Source: an optimization exercise on an open RTL-to-GDS flow (aim: a short achievable clock period and few clock cycles). Production flows keep margins and buffers that such runs may drop. In this exercise RTL edits were held to simulation tests only and were not proved equivalent to the original. Some runs may be left out. An edit can pass the tests and still lose a function that they never use.

==> run_1/port_nets.png <==
(1.5 px per um)
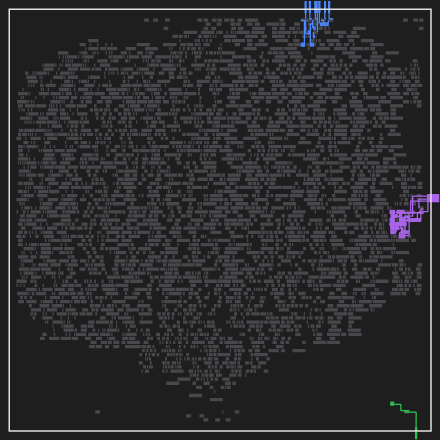
==> run_1/final_placement.png <==
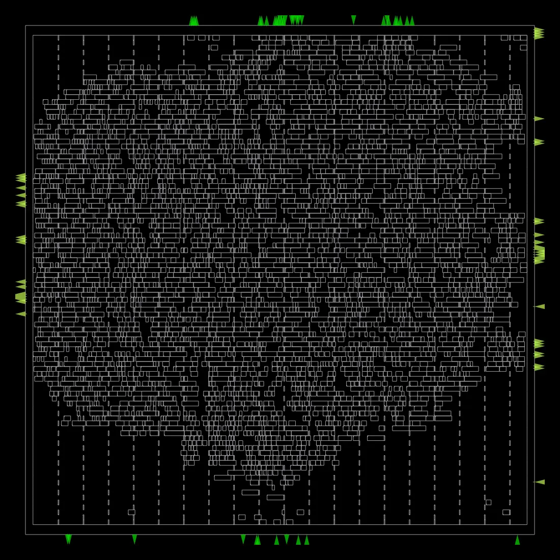
==> run_1/cts_layout.png <==
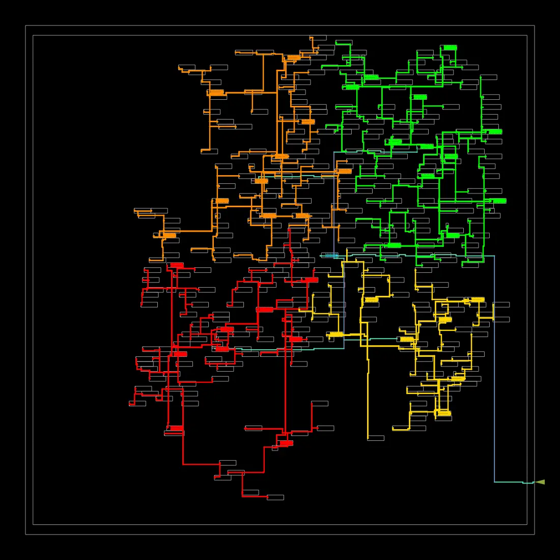
[flow/config.mk]
export PLATFORM = sky130hd
export DESIGN_NAME = datapath
export DESIGN_NICKNAME = datapath
export VERILOG_FILES = /design/flow/design.v
export SDC_FILE = /design/flow/constraint.sdc
export NUM_CORES = 4
export LEC_CHECK = 0
export CAP_MARGIN = 20
export CORE_MARGIN = 4
export CORE_UTILIZATION = 40
export SLEW_MARGIN = 20
[flow/constraint.sdc]
create_clock -name core_clock -period 9.3 [get_ports {clk}]
set_input_delay 1.8600 -clock core_clock [delete_from_list [all_inputs] [get_ports {clk}]]
set_output_delay 1.8600 -clock core_clock [all_outputs]
set_load 0.01 [all_outputs]
[flow/design.v]
module sixteen_bit_reg(D, clk, rst, Q, enable);
	input enable;
	input[15:0] D;
	input clk, rst;
	output reg [15:0] Q;
	always @(posedge clk or posedge rst) begin
		if (rst == 1'b1)
			Q <= 16'b0;
		else if (enable == 1'b1)
			Q <= D;
		end
endmodule
module eight_bit_reg(D,clk,rst,Q);
input[7:0] D;
input clk, rst;
output reg [7:0] Q;
always @(posedge clk or posedge rst) begin
	if (rst == 1'b1)
		Q <= 8'b0;
	else 
		Q <= D;
	end
endmodule
module program_counter(clk, rst, bus, select, pc_enable, out);
	input clk, rst, pc_enable, select;
	input [15:0] bus;
	output reg [15:0] out;
	reg [15:0] mux_out;
	always @(select or out or bus) begin
		if (select == 1'b0)
			mux_out = out + 1'b1;
		else
			mux_out = bus;
	end
	always @(posedge clk or posedge rst) begin
		if (rst == 1'b1)
			out <= 16'b0;
		else if (pc_enable == 1'b1)
			out <= mux_out;
		end
endmodule
module stack_pointer(in, out, sel, enable, clk, rst);
	input enable, clk, rst;
	input [1:0] sel;
	input [15:0] in;
	output reg [15:0] out;
	reg [15:0] temp;
	always @(sel or out or in) begin
		if (sel == 2'b00)
			temp = in;
		else if (sel == 2'b01)
			temp = out + 1'b1;
		else 
			temp = out - 1'b1;
	end
	always @(posedge clk or posedge rst) begin
		if (rst == 1'b1)
			out <= 16'b1111111111111111;
		else if (enable == 1'b1)
			out <= temp;
	end
endmodule
module FA(a,b,cin,cout,s);
	input a, b, cin;
	output cout, s;
	assign s = (~a & b & ~cin) | (a & ~b & ~cin) | (~a & ~b & cin) | (a & b & cin);
	assign cout = (a & b) | (a & cin) | (b & cin);
endmodule
module sixteenBit_FA(a,b,cin,cout,s);
	input [15:0] a, b;
	input cin;
	output [15:0] s;
	output cout;
	wire c1, c2, c3;
	wire[14:0] c_outs;
	FA fa1(.a(a[0]), .b(b[0]), .cin(cin), .cout(c_outs[0]), .s(s[0]));
	FA fa2(.a(a[1]), .b(b[1]), .cin(c_outs[0]), .cout(c_outs[1]), .s(s[1]));
	FA fa3(.a(a[2]), .b(b[2]), .cin(c_outs[1]), .cout(c_outs[2]), .s(s[2]));
	FA fa4(.a(a[3]), .b(b[3]), .cin(c_outs[2]), .cout(c_outs[3]), .s(s[3]));
	FA fa5(.a(a[4]), .b(b[4]), .cin(c_outs[3]), .cout(c_outs[4]), .s(s[4]));
	FA fa6(.a(a[5]), .b(b[5]), .cin(c_outs[4]), .cout(c_outs[5]), .s(s[5]));
	FA fa7(.a(a[6]), .b(b[6]), .cin(c_outs[5]), .cout(c_outs[6]), .s(s[6]));
	FA fa8(.a(a[7]), .b(b[7]), .cin(c_outs[6]), .cout(c_outs[7]), .s(s[7]));
	FA fa9(.a(a[8]), .b(b[8]), .cin(c_outs[7]), .cout(c_outs[8]), .s(s[8]));
	FA fa10(.a(a[9]), .b(b[9]), .cin(c_outs[8]), .cout(c_outs[9]), .s(s[9]));
	FA fa11(.a(a[10]), .b(b[10]), .cin(c_outs[9]), .cout(c_outs[10]), .s(s[10]));
	FA fa12(.a(a[11]), .b(b[11]), .cin(c_outs[10]), .cout(c_outs[11]), .s(s[11]));
	FA fa13(.a(a[12]), .b(b[12]), .cin(c_outs[11]), .cout(c_outs[12]), .s(s[12]));
	FA fa14(.a(a[13]), .b(b[13]), .cin(c_outs[12]), .cout(c_outs[13]), .s(s[13]));
	FA fa15(.a(a[14]), .b(b[14]), .cin(c_outs[13]), .cout(c_outs[14]), .s(s[14]));
	FA fa16(.a(a[15]), .b(b[15]), .cin(c_outs[14]), .cout(cout), .s(s[15]));
endmodule
module sixteen_bit_xor(a,b,out);
	input [15:0] a,b;
	output [15:0] out;
	assign out = a ^ b;
endmodule
module multiplier(a, b, l_m, r_m);
input [15:0] a, b; 
output [15:0] l_m, r_m;
wire [31:0] m;
assign m = a*b;
assign l_m = m[15:0];
assign r_m = m[31:16];
endmodule
module status_register_encoder(add_out, c_out, status_reg);
input[15:0] add_out;
input c_out;
output [3:0] status_reg;
reg p,n,z,c;
assign status_reg = {n, p, z, c};
always @(add_out or c_out) begin
	if (add_out[15] == 1'b1)
		n = 1'b1;
	else
		n = 1'b0;
	if (add_out[15] == 1'b0)
		p = 1'b1;
	else 
		p = 1'b0;
	if (c_out == 1'b1)
		c = 1'b1;
	else
		c = 1'b0;
	if (add_out == 16'b0)
		z = 1'b1;
	else
		z = 1'b0;
end
endmodule
module alu(clk, rst, a, b, addsub, xor_ctrl, acc_out, acc_enable, a_enable, mul_acc_out, mul_out_ctrl, status_reg, add_ctrl);
	input clk, rst, addsub, xor_ctrl, acc_enable, a_enable, mul_out_ctrl, add_ctrl;
	input[15:0] a,b;
	output[15:0] acc_out,mul_acc_out;
	output [3:0] status_reg;
	wire [15:0] add_out, xor_out, acc_in, a_reg, l_m_out, r_m_out;
	wire c_out;
	reg [15:0] b_mux;
	always @(b or addsub) begin
		if (addsub == 1'b1)
			b_mux = ~b;
		else 
			b_mux = b;
	end
	sixteen_bit_reg a_register(.D(a), .clk(clk), .rst(rst), .Q(a_reg), .enable(a_enable));
	sixteenBit_FA adder_circuit(.a(a_reg),.b(b_mux),.cin(addsub),.cout(c_out),.s(add_out));
	sixteen_bit_xor xor_circuit(.a(a_reg),.b(b),.out(xor_out));
	multiplier multiplier_circuit(.a(a_reg), .b(b), .l_m(l_m_out), .r_m(r_m_out));
	assign acc_in = ({16{add_ctrl}} & add_out) | ({16{xor_ctrl}} & xor_out) | ({16{mul_out_ctrl}} & l_m_out);
	sixteen_bit_reg accumulator(.D(acc_in), .clk(clk), .rst(rst), .Q(acc_out), .enable(acc_enable));
	sixteen_bit_reg mul_accumulator(.D(r_m_out), .clk(clk), .rst(rst), .Q(mul_acc_out), .enable(acc_enable));
	status_register_encoder sr(.add_out(add_out), .c_out(c_out), .status_reg(status_reg));
endmodule
module binary_to_reg_sig(bin, enable, r_sig);
	input[3:0] bin;
	input enable;
	output reg[15:0] r_sig;
	wire [4:0] temp;
	assign temp = {enable,bin};
	always @(temp) begin
	case (temp)
	5'b10000 : begin r_sig = 16'b0000000000000001; end
	5'b10001 : begin r_sig = 16'b0000000000000010; end
	5'b10010 : begin r_sig = 16'b0000000000000100; end
	5'b10011 : begin r_sig = 16'b0000000000001000; end
	5'b10100 : begin r_sig = 16'b0000000000010000; end
	5'b10101 : begin r_sig = 16'b0000000000100000; end
	5'b10110 : begin r_sig = 16'b0000000001000000; end
	5'b10111 : begin r_sig = 16'b0000000010000000; end
	5'b11000 : begin r_sig = 16'b0000000100000000; end
	5'b11001 : begin r_sig = 16'b0000001000000000; end
	5'b11010 : begin r_sig = 16'b0000010000000000; end
	5'b11011 : begin r_sig = 16'b0000100000000000; end
	5'b11100 : begin r_sig = 16'b0001000000000000; end
	5'b11101 : begin r_sig = 16'b0010000000000000; end
	5'b11110 : begin r_sig = 16'b0100000000000000; end
	5'b11111 : begin r_sig = 16'b1000000000000000; end
	default : begin r_sig = 16'b0000000000000000; end
	endcase
	end
endmodule
module next_state(instr, state, next_state, status_reg);
	input [15:0] instr;
	input [7:0] state;
	output reg [7:0] next_state;
	input[3:0] status_reg;
	wire[14:0] temp;
	assign temp = {status_reg[3:1], instr[15:12], state};
	always @(temp) begin
		casez (temp)
		15'bzzzzzzz00000000: begin next_state = 8'b1111; end  
		15'bzzzzzzz00001111: begin next_state = 8'b0001; end  
		15'bzzz000000000001: begin next_state = 8'b0010; end  
		15'bzzz000100000001: begin next_state = 8'b0011; end  
		15'bzzz001000000001: begin next_state = 8'b1001; end  
		15'bzzz001100000001: begin next_state = 8'b0110; end  
		15'bzzz010000000001: begin next_state = 8'b1100; end  
		15'bzzz010100000001: begin next_state = 8'b0100; end  
		15'bzzz011000000001: begin next_state = 8'b0101; end  
		15'bzzz100000000001: begin next_state = 8'b10011; end  
		15'bzzz100100000001: begin next_state = 8'b10111; end  
		15'bzzz101000000001: begin next_state = 8'b11011; end  
		15'bzzz101100000001: begin next_state = 8'b100001; end  
		15'bzzz110000000001: begin next_state = 8'b00100110; end  
		15'bzzz110100000001: begin next_state = 8'b00101001; end  
		15'bzzz111000000001: begin next_state = 8'b00101110; end  
		15'bzzz111100000001: begin next_state = 8'b00101111; end  
		15'bzzz011100000001: begin next_state = 8'b00101000; end  
		15'bzzzzzzz00000010: begin next_state = 8'b0000; end  
		15'bzzzzzzz00000011: begin next_state = 8'b0000; end  
		15'bzzzzzzz00001011: begin next_state = 8'b0000; end  
		15'bzzzzzzz00001000: begin next_state = 8'b0000; end  
 		15'bzzzzzzz00001110: begin next_state = 8'b0000; end  
		15'bzzzzzzz00000100: begin next_state = 8'b0000; end  
		15'bzzzzzzz00000101: begin next_state = 8'b0000; end  
		15'bzzzzzzz00100111: begin next_state = 8'b0000; end  
		15'bzzzzzzz00001001: begin next_state = 8'b1010; end
		15'bzzzzzzz00001010: begin next_state = 8'b1011; end
		15'bzzzzzzz00000110: begin next_state = 8'b0111; end
		15'bzzzzzzz00000111: begin next_state = 8'b1000; end
		15'bzzzzzzz00001100: begin next_state = 8'b1101; end
		15'bzzzzzzz00001101: begin next_state = 8'b1110; end
		15'bzzzzzzz00010011: begin next_state = 8'b10100; end 
		15'bzzzzzzz00010100: begin next_state = 8'b10101; end
		15'bzzzzzzz00010101: begin next_state = 8'b10110; end
		15'bzzzzzzz00010111: begin next_state = 8'b00011000; end
		15'bzzzzzzz00011000: begin next_state = 8'b00011001; end
		15'bzzzzzzz00011001: begin next_state = 8'b00011010; end
		15'bzzzzzzz00011011: begin next_state = 8'b00011100; end
		15'bzzzzzzz00011100: begin next_state = 8'b00011101; end
		15'bzzzzzzz00011101: begin next_state = 8'b00011110; end
		15'bzzzzzzz00011110: begin next_state = 8'b00011111; end
		15'bzzzzzzz00011111: begin next_state = 8'b00100000; end
		15'bzzzzzzz00100000: begin next_state = 8'b00100101; end
		15'bzzzzzzz00100001: begin next_state = 8'b00100010; end
		15'bzzzzzzz00100010: begin next_state = 8'b00100011; end
		15'bzzzzzzz00100011: begin next_state = 8'b00100100; end
		15'bzzzzzzz00100110: begin next_state = 8'b00100111; end
		15'bzz1zzzz00101001: begin next_state = 8'b00101010; end 
		15'bzzzzzzz00101010: begin next_state = 8'b00101100; end
		15'bzzzzzzz00101100: begin next_state = 8'b00101101; end
		15'bzz0zzzz00101001: begin next_state = 8'b00101011; end
		15'b1zzzzzz00101110: begin next_state = 8'b00101010; end 
		15'b0zzzzzz00101110: begin next_state = 8'b00101011; end
		15'bz1zzzzz00101111: begin next_state = 8'b00101010; end 
		15'bz0zzzzz00101111: begin next_state = 8'b00101011; end
		15'bzzzzzzz00101000 : begin next_state = 8'b10000; end
		15'bzzzzzzz00010000 : begin next_state = 8'b10001; end
		15'bzzzzzzz00010001 : begin next_state = 8'b10010; end
		default : begin next_state = 8'b0; end
		endcase
		end
endmodule
module control_output
	(
		state, instr, rin, rout, gin, gout, pcin, pcout, addsub, 
		a_in, xorctrl, ctrl_out, ram_addr_sel, ram_out_ctrl, 
		instr_enable, pc_enable,wr_enable, sp_sel, d_select, 
		sr_sel, mul_out_ctrl, mul_acc_out_ctrl, add_ctrl	
	);
	input [7:0] state;
	input [15:0] instr;
	output [15:0] rin, rout;
	output reg gin, gout, pcin, pcout, addsub, a_in, xorctrl, ctrl_out; 
	output reg ram_addr_sel, ram_out_ctrl, instr_enable, pc_enable; 
	output reg wr_enable, d_select, sr_sel, mul_out_ctrl, mul_acc_out_ctrl, add_ctrl;
	output reg [1:0] sp_sel;
	reg rx_in,rx_out, ry_in, ry_out;
	wire [15:0] rx_in_data, rx_out_data, ry_in_data, ry_out_data, rmull_in_data;
	reg [15:0] sp_enable, SR_enable;
	reg mull_set;
	assign rin = rx_in_data | ry_in_data | {sp_enable << 15} | {SR_enable << 14} | rmull_in_data;
	assign rout = rx_out_data | ry_out_data;
	always @(state) begin
		case(state)
		8'b00000: begin ctrl_out = 1'b0; rx_in = 1'b0; rx_out = 1'b0; ry_in = 1'b0; ry_out = 1'b0; gin = 1'b0; gout = 1'b0; pcin = 1'b0; pcout = 1'b0; addsub = 1'b0; a_in = 1'b0; xorctrl = 1'b0; add_ctrl = 1'b0; ram_addr_sel = 1'b0; ram_out_ctrl = 1'b0; instr_enable = 1'b0; pc_enable = 1'b0; wr_enable = 1'b0; sp_sel = 2'b00; sp_enable = 1'b0; d_select = 1'b0; SR_enable = 1'b0; sr_sel = 1'b0; mull_set = 1'b0; mul_out_ctrl = 1'b0; mul_acc_out_ctrl	= 1'b0; end  
		8'b01111: begin ctrl_out = 1'b0; rx_in = 1'b0; rx_out = 1'b0; ry_in = 1'b0; ry_out = 1'b0; gin = 1'b0; gout = 1'b0; pcin = 1'b0; pcout = 1'b0; addsub = 1'b0; a_in = 1'b0; xorctrl = 1'b0; add_ctrl = 1'b0; ram_addr_sel = 1'b0; ram_out_ctrl = 1'b1; instr_enable = 1'b1; pc_enable = 1'b0; wr_enable = 1'b0; sp_sel = 2'b00; sp_enable = 1'b0; d_select = 1'b0; SR_enable = 1'b0; sr_sel = 1'b0; mull_set = 1'b0; mul_out_ctrl = 1'b0; mul_acc_out_ctrl	= 1'b0; end   
		8'b00001: begin ctrl_out = 1'b0; rx_in = 1'b0; rx_out = 1'b0; ry_in = 1'b0; ry_out = 1'b0; gin = 1'b0; gout = 1'b0; pcin = 1'b0; pcout = 1'b0; addsub = 1'b0; a_in = 1'b0; xorctrl = 1'b0; add_ctrl = 1'b0; ram_addr_sel = 1'b0; ram_out_ctrl = 1'b0; instr_enable = 1'b0; pc_enable = 1'b0; wr_enable = 1'b0; sp_sel = 2'b00; sp_enable = 1'b0; d_select = 1'b0; SR_enable = 1'b0; sr_sel = 1'b0; mull_set = 1'b0; mul_out_ctrl = 1'b0; mul_acc_out_ctrl	= 1'b0; end  
		8'b00010: begin ctrl_out = 1'b1; rx_in = 1'b1; rx_out = 1'b0; ry_in = 1'b0; ry_out = 1'b0; gin = 1'b0; gout = 1'b0; pcin = 1'b0; pcout = 1'b0; addsub = 1'b0; a_in = 1'b0; xorctrl = 1'b0; add_ctrl = 1'b0; ram_addr_sel = 1'b0; ram_out_ctrl = 1'b0; instr_enable = 1'b0; pc_enable = 1'b1; wr_enable = 1'b0; sp_sel = 2'b00; sp_enable = 1'b0; d_select = 1'b0; SR_enable = 1'b0; sr_sel = 1'b0; mull_set = 1'b0; mul_out_ctrl = 1'b0; mul_acc_out_ctrl	= 1'b0; end
		8'b00011: begin ctrl_out = 1'b0; rx_in = 1'b1; rx_out = 1'b0; ry_in = 1'b0; ry_out = 1'b1; gin = 1'b0; gout = 1'b0; pcin = 1'b0; pcout = 1'b0; addsub = 1'b0; a_in = 1'b0; xorctrl = 1'b0; add_ctrl = 1'b0; ram_addr_sel = 1'b0; ram_out_ctrl = 1'b0; instr_enable = 1'b0; pc_enable = 1'b1; wr_enable = 1'b0; sp_sel = 2'b00; sp_enable = 1'b0; d_select = 1'b0; SR_enable = 1'b0; sr_sel = 1'b0; mull_set = 1'b0; mul_out_ctrl = 1'b0; mul_acc_out_ctrl	= 1'b0; end
		8'b00100: begin ctrl_out = 1'b0; rx_in = 1'b1; rx_out = 1'b0; ry_in = 1'b0; ry_out = 1'b0; gin = 1'b0; gout = 1'b0; pcin = 1'b0; pcout = 1'b1; addsub = 1'b0; a_in = 1'b0; xorctrl = 1'b0; add_ctrl = 1'b0; ram_addr_sel = 1'b0; ram_out_ctrl = 1'b0; instr_enable = 1'b0; pc_enable = 1'b1; wr_enable = 1'b0; sp_sel = 2'b00;sp_enable = 1'b0;  d_select = 1'b0; SR_enable = 1'b0; sr_sel = 1'b0; mull_set = 1'b0; mul_out_ctrl = 1'b0; mul_acc_out_ctrl	= 1'b0; end
		8'b00101: begin ctrl_out = 1'b0; rx_in = 1'b0; rx_out = 1'b1; ry_in = 1'b0; ry_out = 1'b0; gin = 1'b0; gout = 1'b0; pcin = 1'b1; pcout = 1'b0; addsub = 1'b0; a_in = 1'b0; xorctrl = 1'b0; add_ctrl = 1'b0; ram_addr_sel = 1'b0; ram_out_ctrl = 1'b0; instr_enable = 1'b0; pc_enable = 1'b1; wr_enable = 1'b0; sp_sel = 2'b00; sp_enable = 1'b0; d_select = 1'b0; SR_enable = 1'b0; sr_sel = 1'b0; mull_set = 1'b0; mul_out_ctrl = 1'b0; mul_acc_out_ctrl	= 1'b0; end
		8'b00110: begin ctrl_out = 1'b0; rx_in = 1'b0; rx_out = 1'b1; ry_in = 1'b0; ry_out = 1'b0; gin = 1'b0; gout = 1'b0; pcin = 1'b0; pcout = 1'b0; addsub = 1'b0; a_in = 1'b1; xorctrl = 1'b0; add_ctrl = 1'b0; ram_addr_sel = 1'b0; ram_out_ctrl = 1'b0; instr_enable = 1'b0; pc_enable = 1'b0; wr_enable = 1'b0; sp_sel = 2'b00; sp_enable = 1'b0; d_select = 1'b0; SR_enable = 1'b0; sr_sel = 1'b0; mull_set = 1'b0; mul_out_ctrl = 1'b0; mul_acc_out_ctrl	= 1'b0; end
		8'b00111: begin ctrl_out = 1'b0; rx_in = 1'b0; rx_out = 1'b0; ry_in = 1'b0; ry_out = 1'b1; gin = 1'b1; gout = 1'b0; pcin = 1'b0; pcout = 1'b0; addsub = 1'b1; a_in = 1'b0; xorctrl = 1'b0; add_ctrl = 1'b1; ram_addr_sel = 1'b0; ram_out_ctrl = 1'b0; instr_enable = 1'b0; pc_enable = 1'b0; wr_enable = 1'b0; sp_sel = 2'b00; sp_enable = 1'b0; d_select = 1'b0; SR_enable = 1'b0; sr_sel = 1'b0; mull_set = 1'b0; mul_out_ctrl = 1'b0; mul_acc_out_ctrl	= 1'b0; end
		8'b01000: begin ctrl_out = 1'b0; rx_in = 1'b1; rx_out = 1'b0; ry_in = 1'b0; ry_out = 1'b0; gin = 1'b0; gout = 1'b1; pcin = 1'b0; pcout = 1'b0; addsub = 1'b0; a_in = 1'b0; xorctrl = 1'b0; add_ctrl = 1'b0; ram_addr_sel = 1'b0; ram_out_ctrl = 1'b0; instr_enable = 1'b0; pc_enable = 1'b1; wr_enable = 1'b0; sp_sel = 2'b00; sp_enable = 1'b0; d_select = 1'b0; SR_enable = 1'b0; sr_sel = 1'b0; mull_set = 1'b0; mul_out_ctrl = 1'b0; mul_acc_out_ctrl	= 1'b0; end
		8'b01001: begin ctrl_out = 1'b0; rx_in = 1'b0; rx_out = 1'b1; ry_in = 1'b0; ry_out = 1'b0; gin = 1'b0; gout = 1'b0; pcin = 1'b0; pcout = 1'b0; addsub = 1'b0; a_in = 1'b1; xorctrl = 1'b0; add_ctrl = 1'b0; ram_addr_sel = 1'b0; ram_out_ctrl = 1'b0; instr_enable = 1'b0; pc_enable = 1'b0; wr_enable = 1'b0; sp_sel = 2'b00; sp_enable = 1'b0; d_select = 1'b0; SR_enable = 1'b0; sr_sel = 1'b0; mull_set = 1'b0; mul_out_ctrl = 1'b0; mul_acc_out_ctrl	= 1'b0; end
		8'b01010: begin ctrl_out = 1'b0; rx_in = 1'b0; rx_out = 1'b0; ry_in = 1'b0; ry_out = 1'b1; gin = 1'b1; gout = 1'b0; pcin = 1'b0; pcout = 1'b0; addsub = 1'b0; a_in = 1'b0; xorctrl = 1'b0; add_ctrl = 1'b1; ram_addr_sel = 1'b0; ram_out_ctrl = 1'b0; instr_enable = 1'b0; pc_enable = 1'b0; wr_enable = 1'b0; sp_sel = 2'b00; sp_enable = 1'b0; d_select = 1'b0; SR_enable = 1'b0; sr_sel = 1'b0; mull_set = 1'b0; mul_out_ctrl = 1'b0; mul_acc_out_ctrl	= 1'b0; end
		8'b01011: begin ctrl_out = 1'b0; rx_in = 1'b1; rx_out = 1'b0; ry_in = 1'b0; ry_out = 1'b0; gin = 1'b0; gout = 1'b1; pcin = 1'b0; pcout = 1'b0; addsub = 1'b0; a_in = 1'b0; xorctrl = 1'b0; add_ctrl = 1'b0; ram_addr_sel = 1'b0; ram_out_ctrl = 1'b0; instr_enable = 1'b0; pc_enable = 1'b1; wr_enable = 1'b0; sp_sel = 2'b00;sp_enable = 1'b0;  d_select = 1'b0; SR_enable = 1'b0; sr_sel = 1'b0; mull_set = 1'b0; mul_out_ctrl = 1'b0; mul_acc_out_ctrl	= 1'b0; end 
		8'b01100: begin ctrl_out = 1'b0; rx_in = 1'b0; rx_out = 1'b1; ry_in = 1'b0; ry_out = 1'b0; gin = 1'b0; gout = 1'b0; pcin = 1'b0; pcout = 1'b0; addsub = 1'b0; a_in = 1'b1; xorctrl = 1'b0; add_ctrl = 1'b0; ram_addr_sel = 1'b0; ram_out_ctrl = 1'b0; instr_enable = 1'b0; pc_enable = 1'b0; wr_enable = 1'b0; sp_sel = 2'b00; sp_enable = 1'b0; d_select = 1'b0; SR_enable = 1'b0; sr_sel = 1'b0; mull_set = 1'b0; mul_out_ctrl = 1'b0; mul_acc_out_ctrl	= 1'b0; end
		8'b01101: begin ctrl_out = 1'b0; rx_in = 1'b0; rx_out = 1'b0; ry_in = 1'b0; ry_out = 1'b1; gin = 1'b1; gout = 1'b0; pcin = 1'b0; pcout = 1'b0; addsub = 1'b0; a_in = 1'b0; xorctrl = 1'b1; add_ctrl = 1'b0; ram_addr_sel = 1'b0; ram_out_ctrl = 1'b0; instr_enable = 1'b0; pc_enable = 1'b0; wr_enable = 1'b0; sp_sel = 2'b00; sp_enable = 1'b0; d_select = 1'b0; SR_enable = 1'b0; sr_sel = 1'b0; mull_set = 1'b0; mul_out_ctrl = 1'b0; mul_acc_out_ctrl	= 1'b0; end
		8'b01110: begin ctrl_out = 1'b0; rx_in = 1'b1; rx_out = 1'b0; ry_in = 1'b0; ry_out = 1'b0; gin = 1'b0; gout = 1'b1; pcin = 1'b0; pcout = 1'b0; addsub = 1'b0; a_in = 1'b0; xorctrl = 1'b0; add_ctrl = 1'b0; ram_addr_sel = 1'b0; ram_out_ctrl = 1'b0; instr_enable = 1'b0; pc_enable = 1'b1; wr_enable = 1'b0; sp_sel = 2'b00; sp_enable = 1'b0; d_select = 1'b0; SR_enable = 1'b0; sr_sel = 1'b0; mull_set = 1'b0; mul_out_ctrl = 1'b0; mul_acc_out_ctrl	= 1'b0; end 
		8'b10011: begin ctrl_out = 1'b0; rx_in = 1'b0; rx_out = 1'b0; ry_in = 1'b0; ry_out = 1'b0; gin = 1'b0; gout = 1'b0; pcin = 1'b0; pcout = 1'b0; addsub = 1'b0; a_in = 1'b0; xorctrl = 1'b0; add_ctrl = 1'b0; ram_addr_sel = 1'b1; ram_out_ctrl = 1'b0; instr_enable = 1'b0; pc_enable = 1'b0; wr_enable = 1'b0; sp_sel = 2'b00; sp_enable = 1'b0; d_select = 1'b0; SR_enable = 1'b0; sr_sel = 1'b0; mull_set = 1'b0; mul_out_ctrl = 1'b0; mul_acc_out_ctrl	= 1'b0; end
		8'b10100: begin ctrl_out = 1'b0; rx_in = 1'b0; rx_out = 1'b0; ry_in = 1'b0; ry_out = 1'b0; gin = 1'b0; gout = 1'b0; pcin = 1'b0; pcout = 1'b0; addsub = 1'b0; a_in = 1'b0; xorctrl = 1'b0; add_ctrl = 1'b0; ram_addr_sel = 1'b1; ram_out_ctrl = 1'b0; instr_enable = 1'b0; pc_enable = 1'b0; wr_enable = 1'b0; sp_sel = 2'b00; sp_enable = 1'b0; d_select = 1'b0; SR_enable = 1'b0; sr_sel = 1'b0; mull_set = 1'b0; mul_out_ctrl = 1'b0; mul_acc_out_ctrl	= 1'b0; end
		8'b10101: begin ctrl_out = 1'b0; rx_in = 1'b0; rx_out = 1'b1; ry_in = 1'b0; ry_out = 1'b0; gin = 1'b0; gout = 1'b0; pcin = 1'b0; pcout = 1'b0; addsub = 1'b0; a_in = 1'b0; xorctrl = 1'b0; add_ctrl = 1'b0; ram_addr_sel = 1'b1; ram_out_ctrl = 1'b0; instr_enable = 1'b0; pc_enable = 1'b0; wr_enable = 1'b1; sp_sel = 2'b00; sp_enable = 1'b0; d_select = 1'b0; SR_enable = 1'b0; sr_sel = 1'b0; mull_set = 1'b0; mul_out_ctrl = 1'b0; mul_acc_out_ctrl	= 1'b0; end
		8'b10110: begin ctrl_out = 1'b0; rx_in = 1'b0; rx_out = 1'b0; ry_in = 1'b0; ry_out = 1'b0; gin = 1'b0; gout = 1'b0; pcin = 1'b0; pcout = 1'b0; addsub = 1'b0; a_in = 1'b0; xorctrl = 1'b0; add_ctrl = 1'b0; ram_addr_sel = 1'b0; ram_out_ctrl = 1'b0; instr_enable = 1'b0; pc_enable = 1'b1; wr_enable = 1'b0; sp_sel = 2'b10; sp_enable = 1'b1; d_select = 1'b0; SR_enable = 1'b0; sr_sel = 1'b0; mull_set = 1'b0; mul_out_ctrl = 1'b0; mul_acc_out_ctrl	= 1'b0; end
		8'b10111: begin ctrl_out = 1'b0; rx_in = 1'b0; rx_out = 1'b0; ry_in = 1'b0; ry_out = 1'b0; gin = 1'b0; gout = 1'b0; pcin = 1'b0; pcout = 1'b0; addsub = 1'b0; a_in = 1'b0; xorctrl = 1'b0; add_ctrl = 1'b0; ram_addr_sel = 1'b0; ram_out_ctrl = 1'b0; instr_enable = 1'b0; pc_enable = 1'b0; wr_enable = 1'b0; sp_sel = 2'b01; sp_enable = 1'b1; d_select = 1'b0; SR_enable = 1'b0; sr_sel = 1'b0; mull_set = 1'b0; mul_out_ctrl = 1'b0; mul_acc_out_ctrl	= 1'b0; end
		8'b11000: begin ctrl_out = 1'b0; rx_in = 1'b0; rx_out = 1'b0; ry_in = 1'b0; ry_out = 1'b0; gin = 1'b0; gout = 1'b0; pcin = 1'b0; pcout = 1'b0; addsub = 1'b0; a_in = 1'b0; xorctrl = 1'b0; add_ctrl = 1'b0; ram_addr_sel = 1'b1; ram_out_ctrl = 1'b0; instr_enable = 1'b0; pc_enable = 1'b0; wr_enable = 1'b0; sp_sel = 2'b00; sp_enable = 1'b0; d_select = 1'b0; SR_enable = 1'b0; sr_sel = 1'b0; mull_set = 1'b0; mul_out_ctrl = 1'b0; mul_acc_out_ctrl	= 1'b0; end
		8'b11001: begin ctrl_out = 1'b0; rx_in = 1'b0; rx_out = 1'b0; ry_in = 1'b0; ry_out = 1'b0; gin = 1'b0; gout = 1'b0; pcin = 1'b0; pcout = 1'b0; addsub = 1'b0; a_in = 1'b0; xorctrl = 1'b0; add_ctrl = 1'b0; ram_addr_sel = 1'b1; ram_out_ctrl = 1'b0; instr_enable = 1'b0; pc_enable = 1'b0; wr_enable = 1'b0; sp_sel = 2'b00; sp_enable = 1'b0; d_select = 1'b0; SR_enable = 1'b0; sr_sel = 1'b0; mull_set = 1'b0; mul_out_ctrl = 1'b0; mul_acc_out_ctrl	= 1'b0; end
		8'b11010: begin ctrl_out = 1'b0; rx_in = 1'b1; rx_out = 1'b0; ry_in = 1'b0; ry_out = 1'b0; gin = 1'b0; gout = 1'b0; pcin = 1'b0; pcout = 1'b0; addsub = 1'b0; a_in = 1'b0; xorctrl = 1'b0; add_ctrl = 1'b0; ram_addr_sel = 1'b1; ram_out_ctrl = 1'b1; instr_enable = 1'b0; pc_enable = 1'b1; wr_enable = 1'b0; sp_sel = 2'b0;  sp_enable = 1'b0; d_select = 1'b0; SR_enable = 1'b0; sr_sel = 1'b0; mull_set = 1'b0; mul_out_ctrl = 1'b0; mul_acc_out_ctrl	= 1'b0; end
		8'b11011: begin ctrl_out = 1'b0; rx_in = 1'b0; rx_out = 1'b0; ry_in = 1'b0; ry_out = 1'b0; gin = 1'b0; gout = 1'b0; pcin = 1'b0; pcout = 1'b0; addsub = 1'b0; a_in = 1'b0; xorctrl = 1'b0; add_ctrl = 1'b0; ram_addr_sel = 1'b0; ram_out_ctrl = 1'b0; instr_enable = 1'b0; pc_enable = 1'b1; wr_enable = 1'b0; sp_sel = 2'b00; sp_enable = 1'b0; d_select = 1'b0; SR_enable = 1'b0; sr_sel = 1'b0; mull_set = 1'b0; mul_out_ctrl = 1'b0; mul_acc_out_ctrl	= 1'b0; end
		8'b11100: begin ctrl_out = 1'b0; rx_in = 1'b0; rx_out = 1'b0; ry_in = 1'b0; ry_out = 1'b0; gin = 1'b0; gout = 1'b0; pcin = 1'b0; pcout = 1'b0; addsub = 1'b0; a_in = 1'b0; xorctrl = 1'b0; add_ctrl = 1'b0; ram_addr_sel = 1'b0; ram_out_ctrl = 1'b0; instr_enable = 1'b0; pc_enable = 1'b0; wr_enable = 1'b0; sp_sel = 2'b00; sp_enable = 1'b0; d_select = 1'b0; SR_enable = 1'b0; sr_sel = 1'b0; mull_set = 1'b0; mul_out_ctrl = 1'b0; mul_acc_out_ctrl	= 1'b0; end
		8'b11101: begin ctrl_out = 1'b0; rx_in = 1'b0; rx_out = 1'b0; ry_in = 1'b0; ry_out = 1'b0; gin = 1'b0; gout = 1'b0; pcin = 1'b0; pcout = 1'b0; addsub = 1'b0; a_in = 1'b0; xorctrl = 1'b0; add_ctrl = 1'b0; ram_addr_sel = 1'b0; ram_out_ctrl = 1'b1; instr_enable = 1'b1; pc_enable = 1'b0; wr_enable = 1'b0; sp_sel = 2'b00; sp_enable = 1'b0; d_select = 1'b0; SR_enable = 1'b0; sr_sel = 1'b0; mull_set = 1'b0; mul_out_ctrl = 1'b0; mul_acc_out_ctrl	= 1'b0; end
		8'b11110: begin ctrl_out = 1'b0; rx_in = 1'b0; rx_out = 1'b0; ry_in = 1'b0; ry_out = 1'b0; gin = 1'b0; gout = 1'b0; pcin = 1'b0; pcout = 1'b0; addsub = 1'b0; a_in = 1'b0; xorctrl = 1'b0; add_ctrl = 1'b0; ram_addr_sel = 1'b1; ram_out_ctrl = 1'b0; instr_enable = 1'b0; pc_enable = 1'b1; wr_enable = 1'b0; sp_sel = 2'b00; sp_enable = 1'b0; d_select = 1'b0; SR_enable = 1'b0; sr_sel = 1'b0; mull_set = 1'b0; mul_out_ctrl = 1'b0; mul_acc_out_ctrl	= 1'b0; end
		8'b11111: begin ctrl_out = 1'b0; rx_in = 1'b0; rx_out = 1'b0; ry_in = 1'b0; ry_out = 1'b0; gin = 1'b0; gout = 1'b0; pcin = 1'b0; pcout = 1'b1; addsub = 1'b0; a_in = 1'b0; xorctrl = 1'b0; add_ctrl = 1'b0; ram_addr_sel = 1'b1; ram_out_ctrl = 1'b0; instr_enable = 1'b0; pc_enable = 1'b0; wr_enable = 1'b1; sp_sel = 2'b00; sp_enable = 1'b0; d_select = 1'b0; SR_enable = 1'b0; sr_sel = 1'b0; mull_set = 1'b0; mul_out_ctrl = 1'b0; mul_acc_out_ctrl	= 1'b0; end
		8'b100000: begin ctrl_out = 1'b0; rx_in = 1'b0; rx_out = 1'b0; ry_in = 1'b0; ry_out = 1'b0; gin = 1'b0; gout = 1'b0; pcin = 1'b0; pcout = 1'b0; addsub = 1'b0; a_in = 1'b0; xorctrl = 1'b0; add_ctrl = 1'b0; ram_addr_sel = 1'b0; ram_out_ctrl = 1'b0; instr_enable = 1'b0; pc_enable = 1'b1; wr_enable = 1'b0; sp_sel = 2'b10; sp_enable = 1'b1; d_select = 1'b0; SR_enable = 1'b0; sr_sel = 1'b0; mull_set = 1'b0; mul_out_ctrl = 1'b0; mul_acc_out_ctrl = 1'b0; end
		8'b100101: begin ctrl_out = 1'b1; rx_in = 1'b0; rx_out = 1'b0; ry_in = 1'b0; ry_out = 1'b0; gin = 1'b0; gout = 1'b0; pcin = 1'b1; pcout = 1'b0; addsub = 1'b0; a_in = 1'b0; xorctrl = 1'b0; add_ctrl = 1'b0; ram_addr_sel = 1'b0; ram_out_ctrl = 1'b0; instr_enable = 1'b0; pc_enable = 1'b1; wr_enable = 1'b0; sp_sel = 2'b10; sp_enable = 1'b0; d_select = 1'b1; SR_enable = 1'b0; sr_sel = 1'b0; mull_set = 1'b0; mul_out_ctrl = 1'b0; mul_acc_out_ctrl = 1'b0; end
		8'b100001: begin ctrl_out = 1'b0; rx_in = 1'b0; rx_out = 1'b0; ry_in = 1'b0; ry_out = 1'b0; gin = 1'b0; gout = 1'b0; pcin = 1'b0; pcout = 1'b0; addsub = 1'b0; a_in = 1'b0; xorctrl = 1'b0; add_ctrl = 1'b0; ram_addr_sel = 1'b0; ram_out_ctrl = 1'b0; instr_enable = 1'b0; pc_enable = 1'b0; wr_enable = 1'b0; sp_sel = 2'b01; sp_enable = 1'b1; d_select = 1'b0; SR_enable = 1'b0; sr_sel = 1'b0; mull_set = 1'b0; mul_out_ctrl = 1'b0; mul_acc_out_ctrl = 1'b0; end
		8'b100010: begin ctrl_out = 1'b0; rx_in = 1'b0; rx_out = 1'b0; ry_in = 1'b0; ry_out = 1'b0; gin = 1'b0; gout = 1'b0; pcin = 1'b0; pcout = 1'b0; addsub = 1'b0; a_in = 1'b0; xorctrl = 1'b0; add_ctrl = 1'b0; ram_addr_sel = 1'b1; ram_out_ctrl = 1'b0; instr_enable = 1'b0; pc_enable = 1'b0; wr_enable = 1'b0; sp_sel = 2'b00; sp_enable = 1'b0; d_select = 1'b0; SR_enable = 1'b0; sr_sel = 1'b0; mull_set = 1'b0; mul_out_ctrl = 1'b0; mul_acc_out_ctrl = 1'b0; end
		8'b100011: begin ctrl_out = 1'b0; rx_in = 1'b0; rx_out = 1'b0; ry_in = 1'b0; ry_out = 1'b0; gin = 1'b0; gout = 1'b0; pcin = 1'b0; pcout = 1'b0; addsub = 1'b0; a_in = 1'b0; xorctrl = 1'b0; add_ctrl = 1'b0; ram_addr_sel = 1'b1; ram_out_ctrl = 1'b0; instr_enable = 1'b0; pc_enable = 1'b0; wr_enable = 1'b0; sp_sel = 2'b00; sp_enable = 1'b0; d_select = 1'b0; SR_enable = 1'b0; sr_sel = 1'b0; mull_set = 1'b0; mul_out_ctrl = 1'b0; mul_acc_out_ctrl = 1'b0; end
		8'b100100: begin ctrl_out = 1'b0; rx_in = 1'b0; rx_out = 1'b0; ry_in = 1'b0; ry_out = 1'b0; gin = 1'b0; gout = 1'b0; pcin = 1'b1; pcout = 1'b0; addsub = 1'b0; a_in = 1'b0; xorctrl = 1'b0; add_ctrl = 1'b0; ram_addr_sel = 1'b1; ram_out_ctrl = 1'b1; instr_enable = 1'b0; pc_enable = 1'b1; wr_enable = 1'b0; sp_sel = 2'b00; sp_enable = 1'b0; d_select = 1'b0; SR_enable = 1'b0; sr_sel = 1'b0; mull_set = 1'b0; mul_out_ctrl = 1'b0; mul_acc_out_ctrl = 1'b0; end
		8'b100110: begin ctrl_out = 1'b0; rx_in = 1'b0; rx_out = 1'b1; ry_in = 1'b0; ry_out = 1'b0; gin = 1'b0; gout = 1'b0; pcin = 1'b0; pcout = 1'b0; addsub = 1'b0; a_in = 1'b1; xorctrl = 1'b0; add_ctrl = 1'b0; ram_addr_sel = 1'b0; ram_out_ctrl = 1'b0; instr_enable = 1'b0; pc_enable = 1'b0; wr_enable = 1'b0; sp_sel = 2'b00; sp_enable = 1'b0; d_select = 1'b0; SR_enable = 1'b0; sr_sel = 1'b0; mull_set = 1'b0; mul_out_ctrl = 1'b0; mul_acc_out_ctrl = 1'b0; end 
		8'b100111: begin ctrl_out = 1'b0; rx_in = 1'b0; rx_out = 1'b0; ry_in = 1'b0; ry_out = 1'b1; gin = 1'b0; gout = 1'b0; pcin = 1'b0; pcout = 1'b0; addsub = 1'b1; a_in = 1'b0; xorctrl = 1'b0; add_ctrl = 1'b0; ram_addr_sel = 1'b0; ram_out_ctrl = 1'b0; instr_enable = 1'b0; pc_enable = 1'b1; wr_enable = 1'b0; sp_sel = 2'b00; sp_enable = 1'b0; d_select = 1'b0; SR_enable = 1'b1; sr_sel = 1'b1; mull_set = 1'b0; mul_out_ctrl = 1'b0; mul_acc_out_ctrl = 1'b0; end
		8'b101001: begin ctrl_out = 1'b0; rx_in = 1'b0; rx_out = 1'b0; ry_in = 1'b0; ry_out = 1'b0; gin = 1'b0; gout = 1'b0; pcin = 1'b0; pcout = 1'b0; addsub = 1'b0; a_in = 1'b0; xorctrl = 1'b0; add_ctrl = 1'b0; ram_addr_sel = 1'b0; ram_out_ctrl = 1'b0; instr_enable = 1'b0; pc_enable = 1'b1; wr_enable = 1'b0; sp_sel = 2'b00; sp_enable = 1'b0; d_select = 1'b0; SR_enable = 1'b0; sr_sel = 1'b0; mull_set = 1'b0; mul_out_ctrl = 1'b0; mul_acc_out_ctrl = 1'b0; end
		8'b101110: begin ctrl_out = 1'b0; rx_in = 1'b0; rx_out = 1'b0; ry_in = 1'b0; ry_out = 1'b0; gin = 1'b0; gout = 1'b0; pcin = 1'b0; pcout = 1'b0; addsub = 1'b0; a_in = 1'b0; xorctrl = 1'b0; add_ctrl = 1'b0; ram_addr_sel = 1'b0; ram_out_ctrl = 1'b0; instr_enable = 1'b0; pc_enable = 1'b1; wr_enable = 1'b0; sp_sel = 2'b00; sp_enable = 1'b0; d_select = 1'b0; SR_enable = 1'b0; sr_sel = 1'b0; mull_set = 1'b0; mul_out_ctrl = 1'b0; mul_acc_out_ctrl = 1'b0; end
		8'b101111: begin ctrl_out = 1'b0; rx_in = 1'b0; rx_out = 1'b0; ry_in = 1'b0; ry_out = 1'b0; gin = 1'b0; gout = 1'b0; pcin = 1'b0; pcout = 1'b0; addsub = 1'b0; a_in = 1'b0; xorctrl = 1'b0; add_ctrl = 1'b0; ram_addr_sel = 1'b0; ram_out_ctrl = 1'b0; instr_enable = 1'b0; pc_enable = 1'b1; wr_enable = 1'b0; sp_sel = 2'b00; sp_enable = 1'b0; d_select = 1'b0; SR_enable = 1'b0; sr_sel = 1'b0; mull_set = 1'b0; mul_out_ctrl = 1'b0; mul_acc_out_ctrl = 1'b0; end
		8'b101010: begin ctrl_out = 1'b0; rx_in = 1'b0; rx_out = 1'b0; ry_in = 1'b0; ry_out = 1'b0; gin = 1'b0; gout = 1'b0; pcin = 1'b0; pcout = 1'b0; addsub = 1'b0; a_in = 1'b0; xorctrl = 1'b0; add_ctrl = 1'b0; ram_addr_sel = 1'b0; ram_out_ctrl = 1'b0; instr_enable = 1'b0; pc_enable = 1'b0; wr_enable = 1'b0; sp_sel = 2'b00; sp_enable = 1'b0; d_select = 1'b0;  SR_enable = 1'b0; sr_sel = 1'b0; mull_set = 1'b0; mul_out_ctrl = 1'b0; mul_acc_out_ctrl = 1'b0; end
		8'b101011: begin ctrl_out = 1'b0; rx_in = 1'b0; rx_out = 1'b0; ry_in = 1'b0; ry_out = 1'b0; gin = 1'b0; gout = 1'b0; pcin = 1'b0; pcout = 1'b0; addsub = 1'b0; a_in = 1'b0; xorctrl = 1'b0; add_ctrl = 1'b0; ram_addr_sel = 1'b0; ram_out_ctrl = 1'b0; instr_enable = 1'b0; pc_enable = 1'b1; wr_enable = 1'b0; sp_sel = 2'b00; sp_enable = 1'b0; d_select = 1'b0; SR_enable = 1'b0; sr_sel = 1'b0; mull_set = 1'b0; mul_out_ctrl = 1'b0; mul_acc_out_ctrl = 1'b0; end
		8'b101100: begin ctrl_out = 1'b0; rx_in = 1'b0; rx_out = 1'b0; ry_in = 1'b0; ry_out = 1'b0; gin = 1'b0; gout = 1'b0; pcin = 1'b0; pcout = 1'b0; addsub = 1'b0; a_in = 1'b0; xorctrl = 1'b0; add_ctrl = 1'b0; ram_addr_sel = 1'b0; ram_out_ctrl = 1'b1; instr_enable = 1'b1; pc_enable = 1'b0; wr_enable = 1'b0; sp_sel = 2'b00; sp_enable = 1'b0; d_select = 1'b0;  SR_enable = 1'b0; sr_sel = 1'b0; mull_set = 1'b0; mul_out_ctrl = 1'b0; mul_acc_out_ctrl = 1'b0; end
		8'b101101: begin ctrl_out = 1'b1; rx_in = 1'b0; rx_out = 1'b0; ry_in = 1'b0; ry_out = 1'b0; gin = 1'b0; gout = 1'b0; pcin = 1'b1; pcout = 1'b0; addsub = 1'b0; a_in = 1'b0; xorctrl = 1'b0; add_ctrl = 1'b0; ram_addr_sel = 1'b0; ram_out_ctrl = 1'b0; instr_enable = 1'b0; pc_enable = 1'b1; wr_enable = 1'b0; sp_sel = 2'b00; sp_enable = 1'b0; d_select = 1'b1;  SR_enable = 1'b0; sr_sel = 1'b0; mull_set = 1'b0; mul_out_ctrl = 1'b0; mul_acc_out_ctrl = 1'b0; end
		8'b00101000: begin ctrl_out = 1'b0; rx_in = 1'b0; rx_out = 1'b1; ry_in = 1'b0; ry_out = 1'b0; gin = 1'b0; gout = 1'b0; pcin = 1'b0; pcout = 1'b0; addsub = 1'b0; a_in = 1'b1; xorctrl = 1'b0; add_ctrl = 1'b0; ram_addr_sel = 1'b0; ram_out_ctrl = 1'b0; instr_enable = 1'b0; pc_enable = 1'b0; wr_enable = 1'b0; sp_sel = 2'b00; sp_enable = 1'b0; d_select = 1'b0;  SR_enable = 1'b0; sr_sel = 1'b0; mull_set = 1'b0; mul_out_ctrl = 1'b0; mul_acc_out_ctrl = 1'b0; end
		8'b00010000: begin ctrl_out = 1'b0; rx_in = 1'b0; rx_out = 1'b0; ry_in = 1'b0; ry_out = 1'b1; gin = 1'b1; gout = 1'b0; pcin = 1'b0; pcout = 1'b0; addsub = 1'b0; a_in = 1'b0; xorctrl = 1'b0; add_ctrl = 1'b0; ram_addr_sel = 1'b0; ram_out_ctrl = 1'b0; instr_enable = 1'b0; pc_enable = 1'b0; wr_enable = 1'b0; sp_sel = 2'b00; sp_enable = 1'b0; d_select = 1'b0;  SR_enable = 1'b0; sr_sel = 1'b0; mull_set = 1'b0; mul_out_ctrl = 1'b1; mul_acc_out_ctrl = 1'b0; end
		8'b00010001: begin ctrl_out = 1'b0; rx_in = 1'b1; rx_out = 1'b0; ry_in = 1'b0; ry_out = 1'b0; gin = 1'b0; gout = 1'b1; pcin = 1'b0; pcout = 1'b0; addsub = 1'b0; a_in = 1'b0; xorctrl = 1'b0; add_ctrl = 1'b0; ram_addr_sel = 1'b0; ram_out_ctrl = 1'b0; instr_enable = 1'b0; pc_enable = 1'b0; wr_enable = 1'b0; sp_sel = 2'b00; sp_enable = 1'b0; d_select = 1'b0;  SR_enable = 1'b0; sr_sel = 1'b0; mull_set = 1'b0; mul_out_ctrl = 1'b0; mul_acc_out_ctrl = 1'b0; end
		8'b00010010: begin ctrl_out = 1'b0; rx_in = 1'b0; rx_out = 1'b0; ry_in = 1'b0; ry_out = 1'b0; gin = 1'b0; gout = 1'b0; pcin = 1'b0; pcout = 1'b0; addsub = 1'b0; a_in = 1'b0; xorctrl = 1'b0; add_ctrl = 1'b0; ram_addr_sel = 1'b0; ram_out_ctrl = 1'b0; instr_enable = 1'b0; pc_enable = 1'b1; wr_enable = 1'b0; sp_sel = 2'b00; sp_enable = 1'b0; d_select = 1'b0;  SR_enable = 1'b0; sr_sel = 1'b0; mull_set = 1'b1; mul_out_ctrl = 1'b0; mul_acc_out_ctrl = 1'b1; end
		default  : begin ctrl_out = 1'b0; rx_in = 1'b0; rx_out = 1'b0; ry_in = 1'b0; ry_out = 1'b0; gin = 1'b0; gout = 1'b0; pcin = 1'b0; pcout = 1'b0; addsub = 1'b0; a_in = 1'b0; xorctrl = 1'b0; add_ctrl = 1'b0; ram_addr_sel = 1'b0; ram_out_ctrl = 1'b0; instr_enable = 1'b0; pc_enable = 1'b0; wr_enable = 1'b0; sp_sel = 2'b00; sp_enable = 1'b0; d_select = 1'b0;  SR_enable = 1'b0; sr_sel = 1'b0; mull_set = 1'b0; mul_out_ctrl = 1'b0; mul_acc_out_ctrl = 1'b0; end
	endcase
	end
	wire [3:0] rx, ry;
	assign rx = instr[11:8];
	assign ry = instr[7:4];
	binary_to_reg_sig get_rx_in(.bin(rx), .enable(rx_in), .r_sig(rx_in_data));
	binary_to_reg_sig get_rx_out(.bin(rx), .enable(rx_out), .r_sig(rx_out_data));
	binary_to_reg_sig get_ry_in(.bin(ry), .enable(ry_in), .r_sig(ry_in_data));
	binary_to_reg_sig get_ry_out(.bin(ry), .enable(ry_out), .r_sig(ry_out_data));
	wire mull_32;
	assign mull_32 = (rx >= 4'b1000 && rx <= 4'b1101 && mull_set);
	binary_to_reg_sig get_mull_R(.bin(rx + 1'b1),.enable(mull_32), .r_sig(rmull_in_data));
endmodule
module control_unit 
	(
		clk, rst, instr, rin, 
		rout, gin, gout, pcin, 
		pcout, addsub, a_in, 
		xorctrl, ctrl_out, 
		out,ram_addr_sel, ram_out_ctrl, instr_enable, pc_enable, wr_enable, sp_sel, sr_sel, current_status,
		mul_out_ctrl, mul_acc_out_ctrl, add_ctrl	
	);
	input clk, rst;
	input [3:0] current_status;
	input [15:0]instr;
	output [15:0] rin, rout;
	output gin, gout, pcin, pcout, addsub, a_in, xorctrl , ctrl_out, ram_addr_sel, ram_out_ctrl, instr_enable, pc_enable, wr_enable, sr_sel, mul_out_ctrl, mul_acc_out_ctrl,add_ctrl;
	output reg [15:0] out;
	output [1:0] sp_sel;
	wire d_select;
	always @(d_select or instr) begin
		if (d_select == 1'b0)
			out = {8'b0,instr[7:0]};
		else 
			out = instr;
	end
	wire [7:0] curr_state, next_state;
	eight_bit_reg state_reg(.D(next_state),.clk(clk),.rst(rst),.Q(curr_state));
	next_state inst_next_state(.instr(instr),.state(curr_state),.next_state(next_state), .status_reg(current_status));
	control_output get_outputs(.state(curr_state),.instr(instr),.rin(rin), .rout(rout), .gin(gin), .gout(gout)
		, .pcin(pcin), .pcout(pcout), .addsub(addsub),.a_in(a_in), .xorctrl(xorctrl) , .ctrl_out(ctrl_out),
		.ram_addr_sel(ram_addr_sel), .ram_out_ctrl(ram_out_ctrl), .instr_enable(instr_enable), .pc_enable(pc_enable),
		.wr_enable(wr_enable), .sp_sel(sp_sel), .d_select(d_select), .sr_sel(sr_sel),
		.mul_out_ctrl(mul_out_ctrl), .mul_acc_out_ctrl(mul_acc_out_ctrl),.add_ctrl(add_ctrl)	
		);
endmodule
module binary_to_7Seg(binary, sevenSeg);
	input[3:0] binary;
	output reg[6:0]  sevenSeg;
	always @(binary) begin
		case (binary)
		4'b0000 : begin sevenSeg = 7'b1000000; end
		4'b0001 : begin sevenSeg = 7'b1111001; end
		4'b0010 : begin sevenSeg = 7'b0100100; end
		4'b0011 : begin sevenSeg = 7'b0110000; end
		4'b0100 : begin sevenSeg = 7'b0011001; end
		4'b0101 : begin sevenSeg = 7'b0010010; end
		4'b0110 : begin sevenSeg = 7'b0000010; end
		4'b0111 : begin sevenSeg = 7'b1111000; end
		4'b1000 : begin sevenSeg = 7'b0000000; end
		4'b1001 : begin sevenSeg = 7'b0010000; end
		4'b1010 : begin sevenSeg = 7'b0001000; end
		4'b1011 : begin sevenSeg = 7'b0000011; end
		4'b1100 : begin sevenSeg = 7'b1000110; end
		4'b1101 : begin sevenSeg = 7'b0100001; end
		4'b1110 : begin sevenSeg = 7'b0000110; end
		4'b1111 : begin sevenSeg = 7'b0001110; end
		default : begin sevenSeg = 7'b1000000; end
	endcase
	end
endmodule
module seven_seg_controller(sw, r0, r1, r2, r3, r4, r5, r6, r7, r8,r9,r10,r11,r12,r13,r14,r15, displ);
input[3:0] sw;  
input[15:0] r0,r1,r2,r3,r4,r5,r6,r7,r8,r9,r10,r11,r12,r13,r14,r15;  
reg[15:0] val;
output[27:0] displ;  
always @(sw or r0 or r1 or r2 or r3 or r4 or r5 or r6 or r7 or r8 or r9 or r10 or r11 or r12 or r13 or r14 or r15) begin
	case (sw)
	4'b000 : begin val = r0; end
	4'b001 : begin val = r1; end
	4'b010 : begin val = r2; end
	4'b011 : begin val = r3; end
	4'b100 : begin val = r4; end
	4'b101 : begin val = r5; end
	4'b110 : begin val = r6; end
	4'b111 : begin val = r7; end
	4'b1000 : begin val = r8; end
	4'b1001 : begin val = r9; end
	4'b1010 : begin val = r10; end
	4'b1011 : begin val = r11; end
	4'b1100 : begin val = r12; end
	4'b1101 : begin val = r13; end
	4'b1110 : begin val = r14; end
	4'b1111 : begin val = r15; end
endcase
end
binary_to_7Seg bin2seg_inst0(.binary(val[3:0]), .sevenSeg(displ[6:0]));
binary_to_7Seg bin2seg_inst1(.binary(val[7:4]), .sevenSeg(displ[13:7]));
binary_to_7Seg bin2seg_inst2(.binary(val[11:8]), .sevenSeg(displ[20:14]));
binary_to_7Seg bin2seg_inst3(.binary(val[15:12]), .sevenSeg(displ[27:21]));
endmodule
module datapath(clk, rst, sw, seg0, seg1,seg2,seg3, mem_addr, mem_wdata, mem_we, mem_rdata);
	input clk, rst;
	input [3:0] sw;
	output [6:0] seg0,seg1,seg2,seg3;
	output [15:0] mem_addr;
	output [15:0] mem_wdata;
	output mem_we;
	input [15:0] mem_rdata;
	wire [15:0] rin, rout;
	wire wr_enable, ram_addr_sel, pcin, ram_out_ctrl, instr_ctrl, acc_enable, acc_out_ctrl, pc_enable, pc_out_ctrl, addsub, a_enable, xor_ctrl, cu_out_ctrl, mul_out_ctrl, mul_acc_out_ctrl, sr_sel, add_ctrl;
	wire[15:0] instr, bus, instr_address, cu_out, r0_out, r1_out,r2_out, r3_out, r4_out, r5_out, r6_out, r7_out, r8_out, r9_out,r10_out, r11_out, r12_out, r13_out, mul_acc_out, sp_out;
	wire [15:0] ra_in, acc_out, sr_out;
	reg [15:0] ram_address, sr_in;
	wire [15:0] ram_out;
	wire[1:0] sp_sel;
	wire[3:0] status_reg;
	sixteen_bit_reg instruction_register(.clk(clk),.rst(rst),.D(bus),.Q(instr),.enable(instr_ctrl));
	program_counter pc(.clk(clk),.rst(rst), .select(pcin), .bus(bus), .out(instr_address),.pc_enable(pc_enable));
	always@(ram_addr_sel or sp_out or instr_address) begin
		if (ram_addr_sel == 1'b1)
			ram_address <= sp_out;
		else 
			ram_address <= instr_address;
	end
	assign mem_addr = ram_address;
	assign mem_wdata = bus;
	assign mem_we = wr_enable;
	assign ram_out = mem_rdata;
	control_unit control_unit_inst
	(	
		.clk(clk), .rst(rst), .instr(instr), .rin(rin), 
		.rout(rout), .gin(acc_enable), .gout(acc_out_ctrl), .pcin(pcin), 
		.pcout(pc_out_ctrl), .addsub(addsub), .a_in(a_enable), 
		.xorctrl(xor_ctrl), .ctrl_out(cu_out_ctrl), 
		.out(cu_out),.ram_addr_sel(ram_addr_sel), .ram_out_ctrl(ram_out_ctrl), 
		.instr_enable(instr_ctrl),.pc_enable(pc_enable), .wr_enable(wr_enable), .sp_sel(sp_sel), .sr_sel(sr_sel), .current_status(sr_out[3:0]),
		.mul_out_ctrl(mul_out_ctrl), .mul_acc_out_ctrl(mul_acc_out_ctrl),
		.add_ctrl(add_ctrl)	
	);
	alu alu_inst(
		.clk(clk), .rst(rst), .a(bus),.a_enable(a_enable), 
		.b(bus), .addsub(addsub), .xor_ctrl(xor_ctrl), .acc_out(acc_out), .acc_enable(acc_enable)
		,.mul_acc_out(mul_acc_out), .mul_out_ctrl(mul_out_ctrl), .status_reg(status_reg), .add_ctrl(add_ctrl)
		);
	wire [27:0] displays;
	assign seg0 = displays[6:0];
	assign seg1 = displays[13:7];
	assign seg2 = displays[20:14];
	assign seg3 = displays[27:21];
	seven_seg_controller display_driver
	(
		.sw(sw), .r0(r0_out), .r1(r1_out), .r2(r2_out), 
		.r3(r3_out), .r4(r4_out), .r5(r5_out), .r6(r6_out),
		.r7(r7_out), 
		.r8(r8_out),
		.r9(r9_out),
		.r10(r10_out),
		.r11(r11_out),
		.r12(r12_out),
		.r13(r13_out),
		.r14(sr_out),
		.r15(sp_out),
		.displ(displays)
	);
	stack_pointer sp(.in(bus), .out(sp_out), .sel(sp_sel), .enable(rin[15]), .clk(clk), .rst(rst));
	sixteen_bit_reg r0(.D(bus), .clk(clk), .rst(rst), .Q(r0_out),.enable(rin[0]));
	sixteen_bit_reg r1(.D(bus), .clk(clk), .rst(rst), .Q(r1_out),.enable(rin[1]));
	sixteen_bit_reg r2(.D(bus), .clk(clk), .rst(rst), .Q(r2_out),.enable(rin[2]));
	sixteen_bit_reg r3(.D(bus), .clk(clk), .rst(rst), .Q(r3_out),.enable(rin[3]));
	sixteen_bit_reg r4(.D(bus), .clk(clk), .rst(rst), .Q(r4_out),.enable(rin[4]));
	sixteen_bit_reg r5(.D(bus), .clk(clk), .rst(rst), .Q(r5_out),.enable(rin[5]));
	sixteen_bit_reg r6(.D(bus), .clk(clk), .rst(rst), .Q(r6_out),.enable(rin[6]));
	sixteen_bit_reg r7(.D(bus), .clk(clk), .rst(rst), .Q(r7_out),.enable(rin[7]));
	sixteen_bit_reg r8(.D(bus), .clk(clk), .rst(rst), .Q(r8_out),.enable(rin[8]));
	sixteen_bit_reg r9(.D(bus), .clk(clk), .rst(rst), .Q(r9_out),.enable(rin[9]));
	sixteen_bit_reg r10(.D(bus), .clk(clk), .rst(rst), .Q(r10_out),.enable(rin[10]));
	sixteen_bit_reg r11(.D(bus), .clk(clk), .rst(rst), .Q(r11_out),.enable(rin[11]));
	sixteen_bit_reg r12(.D(bus), .clk(clk), .rst(rst), .Q(r12_out),.enable(rin[12]));
	sixteen_bit_reg r13(.D(bus), .clk(clk), .rst(rst), .Q(r13_out),.enable(rin[13]));
	assign bus = ({16{pc_out_ctrl}} & instr_address) | ({16{ram_out_ctrl}} & ram_out)
		| ({16{cu_out_ctrl}} & cu_out) | ({16{acc_out_ctrl}} & acc_out)
		| ({16{mul_acc_out_ctrl}} & mul_acc_out)
		| ({16{rout[15]}} & sp_out) | ({16{rout[14]}} & sr_out)
		| ({16{rout[0]}} & r0_out) | ({16{rout[1]}} & r1_out) | ({16{rout[2]}} & r2_out) | ({16{rout[3]}} & r3_out)
		| ({16{rout[4]}} & r4_out) | ({16{rout[5]}} & r5_out) | ({16{rout[6]}} & r6_out) | ({16{rout[7]}} & r7_out)
		| ({16{rout[8]}} & r8_out) | ({16{rout[9]}} & r9_out) | ({16{rout[10]}} & r10_out) | ({16{rout[11]}} & r11_out)
		| ({16{rout[12]}} & r12_out) | ({16{rout[13]}} & r13_out);
	always@(status_reg or bus or sr_sel) begin
		if (sr_sel == 1'b0)
			sr_in = bus;
		else
			sr_in = status_reg;
	end
	sixteen_bit_reg status_register(.D(sr_in), .clk(clk), .rst(rst), .Q(sr_out),.enable(rin[14]));
endmodule
[flow/run.sh]
#!/bin/bash
# synth_recipe.tcl (not shown) runs the flow's synth.tcl, then flattens the netlist and writes it again
# the make line also repeats each setting of config.mk as NAME=value (left out here)
make -C /OpenROAD-flow-scripts/flow DESIGN_CONFIG=/design/flow/config.mk WORK_HOME=/design/flow/orfs CLKGATE_MAP_FILE= SYNTH_SCRIPT=/design/flow/synth_recipe.tcl finish
==> summary.md, run 1 <==
| Metric | Value |
|---|---|
| Syn avg cell area | `9.30 um^2` |
| Final instance count without filler cells | `4,405` |
| Synth Cell Area | `0.0296 mm^2` |
| Max Cap Violations | `0` |
| Max clock buf depth | `3` |
| Ranking of synthesized cells by area | `dfrtp_1 28%, fa_1 14%, ha_1 7.2%` |
| Vias in the first global route | `26,600` |
| Critical path class | `flop to flop` |
| Tmin final | `8990 ps` |
| Wire per inst | `26.6 um` |
| DRC viols | `0` |
| HPWL after detailed placement | `84.4 mm` |
| Arrival @ worst endpoint | `9450 ps` |
| WP buf/inv | `12` |
| Pre-Repair DR Iteration Count | `6` |
| Post-synthesis sequential area ratio | `29.0%` |
| Largest area contributor in the netlist | `dfrtp_1` |
| Share of cells above drive strength 1 | `20.1%` |
| Yosys warnings | `13` |
| Crit path max-delay family | `adder cells` |
| Hold Vio Cnt, Final | `0` |
| Overflow after GRT | `0` |
| Placed Instances | `4,319` |
| CTS clock-pin slew for the worst setup and hold paths | `70 ps` |
| Post-synth EDFFs | `0` |
| Hold Crit Class | `flop to flop` |
| Relative slew slack | `25.9%` |
| Vias per cell | `6.13` |
| CP Launch Point | `control_unit_inst.state_reg.Q[0]` |
| Ys async rst share | `100%` |
| DRT antenna net count | `0` |
| Drt first-iter violations | `3,246` |
| Area delta synth->final | `18.9%` |
| First-pass GRT wire length | `174 mm` |
| Final period util | `96.7%` |
| Fin nets | `3,813` |
| CP required | `9760 ps` |
| Status | `finished clean` |
| Initial Util | `40.5%` |
| Final setup vio count | `0` |
| Die width | `280 um` |
| Worst slew pin tran | `1110 ps` |
| Total Routing Usage GR | `29.5%` |
| Latest clock arrival within the worst-skew pair | `600 ps` |
| Pin count of the biggest net entering global routing | `133` |
| Initial antenna violation count | `3` |
| TritonCTS clock tree | `done` |
| Routability cong. | `0.964` |
| Synthesized instance count | `3,185` |
| Crit path top cell by count | `fa_1` |
| Slowest stage delay, CP | `540 ps` |
| Synthesis-stage register bit count | `342` |
| Die Span Y | `280 um` |
| Cts hold-fix bufs | `0` |
| Share of the synthesized area in the top cell type | `27.5%` |
| CP Max Fanout | `10` |
| Startpoint types | `flop` |
| Total die area | `0.0785 mm^2` |
| Syn Nets | `3,587` |
| Ys flop type | `dfrtp_1` |
| FMAX | `111 MHz` |
| Slowest-stage cell, CP | `fa_1` |
| RR Startpoint | `control_unit_inst.state_reg.Q[0]` |
| Hold_sp | `alu_inst.mul_accumulator.Q[2]` |
| Post-synth cell types | `93` |
| Final WL | `117 mm` |
| Via count | `27,000` |
| Final Slew Violations | `0` |
| Final Skew | `28.0 ps` |
| Crit path capture type | `flop` |
Testbench counts for the RTL of run 1, summed over its fixed seeds: cycles 250,940.
Notes on port_nets.png above:
green -> `rst`  # direction input, end cells 1, buffers 1, wire 36.0 um
purple -> `sw`  # direction input, end cells 16, buffers 4, wire 312 um
blue -> `seg1`  # direction output, end cells 7, buffers 7, wire 125 um
number of port buffers: 82
Ports: 83

Notes on final_placement.png above:
Layout Utilization: 48.1%
Seq cells: 342
row count: 99
core area: 0.0732 mm^2

Notes on cts_layout.png above:
CTS H-Tree Depth: 2
Sink Count: 342
CTS Root Cell: clkbuf_16
CTS buffer count: 39

run 1: placed cells by master, fill, tap and decap left out, drive strengths merged, types with 27 or more instances in the layout:
| cell | synthesis | routed |
|---|---|---|
| nor3 | 31 | 31 |
| o22ai | 39 | 39 |
| o21ai | 165 | 165 |
| a22oi | 154 | 154 |
| nand2 | 377 | 377 |
| a221oi | 37 | 37 |
| mux2i | 41 | 41 |
| a22o | 33 | 33 |
| and2 | 67 | 67 |
| nor2 | 183 | 183 |
| ha | 171 | 171 |
| a222oi | 32 | 32 |
| a21oi | 150 | 150 |
| mux2 | 182 | 182 |
| inv | 280 | 280 |
| fa | 209 | 209 |
| xnor2 | 29 | 29 |
| dfrtp | 326 | 326 |
| nand4 | 45 | 45 |
| nor2b | 27 | 27 |
| nand3 | 43 | 43 |
| nand2b | 27 | 27 |
| clkdlybuf4s50 | 0 | 82 |
| clkbuf | 131 | 48 |
| buf | 85 | 318 |
run 1: final timing paths:
kind                       slack, ps  cells after the start                        endpoint
setup / recovery                 310                     37  alu_inst.mul_accumulator.Q[15]
hold / removal                   490                      2   alu_inst.mul_accumulator.Q[2]
setup reg to reg                 310                     37  alu_inst.mul_accumulator.Q[15]
hold reg to reg                  490                      2   alu_inst.mul_accumulator.Q[2]
max in group asynchronous       5990                      3                        r9.Q[15]
min in group asynchronous       1850                      2                         r3.Q[0]
run 1: layout make-up:
| cell class | count | area [um^2] |
|---|---|---|
| antenna | 4 | 10.0 |
| sequential | 342 | 8580 |
| multi-input combinational | 2346 | 19500 |
| fill | 6975 | 38000 |
| inverter | 281 | 1060 |
| tap | 959 | 1200 |
| clock inverter | 25 | 382 |
| clock buffer | 47 | 1060 |
| timing repair buffer | 401 | 3430 |
run 1: synthesized netlist by cell type, types with 11 or more instances:
cell and count:
clkbuf_1 131, nor3_1 31, and2_1 66, a21o_1 19, a22o_1 33, nand2_1 377, buf_2 68, a221oi_1 35
and4_1 13, mux2i_1 41, mux2_2 181, a22oi_1 154, a21oi_1 150, a221o_1 14, o22ai_1 34, a31oi_1 16
ha_1 171, a222oi_1 32, a211oi_1 18, fa_1 209, buf_1 13, xnor2_1 29, nor2_1 183, o22a_1 12
inv_1 274, nand2b_1 27, o21ai_0 161, nand4_1 44, or3_1 14, o211ai_1 13, nand3_1 43, dfrtp_1 326
xor2_1 25, nor2b_1 27, dfstp_2 16, o2111ai_1 11
run 1: per-stage QoR:
stage | hold slack, ps | setup WS (ps) | area (um^2) | TNS (ps)
final | 494 | 308 | 35200 | 0
after global routing | 515 | -93.1 | 35200 | -105
after CTS | 492 | 6.47 | 34800 | 0
after detailed placement | 478 | -559 | 33400 | -3150
after global placement | 472 | -461 | 33400 | -2570
after floorplan | 439 | 137 | 29600 | 0
run 1: cell families after synthesis:
group           count (synthesis)  synth area share (%)
buf+inv                       497                  6.64
xor+xnor                       54                  1.60
compound gates                803                  18.9
mux                           225                  8.47
simple gates                  883                  14.1
flops                         342                  29.0
fa+ha+maj                     381                  21.4
run 1: what timing repair did:
| action | 4_1_cts | 5_1_grt |
|---|---|---|
| pin swaps | 2 | 24 |
| resized for setup | 7 | 62 |
| gates cloned | 0 | 1 |
| setup endpoints to repair | 12 | 17 |
| setup buffers | 1 | 8 |
run 1: worst reg2reg max path, delay by kind of cell, from the launching register on:
kind / cells / cell delay [ps]
adder cells (fa/ha/maj): 8 / 3550
multiplexers: 1 / 300
flip-flops: 1 / 350
AND/OR/NAND/NOR: 4 / 720
AO/OA/AOI/OAI: 11 / 2340
XOR/XNOR: 1 / 140
buffers and inverters: 12 / 1460
run 1: metal layers:
layer  track usage, %  up-vias  wire length [um]
li1                 -    11700                 -
met1             37.3    13400             45400
met2             47.6     1489             53300
met3             7.20      391             11300
met4             14.4        2              7080
met5                0        -                13
==> run_1/metal_stack.png <==
(1.5 px per um) Two of the layers only.
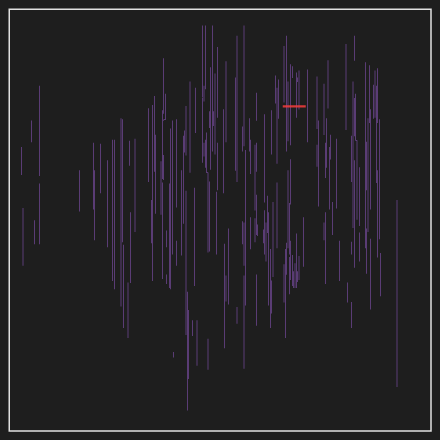

--- run 2 (changed files replaced; the others as in run 1) ---
==> flow/design.v <==
module datapath(clk, rst, sw, seg0, seg1, seg2, seg3, mem_addr, mem_wdata, mem_we, mem_rdata);
	input clk, rst;
	input [3:0] sw;
	output [6:0] seg0, seg1, seg2, seg3;
	output reg [15:0] mem_addr;
	output [15:0] mem_wdata;
	output mem_we;
	input [15:0] mem_rdata;
	localparam K_INSTR = 3'd0, K_BTGT = 3'd1, K_CTGT = 3'd2, K_POPD = 3'd3, K_RETD = 3'd4;
	reg [255:0] rf;                  
	wire [15:0] sp  = rf[255:240];
	wire [15:0] srr = rf[239:224];
	reg        av;                   
	reg [2:0]  ak;
	reg [15:0] ia;
	reg        pf;                   
	reg [2:0]  pfk;
	reg [15:0] pfa;
	reg        wp;                   
	reg [15:0] wa, wd;
	reg        mbusy;                
	reg [15:0] ma, mb;
	reg [3:0]  mrx;
	reg [3:0]  prx;                  
	reg [15:0] ra;                   
	reg [15:0] ba;                   
	reg [15:0]  sc_v;                
	reg [191:0] sc_t;
	reg [255:0] sc_d;
	reg         tv;                  
	reg [15:0]  td;
	reg [15:0]  bt_v;                
	reg [191:0] bt_t;
	reg [255:0] bt_d;
	assign mem_we = wp;
	assign mem_wdata = wd;
	wire [15:0] w = mem_rdata;
	wire [3:0] op = w[15:12];
	wire [3:0] rx = w[11:8];
	wire [3:0] ry = w[7:4];
	wire [15:0] A = rf[rx*16 +: 16];
	wire [15:0] B = rf[ry*16 +: 16];
	wire exe = av && (ak == K_INSTR);
	wire [15:0] ia1 = ia + 16'd1;
	wire [15:0] ia2 = ia + 16'd2;
	wire [15:0] spp1 = sp + 16'd1;
	wire [15:0] spm1 = sp - 16'd1;
	wire [15:0] spp2 = sp + 16'd2;
	wire [3:0]  li = spp2[3:0];
	wire        lhit = sc_v[li] && (sc_t[li*12 +: 12] == spp2[15:4]);
	wire [15:0] ldat = sc_d[li*16 +: 16];
	wire [3:0]  bi = ia[3:0];
	wire        bhit = bt_v[bi] && (bt_t[bi*12 +: 12] == ia[15:4]);
	wire [15:0] btgt = bt_d[bi*16 +: 16];
	wire cond = (op == 4'hD) ? srr[1] : (op == 4'hE) ? srr[3] : srr[2];
	wire [15:0] sum = A + B;
	wire [16:0] dif = {1'b0, A} + {1'b0, ~B} + 17'd1;
	wire [15:0] xr  = A ^ B;
	wire [3:0]  flags = {dif[15], ~dif[15], dif[15:0] == 16'd0, dif[16]};
	wire [31:0] prod = ma * mb;
	reg        we1; reg [3:0] wi1; reg [15:0] wv1;    
	reg        we2; reg [3:0] wi2; reg [15:0] wv2;    
	reg        spw; reg [15:0] spv;                   
	reg        nfv; reg [2:0] nfk; reg [15:0] nfa;    
	reg        rdv;                                   
	reg        dfr; reg [15:0] dfa;                   
	reg        wpn; reg [15:0] wan, wdn;              
	reg        scw;                                   
	reg        tpop;                                  
	reg        btw;                                   
	reg        mst;                                   
	reg        lba;                                   
	reg        lpop;                                  
	always @* begin
		we1 = 1'b0; wi1 = rx; wv1 = 16'd0;
		we2 = 1'b0; wi2 = mrx + 4'd1; wv2 = prod[31:16];
		spw = 1'b0; spv = spp1;
		nfv = 1'b0; nfk = K_INSTR; nfa = ia1; rdv = 1'b0;
		dfr = 1'b0; dfa = ia1;
		wpn = 1'b0; wan = sp; wdn = A;
		scw = 1'b0; tpop = 1'b0; btw = 1'b0; mst = 1'b0; lba = 1'b0; lpop = 1'b0;
		if (mbusy) begin
			we1 = 1'b1; wi1 = mrx; wv1 = prod[15:0];
			we2 = (mrx >= 4'd8) && (mrx <= 4'd13);
		end else if (av && ak == K_POPD) begin
			we1 = 1'b1; wi1 = prx; wv1 = w;
			nfv = 1'b1; nfa = ra;
		end else if (av && ak == K_RETD) begin
			nfv = 1'b1; nfa = w;
		end else if (av && (ak == K_BTGT || ak == K_CTGT)) begin
			nfv = 1'b1; nfa = w; btw = 1'b1;
		end else if (exe) begin
			case (op)
			4'h0: begin we1 = 1'b1; wv1 = {8'h00, w[7:0]}; nfv = 1'b1; end
			4'h1: begin we1 = 1'b1; wv1 = B; nfv = 1'b1; end
			4'h2: begin we1 = 1'b1; wv1 = sum; nfv = 1'b1; end
			4'h3: begin we1 = 1'b1; wv1 = dif[15:0]; nfv = 1'b1; end
			4'h4: begin we1 = 1'b1; wv1 = xr; nfv = 1'b1; end
			4'h5: begin we1 = 1'b1; wv1 = ia; nfv = 1'b1; end
			4'h6: begin nfv = 1'b1; nfa = A; end
			4'h7: begin mst = 1'b1; dfr = 1'b1; end
			4'h8: begin
				wpn = 1'b1; wdn = A; spw = 1'b1; spv = spm1; scw = 1'b1;
				nfv = 1'b1;
			end
			4'h9: begin
				if (tv) begin
					we1 = 1'b1; wv1 = td; spw = 1'b1; tpop = 1'b1; nfv = 1'b1;
				end else if (!wp) begin
					spw = 1'b1; tpop = 1'b1; lpop = 1'b1;
					nfv = 1'b1; rdv = 1'b1; nfk = K_POPD; nfa = spp1;
				end else begin
					dfr = 1'b1; dfa = ia;
				end
			end
			4'hA: begin
				wpn = 1'b1; wdn = ia2; spw = 1'b1; spv = spm1; scw = 1'b1;
				nfv = 1'b1;
				if (bhit) nfa = btgt;
				else begin nfk = K_CTGT; lba = 1'b1; end
			end
			4'hB: begin
				if (tv) begin
					spw = 1'b1; tpop = 1'b1; nfv = 1'b1; nfa = td;
				end else if (!wp) begin
					spw = 1'b1; tpop = 1'b1;
					nfv = 1'b1; rdv = 1'b1; nfk = K_RETD; nfa = spp1;
				end else begin
					dfr = 1'b1; dfa = ia;
				end
			end
			4'hC: begin we1 = 1'b1; wi1 = 4'd14; wv1 = {12'h000, flags}; nfv = 1'b1; end
			default: begin  
				nfv = 1'b1;
				if (!cond) nfa = ia2;
				else if (bhit) nfa = btgt;
				else begin nfk = K_BTGT; lba = 1'b1; end
			end
			endcase
		end
	end
	always @* begin
		if (wp) mem_addr = wa;
		else if (pf) mem_addr = pfa;
		else mem_addr = nfa;
	end
	integer i;
	always @(posedge clk or posedge rst) begin
		if (rst) begin
			rf <= {16'hFFFF, 240'd0};
			av <= 1'b0; ak <= K_INSTR; ia <= 16'd0;
			pf <= 1'b1; pfk <= K_INSTR; pfa <= 16'd0;
			wp <= 1'b0; wa <= 16'd0; wd <= 16'd0;
			mbusy <= 1'b0; ma <= 16'd0; mb <= 16'd0; mrx <= 4'd0;
			prx <= 4'd0; ra <= 16'd0; ba <= 16'd0;
			sc_v <= 16'd0; sc_t <= 192'd0; sc_d <= 256'd0;
			tv <= 1'b0; td <= 16'd0;
			bt_v <= 16'd0; bt_t <= 192'd0; bt_d <= 256'd0;
		end else begin
			for (i = 0; i < 16; i = i + 1) begin
				if (we1 && wi1 == i) rf[i*16 +: 16] <= wv1;
				else if (we2 && wi2 == i) rf[i*16 +: 16] <= wv2;
				else if (i == 15 && spw) rf[i*16 +: 16] <= spv;
			end
			if (scw) begin
				tv <= 1'b1; td <= wdn;
			end else if (tpop) begin
				tv <= lhit; td <= ldat;
			end
			if (we1 && wi1 == 4'd15) tv <= 1'b0;
			if (scw) begin
				sc_v[sp[3:0]] <= 1'b1;
				sc_t[sp[3:0]*12 +: 12] <= sp[15:4];
				sc_d[sp[3:0]*16 +: 16] <= wdn;
			end
			if (btw) begin
				bt_v[ba[3:0]] <= 1'b1;
				bt_t[ba[3:0]*12 +: 12] <= ba[15:4];
				bt_d[ba[3:0]*16 +: 16] <= w;
			end
			if (lba) ba <= ia;
			if (lpop) begin prx <= rx; ra <= ia1; end
			mbusy <= mst;
			if (mst) begin ma <= A; mb <= B; mrx <= rx; end
			wp <= wpn;
			if (wpn) begin wa <= wan; wd <= wdn; end
			if (wp) begin
				av <= 1'b0;
				if (nfv) begin pf <= 1'b1; pfa <= nfa; pfk <= nfk; end
			end else if (pf) begin
				av <= 1'b1; ia <= pfa; ak <= pfk; pf <= 1'b0;
			end else if (nfv) begin
				av <= 1'b1; ia <= nfa; ak <= nfk;
			end else begin
				av <= 1'b0;
			end
			if (dfr) begin pf <= 1'b1; pfa <= dfa; pfk <= K_INSTR; end
		end
	end
	function [6:0] hex7;
		input [3:0] v;
		case (v)
		4'h0: hex7 = 7'b1000000; 4'h1: hex7 = 7'b1111001;
		4'h2: hex7 = 7'b0100100; 4'h3: hex7 = 7'b0110000;
		4'h4: hex7 = 7'b0011001; 4'h5: hex7 = 7'b0010010;
		4'h6: hex7 = 7'b0000010; 4'h7: hex7 = 7'b1111000;
		4'h8: hex7 = 7'b0000000; 4'h9: hex7 = 7'b0010000;
		4'hA: hex7 = 7'b0001000; 4'hB: hex7 = 7'b0000011;
		4'hC: hex7 = 7'b1000110; 4'hD: hex7 = 7'b0100001;
		4'hE: hex7 = 7'b0000110; default: hex7 = 7'b0001110;
		endcase
	endfunction
	reg [27:0] pat [0:15];
	integer k;
	always @* begin
		for (k = 0; k < 16; k = k + 1)
			pat[k] = {hex7(rf[k*16+12 +: 4]), hex7(rf[k*16+8 +: 4]), hex7(rf[k*16+4 +: 4]), hex7(rf[k*16 +: 4])};
	end
	wire [27:0] disp = pat[sw];
	assign seg0 = disp[6:0];
	assign seg1 = disp[13:7];
	assign seg2 = disp[20:14];
	assign seg3 = disp[27:21];
endmodule
==> flow/config.mk <==
export PLATFORM = sky130hd
export DESIGN_NAME = datapath
export DESIGN_NICKNAME = datapath
export VERILOG_FILES = /design/flow/design.v
export SDC_FILE = /design/flow/constraint.sdc
export NUM_CORES = 4
export LEC_CHECK = 0
export ABC_CLOCK_PERIOD_IN_PS = 4500
export CAP_MARGIN = 20
export CORE_MARGIN = 4
export CORE_UTILIZATION = 40
export SETUP_SLACK_MARGIN = 4.5
export SLEW_MARGIN = 20
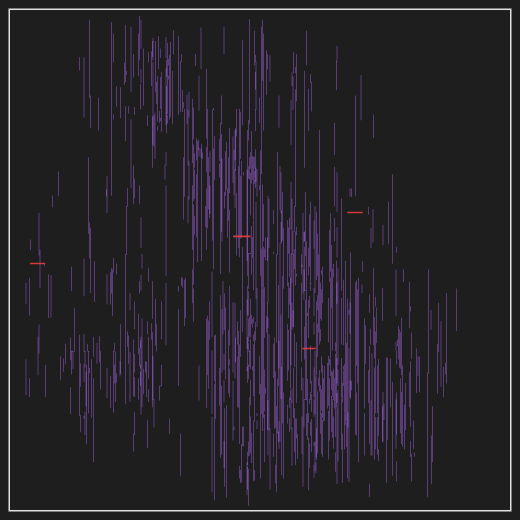
(run_2/metal_stack.png)
(1 px per um) Two of the layers only.
purple -> met4  # wire length 29.2 mm
red -> met5  # wire length 55.2 um
wire per inst: 30.3 um
final WL: 415 mm
Total Routing Usage GR: 31.8%
via count: 88,800

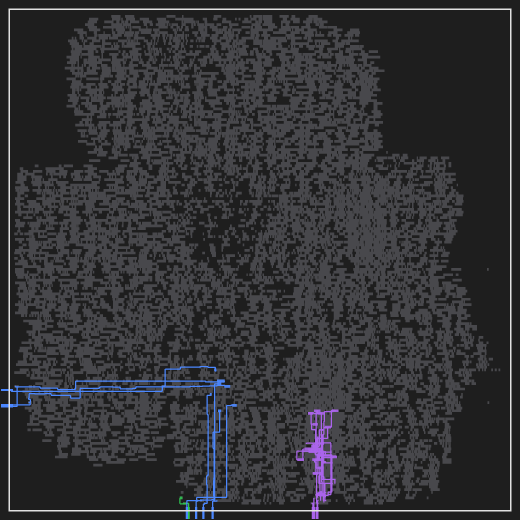
(run_2/port_nets.png)
(1 px per um)
blue -> `seg1`  # direction output, end cells 7, buffers 7, wire 1,270 um
green -> `rst`  # direction input, end cells 1, buffers 1, wire 23.7 um

==> run 2 against run 1 <==
Against the previous run: highest routed layer unchanged; worst hold slack lost 39 ps; via count grew to 3.3 times the previous value; non-clock buffer count grew 345; core utilization grew 0.63 points; critical path type is now flop to primary output; count of clock-buffer cells in the layout grew 165.
==> summary.md, run 2 <==
| Metric | Value |
|---|---|
| Status | `finished clean (unchanged)` |
| Tmin final | `6820 ps (was 8990 ps)` |
| Most frequent cells in the layout | `1,450 x nand2_1, 1,292 x dfrtp_1, 898 x o21ai_0 (was 375 x nand2_1, 326 x dfrtp_1, 297 x buf_4)` |
| DRC viols | `0 (unchanged)` |
| Arrival @ worst endpoint | `4960 ps (was 9450 ps)` |
| DRT antenna net count | `0 (unchanged)` |
| Latest clock arrival within the worst-skew pair | `860 ps (was 600 ps)` |
| Pre-Repair DR Iteration Count | `9 (was 6)` |
| Core area | `0.241 mm^2 (was 0.0732 mm^2)` |
| Fin worst setup slack | `2480 ps (was 308 ps)` |
| Min Hold Slack | `455 ps (was 494 ps)` |
| CP Max Fanout | `6 (was 10)` |
| Final setup vio count | `0 (unchanged)` |
| Critical path class | `flop to primary output (was flop to flop)` |
| Area after DPL | `0.101 mm^2 (was 0.0334 mm^2)` |
| CTS H-Tree Depth | `4 (was 2)` |
| Total negative slack | `0 ps (unchanged)` |
| Placed Instances | `12,900 (was 4,319)` |
| Hold Crit Class | `flop to flop (unchanged)` |
| Synthesized instance count | `10,200 (was 3,185)` |
| CP Launch Point | `ia[1] (was control_unit_inst.state_reg.Q[0])` |
| Count leader, synth | `nand2_1 (unchanged)` |
| Syn avg cell area | `9.51 um^2 (was 9.30 um^2)` |
| Relative slew slack | `17.9% (was 25.9%)` |
| CTS buffer count | `155 (was 39)` |
| Initial Util | `40.2% (was 40.5%)` |
| Initial antenna violation count | `19 (was 3)` |
| Commonest non-fill, non-tap cell in the layout | `nand2_1 (unchanged)` |
| Syn Nets | `11,000 (was 3,587)` |
| Post-synth cell types | `93 (unchanged)` |
| HPWL after detailed placement | `273 mm (was 84.4 mm)` |
| RR Startpoint | `ma[7] (was control_unit_inst.state_reg.Q[0])` |
| Hold Vio Cnt, Final | `0 (unchanged)` |
| FMAX | `147 MHz (was 111 MHz)` |
| Pin count of the biggest net entering global routing | `191 (was 133)` |
| Sink Count | `1,347 (was 342)` |
| Overflow after GRT | `0 (unchanged)` |
| First-pass GRT wire length | `593 mm (was 174 mm)` |
| CP Capture Point | `mem_addr[9] (was alu_inst.mul_accumulator.Q[15])` |
| Max Cap Violations | `0 (unchanged)` |
| R2R Setup Slk | `2570 ps (was 310 ps)` |
| Post-synth EDFFs | `0 (unchanged)` |
| Layout Utilization | `48.7% (was 48.1%)` |
| Yosys warnings | `2 (was 13)` |
| Max clock buf depth | `3 (unchanged)` |
| Share of cells above drive strength 1 | `24.8% (was 20.1%)` |
| Crit path capture type | `primary output (was flop)` |
| Drt first-iter violations | `12,600 (was 3,246)` |
| Register-to-Register Path Depth | `23 (was 37)` |
| FF-to-FF End | `rf[207] (was alu_inst.mul_accumulator.Q[15])` |
| Final instance count without filler cells | `13,700 (was 4,405)` |
| Final period util | `73.3% (was 96.7%)` |
| CTS clock-pin slew for the worst setup and hold paths | `60 ps (was 70 ps)` |
| Largest area contributor in the netlist | `dfrtp_1 (unchanged)` |
| CP required | `7440 ps (was 9760 ps)` |
| Routability cong. | `1.01 (was 0.964)` |
| Ys flop type | `dfrtp_1 (unchanged)` |
| Number of port buffers | `82 (unchanged)` |
| Total die area | `0.250 mm^2 (was 0.0785 mm^2)` |
| Ports | `83 (unchanged)` |
| Post-synth top cells | `1,490 x nand2_1, 1,330 x dfrtp_1, 1,050 x o21ai_0 (was 377 x nand2_1, 326 x dfrtp_1, 274 x inv_1)` |
| Final Slew Violations | `0 (unchanged)` |
Testbench counts for the RTL of run 2, summed over its fixed seeds: cycles 52,024.
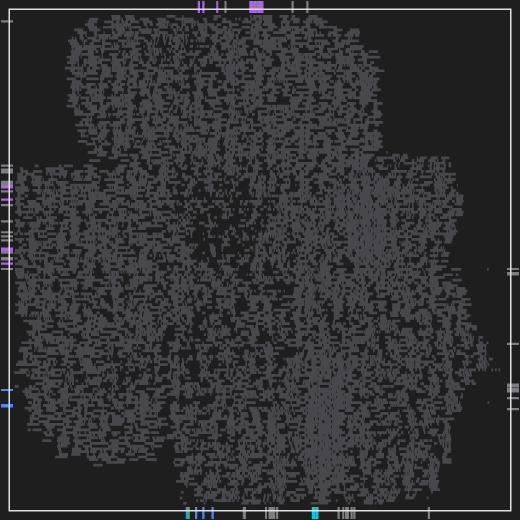
(run_2/pins.png)
(1 px per um) Pins as bars across the die edge, other pins in gray.
blue -> `seg1`  # pins 7, direction output, edge 4 south, 3 west
purple -> `mem_addr`  # pins 16, direction output, edge 10 north, 6 west
cyan -> `sw`  # pins 4, direction input, edge south
green -> `rst`  # pins 1, direction input, edge south
die width: 500 um
Die Span Y: 500 um

run 2: cell count changes after synthesis, moves of 99 or more:
cell / before / now
nand2_1: 377 / 1490
dfrtp_1: 326 / 1330
o21ai_0: 161 / 1050
clkbuf_1: 131 / 618
ha_1: 171 / 604
mux4_2: 2 / 434
nor2_1: 183 / 582
a21oi_1: 150 / 546
inv_1: 274 / 473
mux2_2: 181 / 322
nand2b_1: 27 / 168
o22ai_1: 34 / 147
a22o_1: 33 / 134
a211oi_1: 18 / 117
run 2: what timing repair did:
item	4_1_cts	5_1_grt
gates resized for setup	1269	444
setup buffers	281	141
endpoints found under the setup margin	979	632
pin swaps	285	228
hold buffers	0	0
gates cloned	30	3
run 2: layout make-up:
| cell class | count | area, um^2 |
|---|---|---|
| tap | 3185 | 3990 |
| antenna | 13 | 32.5 |
| sequential | 1347 | 33900 |
| clock buffer | 212 | 4490 |
| clock inverter | 76 | 1130 |
| multi-input combinational | 7614 | 63600 |
| fill | 21700 | 123000 |
| inverter | 482 | 1860 |
| timing repair buffer | 746 | 8330 |
run 2: per-layer routing:
| metal | GRT usage (%) | part of all wire (%) | vias to the layer above |
|---|---|---|---|
| met2 | 47.2 | 43 | 5835 |
| met5 | 0 | 0.013 | - |
| met3 | 7.76 | 12 | 1471 |
| li1 | - | - | 37000 |
| met1 | 42.6 | 39 | 44400 |
| met4 | 17.9 | 7.0 | 8 |
run 2: logic make-up (layout without fill, tap and decap cells):
kind of cell | Yosys count | count (layout) | share of synthesized area, %
flip-flops | 1347 | 1347 | 34.8
XOR/XNOR | 150 | 150 | 1.36
adder cells (fa/ha/maj) | 802 | 802 | 11.9
AO/OA/AOI/OAI | 2785 | 2786 | 18.0
multiplexers | 881 | 881 | 15.1
other | 0 | 13 | 0
AND/OR/NAND/NOR | 2992 | 2995 | 13.9
buffers and inverters | 1231 | 1516 | 4.90
run 2: critical path, cell delays in order (launching register included):
cell     delay (ps)
dfrtp_4         480
buf_12          150
buf_16          150
mux4_2          540
mux4_2          520
xnor2_2         200
nand2_4         120
or4b_4          600
buf_6           150
or4_4           480
o311a_4         140
a21oi_4         210
a31oi_4         150
buf_6           170
run 2: worst min-delay path by stage:
| stage | from | to | slack [ps] | cells after the start |
|---|---|---|---|---|
| 6_report | sc_v[9] | sc_v[9] | 450 | 1 |
| 5_1_grt | sc_v[3] | sc_v[3] | 460 | 1 |
| 4_1_cts | sc_v[3] | sc_v[3] | 450 | 1 |
| 3_5_place_dp | sc_v[3] | sc_v[3] | 440 | 1 |
| 3_3_place_gp | sc_v[9] | sc_v[9] | 430 | 1 |
| 2_1_floorplan | bt_v[5] | bt_v[5] | 420 | 1 |
==> run_2/cts_layout.png <==
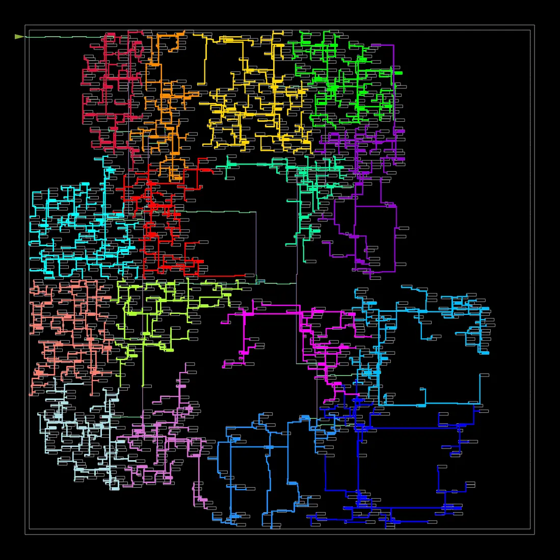

==> run 3: too many edits to list; what changed since run 2 <==
flow/design.v: 224 -> 425 lines; modules unchanged: 0
  datapath: edited, 224 -> 399 lines
  ksadd: new, 26 lines
==> module ksadd as of run 3 <==
module ksadd #(parameter W = 16, parameter L = 5) (a, b, cin, s, cout);    
	input [W-1:0] a, b;
	input cin;
	output [W-1:0] s;
	output cout;
	wire [W:0] G [0:L];
	wire [W:0] P [0:L];
	assign G[0] = {a & b, cin};
	assign P[0] = {a ^ b, 1'b0};
	genvar l, n;
	generate
		for (l = 0; l < L; l = l + 1) begin : lev
			for (n = 0; n <= W; n = n + 1) begin : bitn
				if (n >= (1 << l)) begin : pre
					assign G[l+1][n] = G[l][n] | (P[l][n] & G[l][n-(1<<l)]);
					assign P[l+1][n] = P[l][n] & P[l][n-(1<<l)];
				end else begin : pass
					assign G[l+1][n] = G[l][n];
					assign P[l+1][n] = P[l][n];
				end
			end
		end
	endgenerate
	assign s = a ^ b ^ G[L][W-1:0];
	assign cout = G[L][W];
endmodule
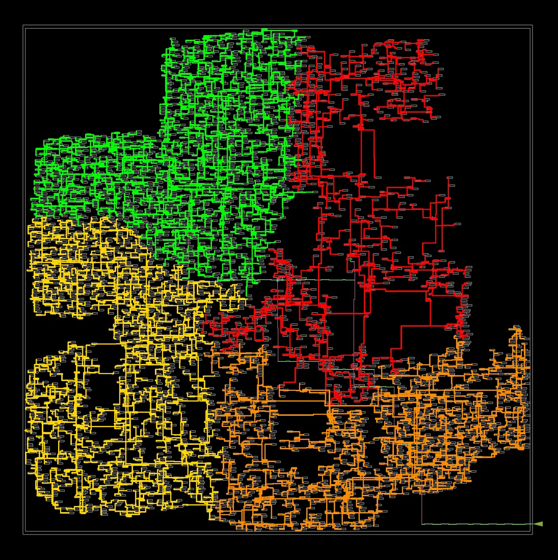
(run_3/cts_layout.png)
CTS H-Tree Depth: 6
Sink Count: 4,746
CTS buffer count: 554

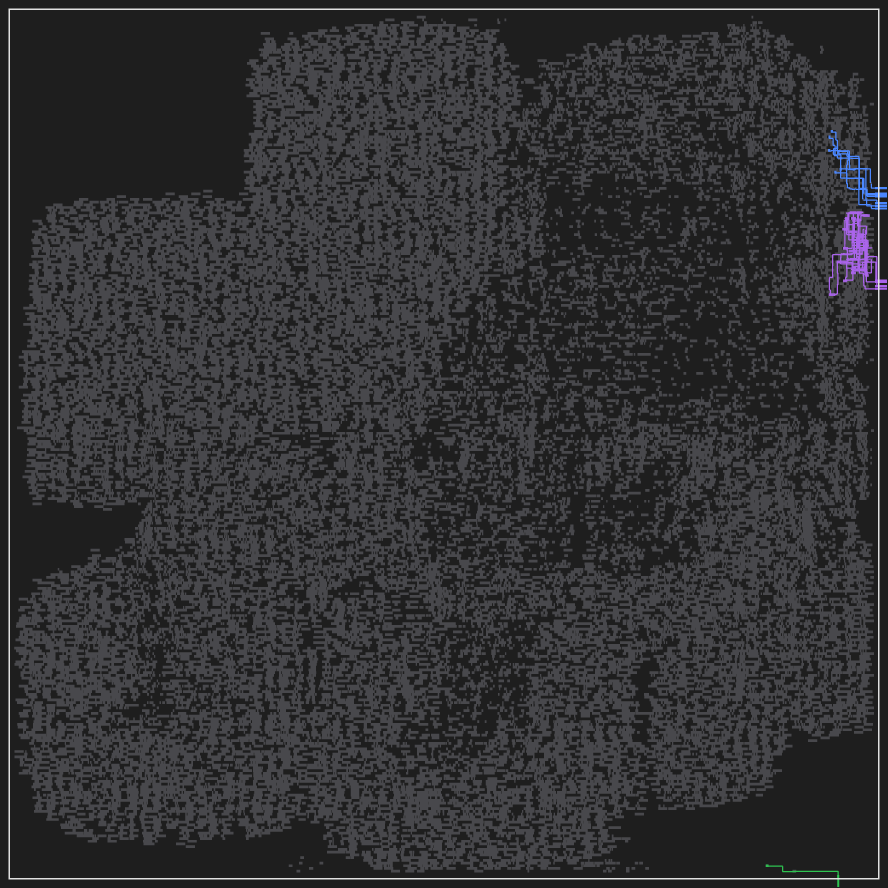
(run_3/port_nets.png)
(1 px per um)
blue -> `seg1`  # direction output, end cells 7, buffers 7, wire 628 um
green -> `rst`  # direction input, end cells 1, buffers 1, wire 87.2 um

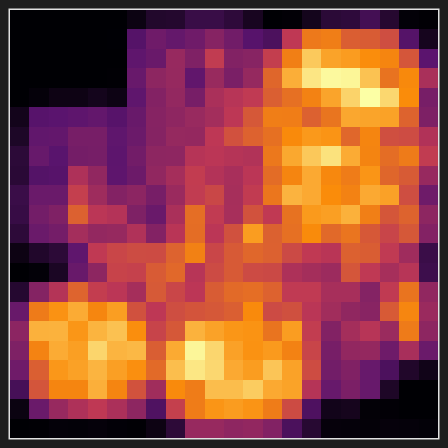
(run_3/wire_density.png)
The die is cut into 22 by 22 equal tiles; black is low, pale yellow is high, scaled to the fullest tile. Values are wire area over tile area, all layers added.
nearly empty tiles = 11%
mean over tiles = 0.39
tiles over half the peak = 46%
emptiest ninth of the die = north-west
fullest tile = 0.85
densest ninth of the die = south
via count: 265,000
final WL: 1590 mm
Total Routing Usage GR: 40.6%

==> run 3 against run 2 <==
Against the previous run: via count rose to 3.0 times the previous value; die area rose to 3.0 times the previous value; still clean; highest routed layer unchanged; routed wire length rose to 3.8 times the previous value; critical path type is now input port to flop.
==> summary.md, run 3 <==
| Metric | Value |
|---|---|
| Status | `finished clean (unchanged)` |
| Slowest-stage cell, CP | `or3b_4 (was or4b_4)` |
| RR Startpoint | `icw[7] (was ma[7])` |
| Initial Util | `40.2% (about the same)` |
| M2 GR Usage | `57.0% (was 47.2%)` |
| Syn Nets | `27,500 (was 11,000)` |
| Cts hold-fix bufs | `0 (unchanged)` |
| Syn avg cell area | `11.1 um^2 (was 9.51 um^2)` |
| FMAX | `153 MHz (was 147 MHz)` |
| Crit path capture type | `flop (was primary output)` |
| Post-synth cell types | `107 (was 93)` |
| Final setup vio count | `0 (unchanged)` |
| Largest area contributor in the netlist | `dfrtp_1 (unchanged)` |
| Total negative slack | `0 ps (unchanged)` |
| HPWL after detailed placement | `1060 mm (was 273 mm)` |
| Vias in the first global route | `251,000 (was 84,400)` |
| Ys async rst share | `97.6% (was 100%)` |
| Number of port buffers | `82 (unchanged)` |
| Slowest stage delay, CP | `410 ps (was 600 ps)` |
| Vias per cell | `7.00 (was 6.49)` |
| Layer with the highest usage | `met2 (unchanged)` |
| Synth Cell Area | `0.296 mm^2 (was 0.0968 mm^2)` |
| Min Hold Slack | `354 ps (was 455 ps)` |
| Pin count of the biggest net entering global routing | `190 (was 191)` |
| CTS Root Cell | `clkbuf_16 (unchanged)` |
| Hold Crit Class | `flop to flop (unchanged)` |
| CP required | `10,290 ps (was 7440 ps)` |
| CP Launch Point | `mem_rdata[8] (was ia[1])` |
| Area delta synth->final | `19.8% (was 21.1%)` |
| Core area | `0.737 mm^2 (was 0.241 mm^2)` |
| Final Slew Violations | `0 (unchanged)` |
| Latest clock arrival within the worst-skew pair | `1160 ps (was 860 ps)` |
| Commonest non-fill, non-tap cell in the layout | `dfrtp_1 (was nand2_1)` |
| Die width | `868 um (was 500 um)` |
| Pre-Repair DR Iteration Count | `10 (was 9)` |
| Count leader, synth | `dfrtp_1 (was nand2_1)` |
| Share of cells above drive strength 1 | `33.6% (was 24.8%)` |
Testbench counts for the RTL of run 3, summed over its fixed seeds: cycles 41,024.
[run 3: final timing paths]
path / endpoint / slack (ps) / depth (start not counted)
setup / recovery: S[0] / 2780 / 32
hold / removal: ar / 350 / 0
setup reg to reg: S[0] / 2950 / 27
hold reg to reg: ar / 350 / 0
max in group asynchronous: bt_t[538] / 5480 / 5
min in group asynchronous: sc_d[52] / 1730 / 3
[run 3: final cells by class]
cell class              count  area [um^2]
well taps                9827        12300
clock inverters           202         2610
clock buffers             795        15900
flip-flops and latches   4746       120000
fillers                 66200       382000
repair buffers           2450        26500
diodes                    151          378
inverters                 600         2680
repair inverters            2         27.5
multi-input cells       19000       174000
[run 3: cells by family (layout without fill, tap and decap cells)]
family,Yosys count,in the layout,synth area share (%)
and+or+nand+nor,6721,6731,9.74
muxes,4801,4801,26.4
AOI/OAI and AO/OA,6221,6222,14.0
adders and majority gates,849,849,4.11
DFF,4746,4746,40.4
buffers and inverters,2868,4049,4.10
xor gates and xnor gates,446,446,1.32
other,0,151,0
[run 3: metal layers]
| layer | share of wire, % | wire, um |
|---|---|---|
| met2 | 41 | 647000 |
| met5 | 0.067 | 1070 |
| met4 | 9.6 | 153000 |
| met3 | 14 | 217000 |
| met1 | 36 | 571000 |
[run 3: timing repair]
item | 4_1_cts | 5_1_grt
gates cloned | 64 | 43
resized for setup | 2277 | 952
pin swaps | 557 | 437
setup buffers | 678 | 280
setup endpoints to repair | 3080 | 2295
[run 3: critical path, delay by kind of cell]
family	cells	cell delay [ps]
compound gates	9	1730
buf+inv	12	1540
fa+ha+maj	2	460
mux	2	520
simple gates	7	1390
[run 3: metrics by stage]
| stage | setup WS (ps) | instances |
|---|---|---|
| 2_1_floorplan | -57090 | 26700 |
| 3_3_place_gp | -58.5 | 35600 |
| 3_5_place_dp | -78.3 | 35600 |
| 4_1_cts | 2920 | 37300 |
| 5_1_grt | 2650 | 37700 |
| 6_report | 2780 | 37800 |
==> run_3/metal_stack.png <==
(1 px per um) Two of the layers only.
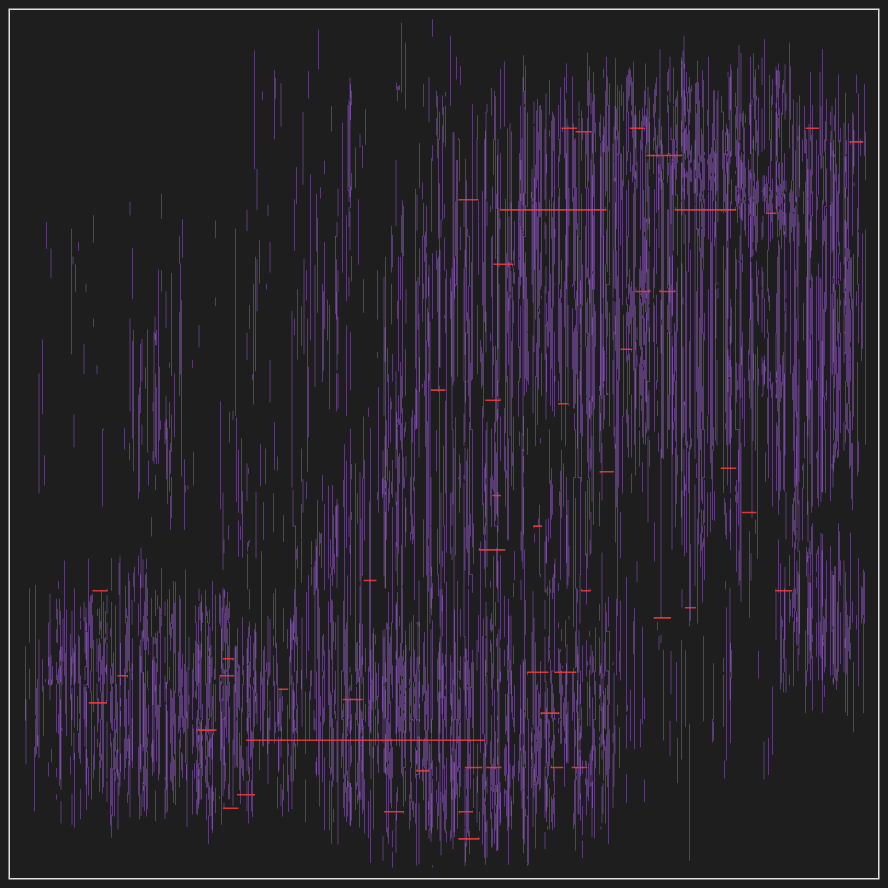

--- run 4: outline of the changes from run 3 ---
flow/design.v: 425 -> 529 lines; modules unchanged: 1
  datapath: edited, 399 -> 503 lines
--- a/flow/config.mk
+++ b/flow/config.mk
@@ -8,4 +8,6 @@
 export ABC_CLOCK_PERIOD_IN_PS = 4500
 export CAP_MARGIN = 20
+export CELL_PAD_IN_SITES_DETAIL_PLACEMENT = 1
+export CELL_PAD_IN_SITES_GLOBAL_PLACEMENT = 1
 export CORE_MARGIN = 4
 export CORE_UTILIZATION = 40
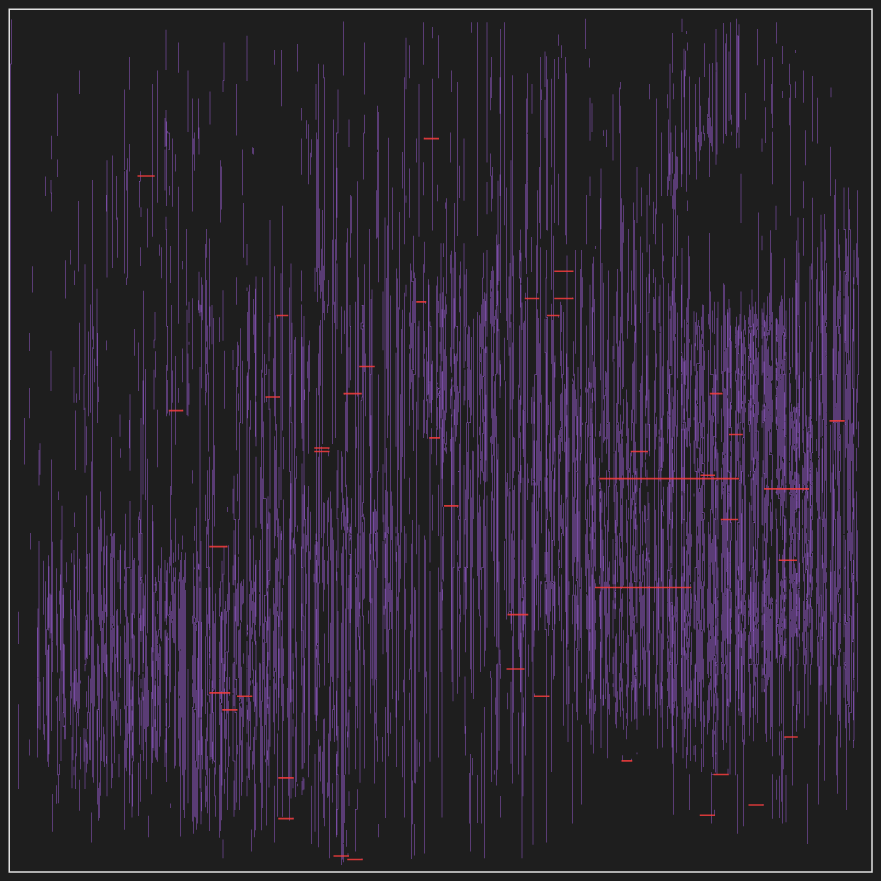
(run_4/metal_stack.png)
(1 px per um) Two of the layers only.
purple -> met4  # wire length 176 mm
red -> met5  # wire length 817 um
final WL: 1680 mm
via count: 257,000
Total Routing Usage GR: 43.6%
wire per inst: 47.1 um

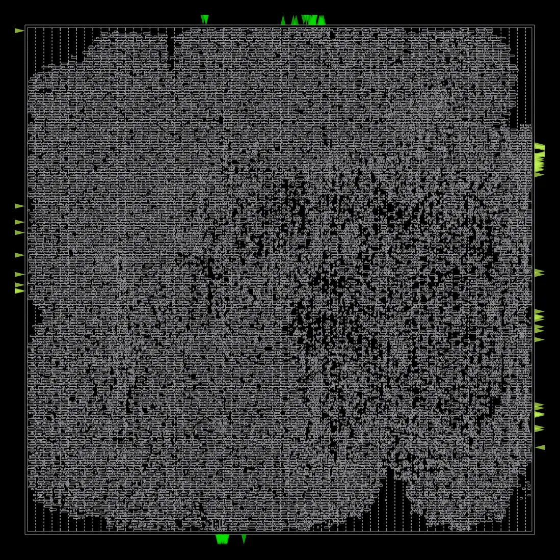
(run_4/final_placement.png)
final instance count without filler cells: 35,600
Tapcells: 9,607
core area: 0.726 mm^2
Seq/total area: 36.0%
Seq cells: 4,389

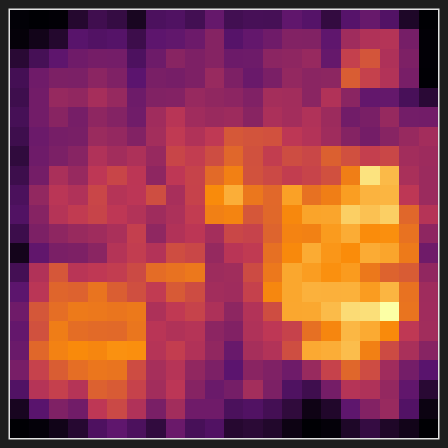
(run_4/wire_density.png)
The die is cut into 22 by 22 equal tiles; black is low, pale yellow is high, scaled to the fullest tile. Values are wire area over tile area, all layers added.
nearly empty tiles = 2.7%
tiles over half the peak = 36%
densest ninth of the die = east
mean over tiles = 0.41
emptiest ninth of the die = north-west

==> run 4 against run 3 <==
Against the previous run: highest routed layer unchanged; still clean on timing, DRC and antenna; core utilization is 0.21 points higher; critical endpoint is now rf[109]; via count decreased by 2.9%.
==> summary.md, run 4 <==
| Metric | Value |
|---|---|
| Final Slew Violations | `0 (unchanged)` |
| Top Layer Used | `met5 (unchanged)` |
| Hold Crit Class | `flop to flop (unchanged)` |
| RR Startpoint | `rf[208] (was icw[7])` |
| CP required | `10,290 ps (about the same)` |
| Synthesized instance count | `24,700 (was 26,700)` |
| Status | `finished clean (unchanged)` |
| Critical path class | `input port to flop (unchanged)` |
| Die Span Y | `861 um (was 868 um)` |
| Vias per cell | `7.21 (was 7.00)` |
| Count leader, synth | `edfxtp_1 (was dfrtp_1)` |
| Number of flip-flops in the largest register | `1,024` |
| Share of cells above drive strength 1 | `34.5% (was 33.6%)` |
| Slowest stage delay, CP | `530 ps (was 410 ps)` |
| Tmin final | `6480 ps (was 6520 ps)` |
| Pre-Repair DR Iteration Count | `13 (was 10)` |
| Final period util | `69.6% (was 70.2%)` |
| CTS buffer count | `549 (was 554)` |
| Synthesis-stage register bit count | `4,389 (was 4,746)` |
| Hold Vio Cnt, Final | `0 (unchanged)` |
| Row count | `313 (was 315)` |
| Drt first-iter violations | `37,500 (was 38,500)` |
| Total negative slack | `0 ps (unchanged)` |
| Synth Cell Area | `0.291 mm^2 (was 0.296 mm^2)` |
| CTS H-Tree Depth | `6 (unchanged)` |
| First-pass GRT wire length | `2230 mm (was 2130 mm)` |
| Max Cap Violations | `0 (unchanged)` |
| Final setup vio count | `0 (unchanged)` |
| Register-to-Register Path Depth | `26 (was 27)` |
| Ports | `83 (unchanged)` |
| Syn Nets | `25,600 (was 27,500)` |
| Hold-critical path depth | `0 (unchanged)` |
| R2R Setup Slk | `2860 ps (was 2950 ps)` |
| Pin count of the biggest net entering global routing | `169 (was 190)` |
| Initial antenna violation count | `170 (was 187)` |
| Vias in the first global route | `248,000 (was 251,000)` |
| Max clock buf depth | `4 (unchanged)` |
| Crit path capture type | `flop (unchanged)` |
| Relative slew slack | `5.20% (was 16.1%)` |
| DRC viols | `0 (unchanged)` |
| Sequential cell area | `0.126 mm^2 (was 0.120 mm^2)` |
| Overflow after GRT | `0 (unchanged)` |
| Arrival @ worst endpoint | `7460 ps (was 7510 ps)` |
| Ys async rst share | `26.7% (was 97.6%)` |
| Filler cells | `73,600 (was 66,200)` |
| CTS Root Cell | `clkbuf_16 (unchanged)` |
| Initial Util | `40.1% (was 40.2%)` |
| DRT antenna net count | `0 (unchanged)` |
| Post-synthesis sequential area ratio | `43.3% (was 40.4%)` |
| CTS clock-pin slew for the worst setup and hold paths | `60 ps (about the same)` |
| HPWL after detailed placement | `1120 mm (was 1060 mm)` |
| Area delta synth->final | `20.4% (was 19.8%)` |
| Startpoint types | `input port (unchanged)` |
| Area of the multi-input gates | `0.164 mm^2 (was 0.174 mm^2)` |
| Yosys warnings | `7 (was 8)` |
| Most frequent cells in the layout | `3,215 x edfxtp_1, 2,373 x nand2_1, 1,936 x mux4_2 (was 4,448 x dfrtp_1, 3,570 x nand2_1, 2,114 x mux4_2)` |
| Routability cong. | `1.06 (was 1.07)` |
| TritonCTS clock tree | `done (unchanged)` |
| Commonest non-fill, non-tap cell in the layout | `edfxtp_1 (was dfrtp_1)` |
| Share of the synthesized area in the top cell type | `33.1% (was 39.0%)` |
| CP Max Fanout | `7 (was 6)` |
| Hold EP | `ar (unchanged)` |
| Sink Count | `4,389 (was 4,746)` |
| Worst slew pin tran | `1420 ps (was 1260 ps)` |
| Final Skew | `63.8 ps (was 84.8 ps)` |
| Largest area contributor in the netlist | `edfxtp_1 (was dfrtp_1)` |
| Post-synth cell types | `130 (was 107)` |
| Crit path max-delay family | `compound AO/OA/AOI/OAI gates (unchanged)` |
| Met1 WL | `598 mm (was 571 mm)` |
| FMAX | `154 MHz (was 153 MHz)` |
| Die width | `861 um (was 868 um)` |
| Latest clock arrival within the worst-skew pair | `1170 ps (was 1160 ps)` |
| Post-synth EDFFs | `3,215 (was 116)` |
| Ys flop type | `edfxtp_1 (was dfrtp_1)` |
| WP buf/inv | `11 (was 12)` |
| Met3 WL | `192 mm (was 217 mm)` |
| Hold_sp | `sr (unchanged)` |
| Post-synth top cells | `3,215 x edfxtp_1, 2,523 x nand2_1, 1,935 x mux4_2 (was 4,610 x dfrtp_1, 3,708 x nand2_1, 2,110 x mux4_2)` |
| Number of port buffers | `82 (unchanged)` |
| Slowest-stage cell, CP | `mux4_2 (was or3b_4)` |
| Fin nets | `26,300 (was 28,300)` |
Testbench counts for the RTL of run 4, summed over its fixed seeds: cycles 38,173.
[run 4: changes by cell type in the layout (fill, tap and decap cells not counted), moves of 117 or more]
cell / delta
nand2_1: -1197
a22oi_1: -117
dfrtp_1: -3450
o22ai_1: -118
edfxtp_1: +3099
mux4_2: -178
mux2_2: -315
[run 4: cell type report]
class / instances / share of cell area, %
Clock buffer: 721 / 4.30
Timing Repair inverter: 4 / 0.00999
Tap cell: 9607 / 3.43
Timing Repair Buffer: 2570 / 7.98
Multi-Input combinational cell: 17400 / 46.7
Clock inverter: 267 / 0.779
Antenna cell: 131 / 0.0934
Inverter: 591 / 0.701
Sequential cell: 4389 / 36.0
[run 4: kinds of logic (layout without fill, tap and decap cells)]
logic type | Yosys count | after routing | share of synthesized area, %
compound gates | 6235 | 6235 | 14.5
simple gates | 5445 | 5449 | 8.17
flops | 4389 | 4389 | 43.3
mux | 4383 | 4389 | 24.2
buf+inv | 2999 | 4153 | 4.33
fa+ha+maj | 845 | 845 | 4.16
xor+xnor | 445 | 445 | 1.37
other cells | 0 | 131 | 0
[run 4: what timing repair did]
item	in CTS	in global routing
setup buffers	695	278
pin swaps	418	344
endpoints found under the setup margin	2628	1885
gates resized for setup	2320	801
hold buffers	0	0
gates cloned	79	16
[run 4: worst max-delay path by stage]
stage	cells past startpoint	end	slack (ps)	startpoint
finish	33	rf[109]	2820	mem_rdata[9]
global route	31	rf[15]	2680	mem_rdata[9]
CTS	30	rf[207]	3030	mem_rdata[9]
detailed placement	28	rf[207]	740	mem_rdata[9]
global placement	28	rf[207]	630	mem_rdata[9]
floorplan	9	ic_v[56]	-19710	afc
[run 4: layer usage]
layer / track usage, % / vias to the layer above
li1: - / 97800
met1: 53.0 / 134000
met2: 64.0 / 18800
met3: 13.5 / 6034
met4: 35.2 / 84
met5: 0.319 / -
[run 4: stage by stage]
stage                     util, %  instances  setup WS, ps  hold slack [ps]  cell area, um^2
final                        48.3      35600          2820              362           351000
after detailed placement     42.4      33500           737              346           308000
after floorplan                 -      24700        -19710              331           291000
after global routing         48.3      35600          2680              383           351000
after global placement       42.4      33400           631              337           308000
after CTS                    47.4      35200          3030              368           344000

-- what the ideal ports hide --
The results above use ideal ports. As a check the final layouts listed here were re-extracted and re-timed, cells and wires unchanged.
Step 1, drivers: a clkbuf_16 drives clk and a buf_2 each remaining input, both assumed.
Step 2 moves the port delays by t, midway between the first and last clock arrival at a register: inputs arrive t later, outputs are due t later. That takes back most of the time a late clock gives input paths.
a / b / c = no drivers / after step 1 / after step 2; a / b = the first two.
| run | t (ns) | slack for setup (ns) | clock arrival spread, ns | worst slew at a driven data input, ns |
|---|---|---|---|---|
| run 1 | 0.643 | 0.308 / 0.308 / 0.008 | 0.031 / 0.032 | 0.09 |
| run 2 | 0.946 | 2.481 / 2.022 / 1.694 | 0.045 / 0.045 | 0.80 |
| run 3 | 1.264 | 2.775 / 2.759 / 1.495 | 0.095 / 0.095 | 0.39 |
| run 4 | 1.284 | 2.823 / 2.862 / 1.626 | 0.071 / 0.071 | 0.07 |
After both steps every run listed still meets setup and hold. For run 3, which loses most, drivers alone change the setup slack by -0.016 ns; drivers and shift together by -1.280 ns.
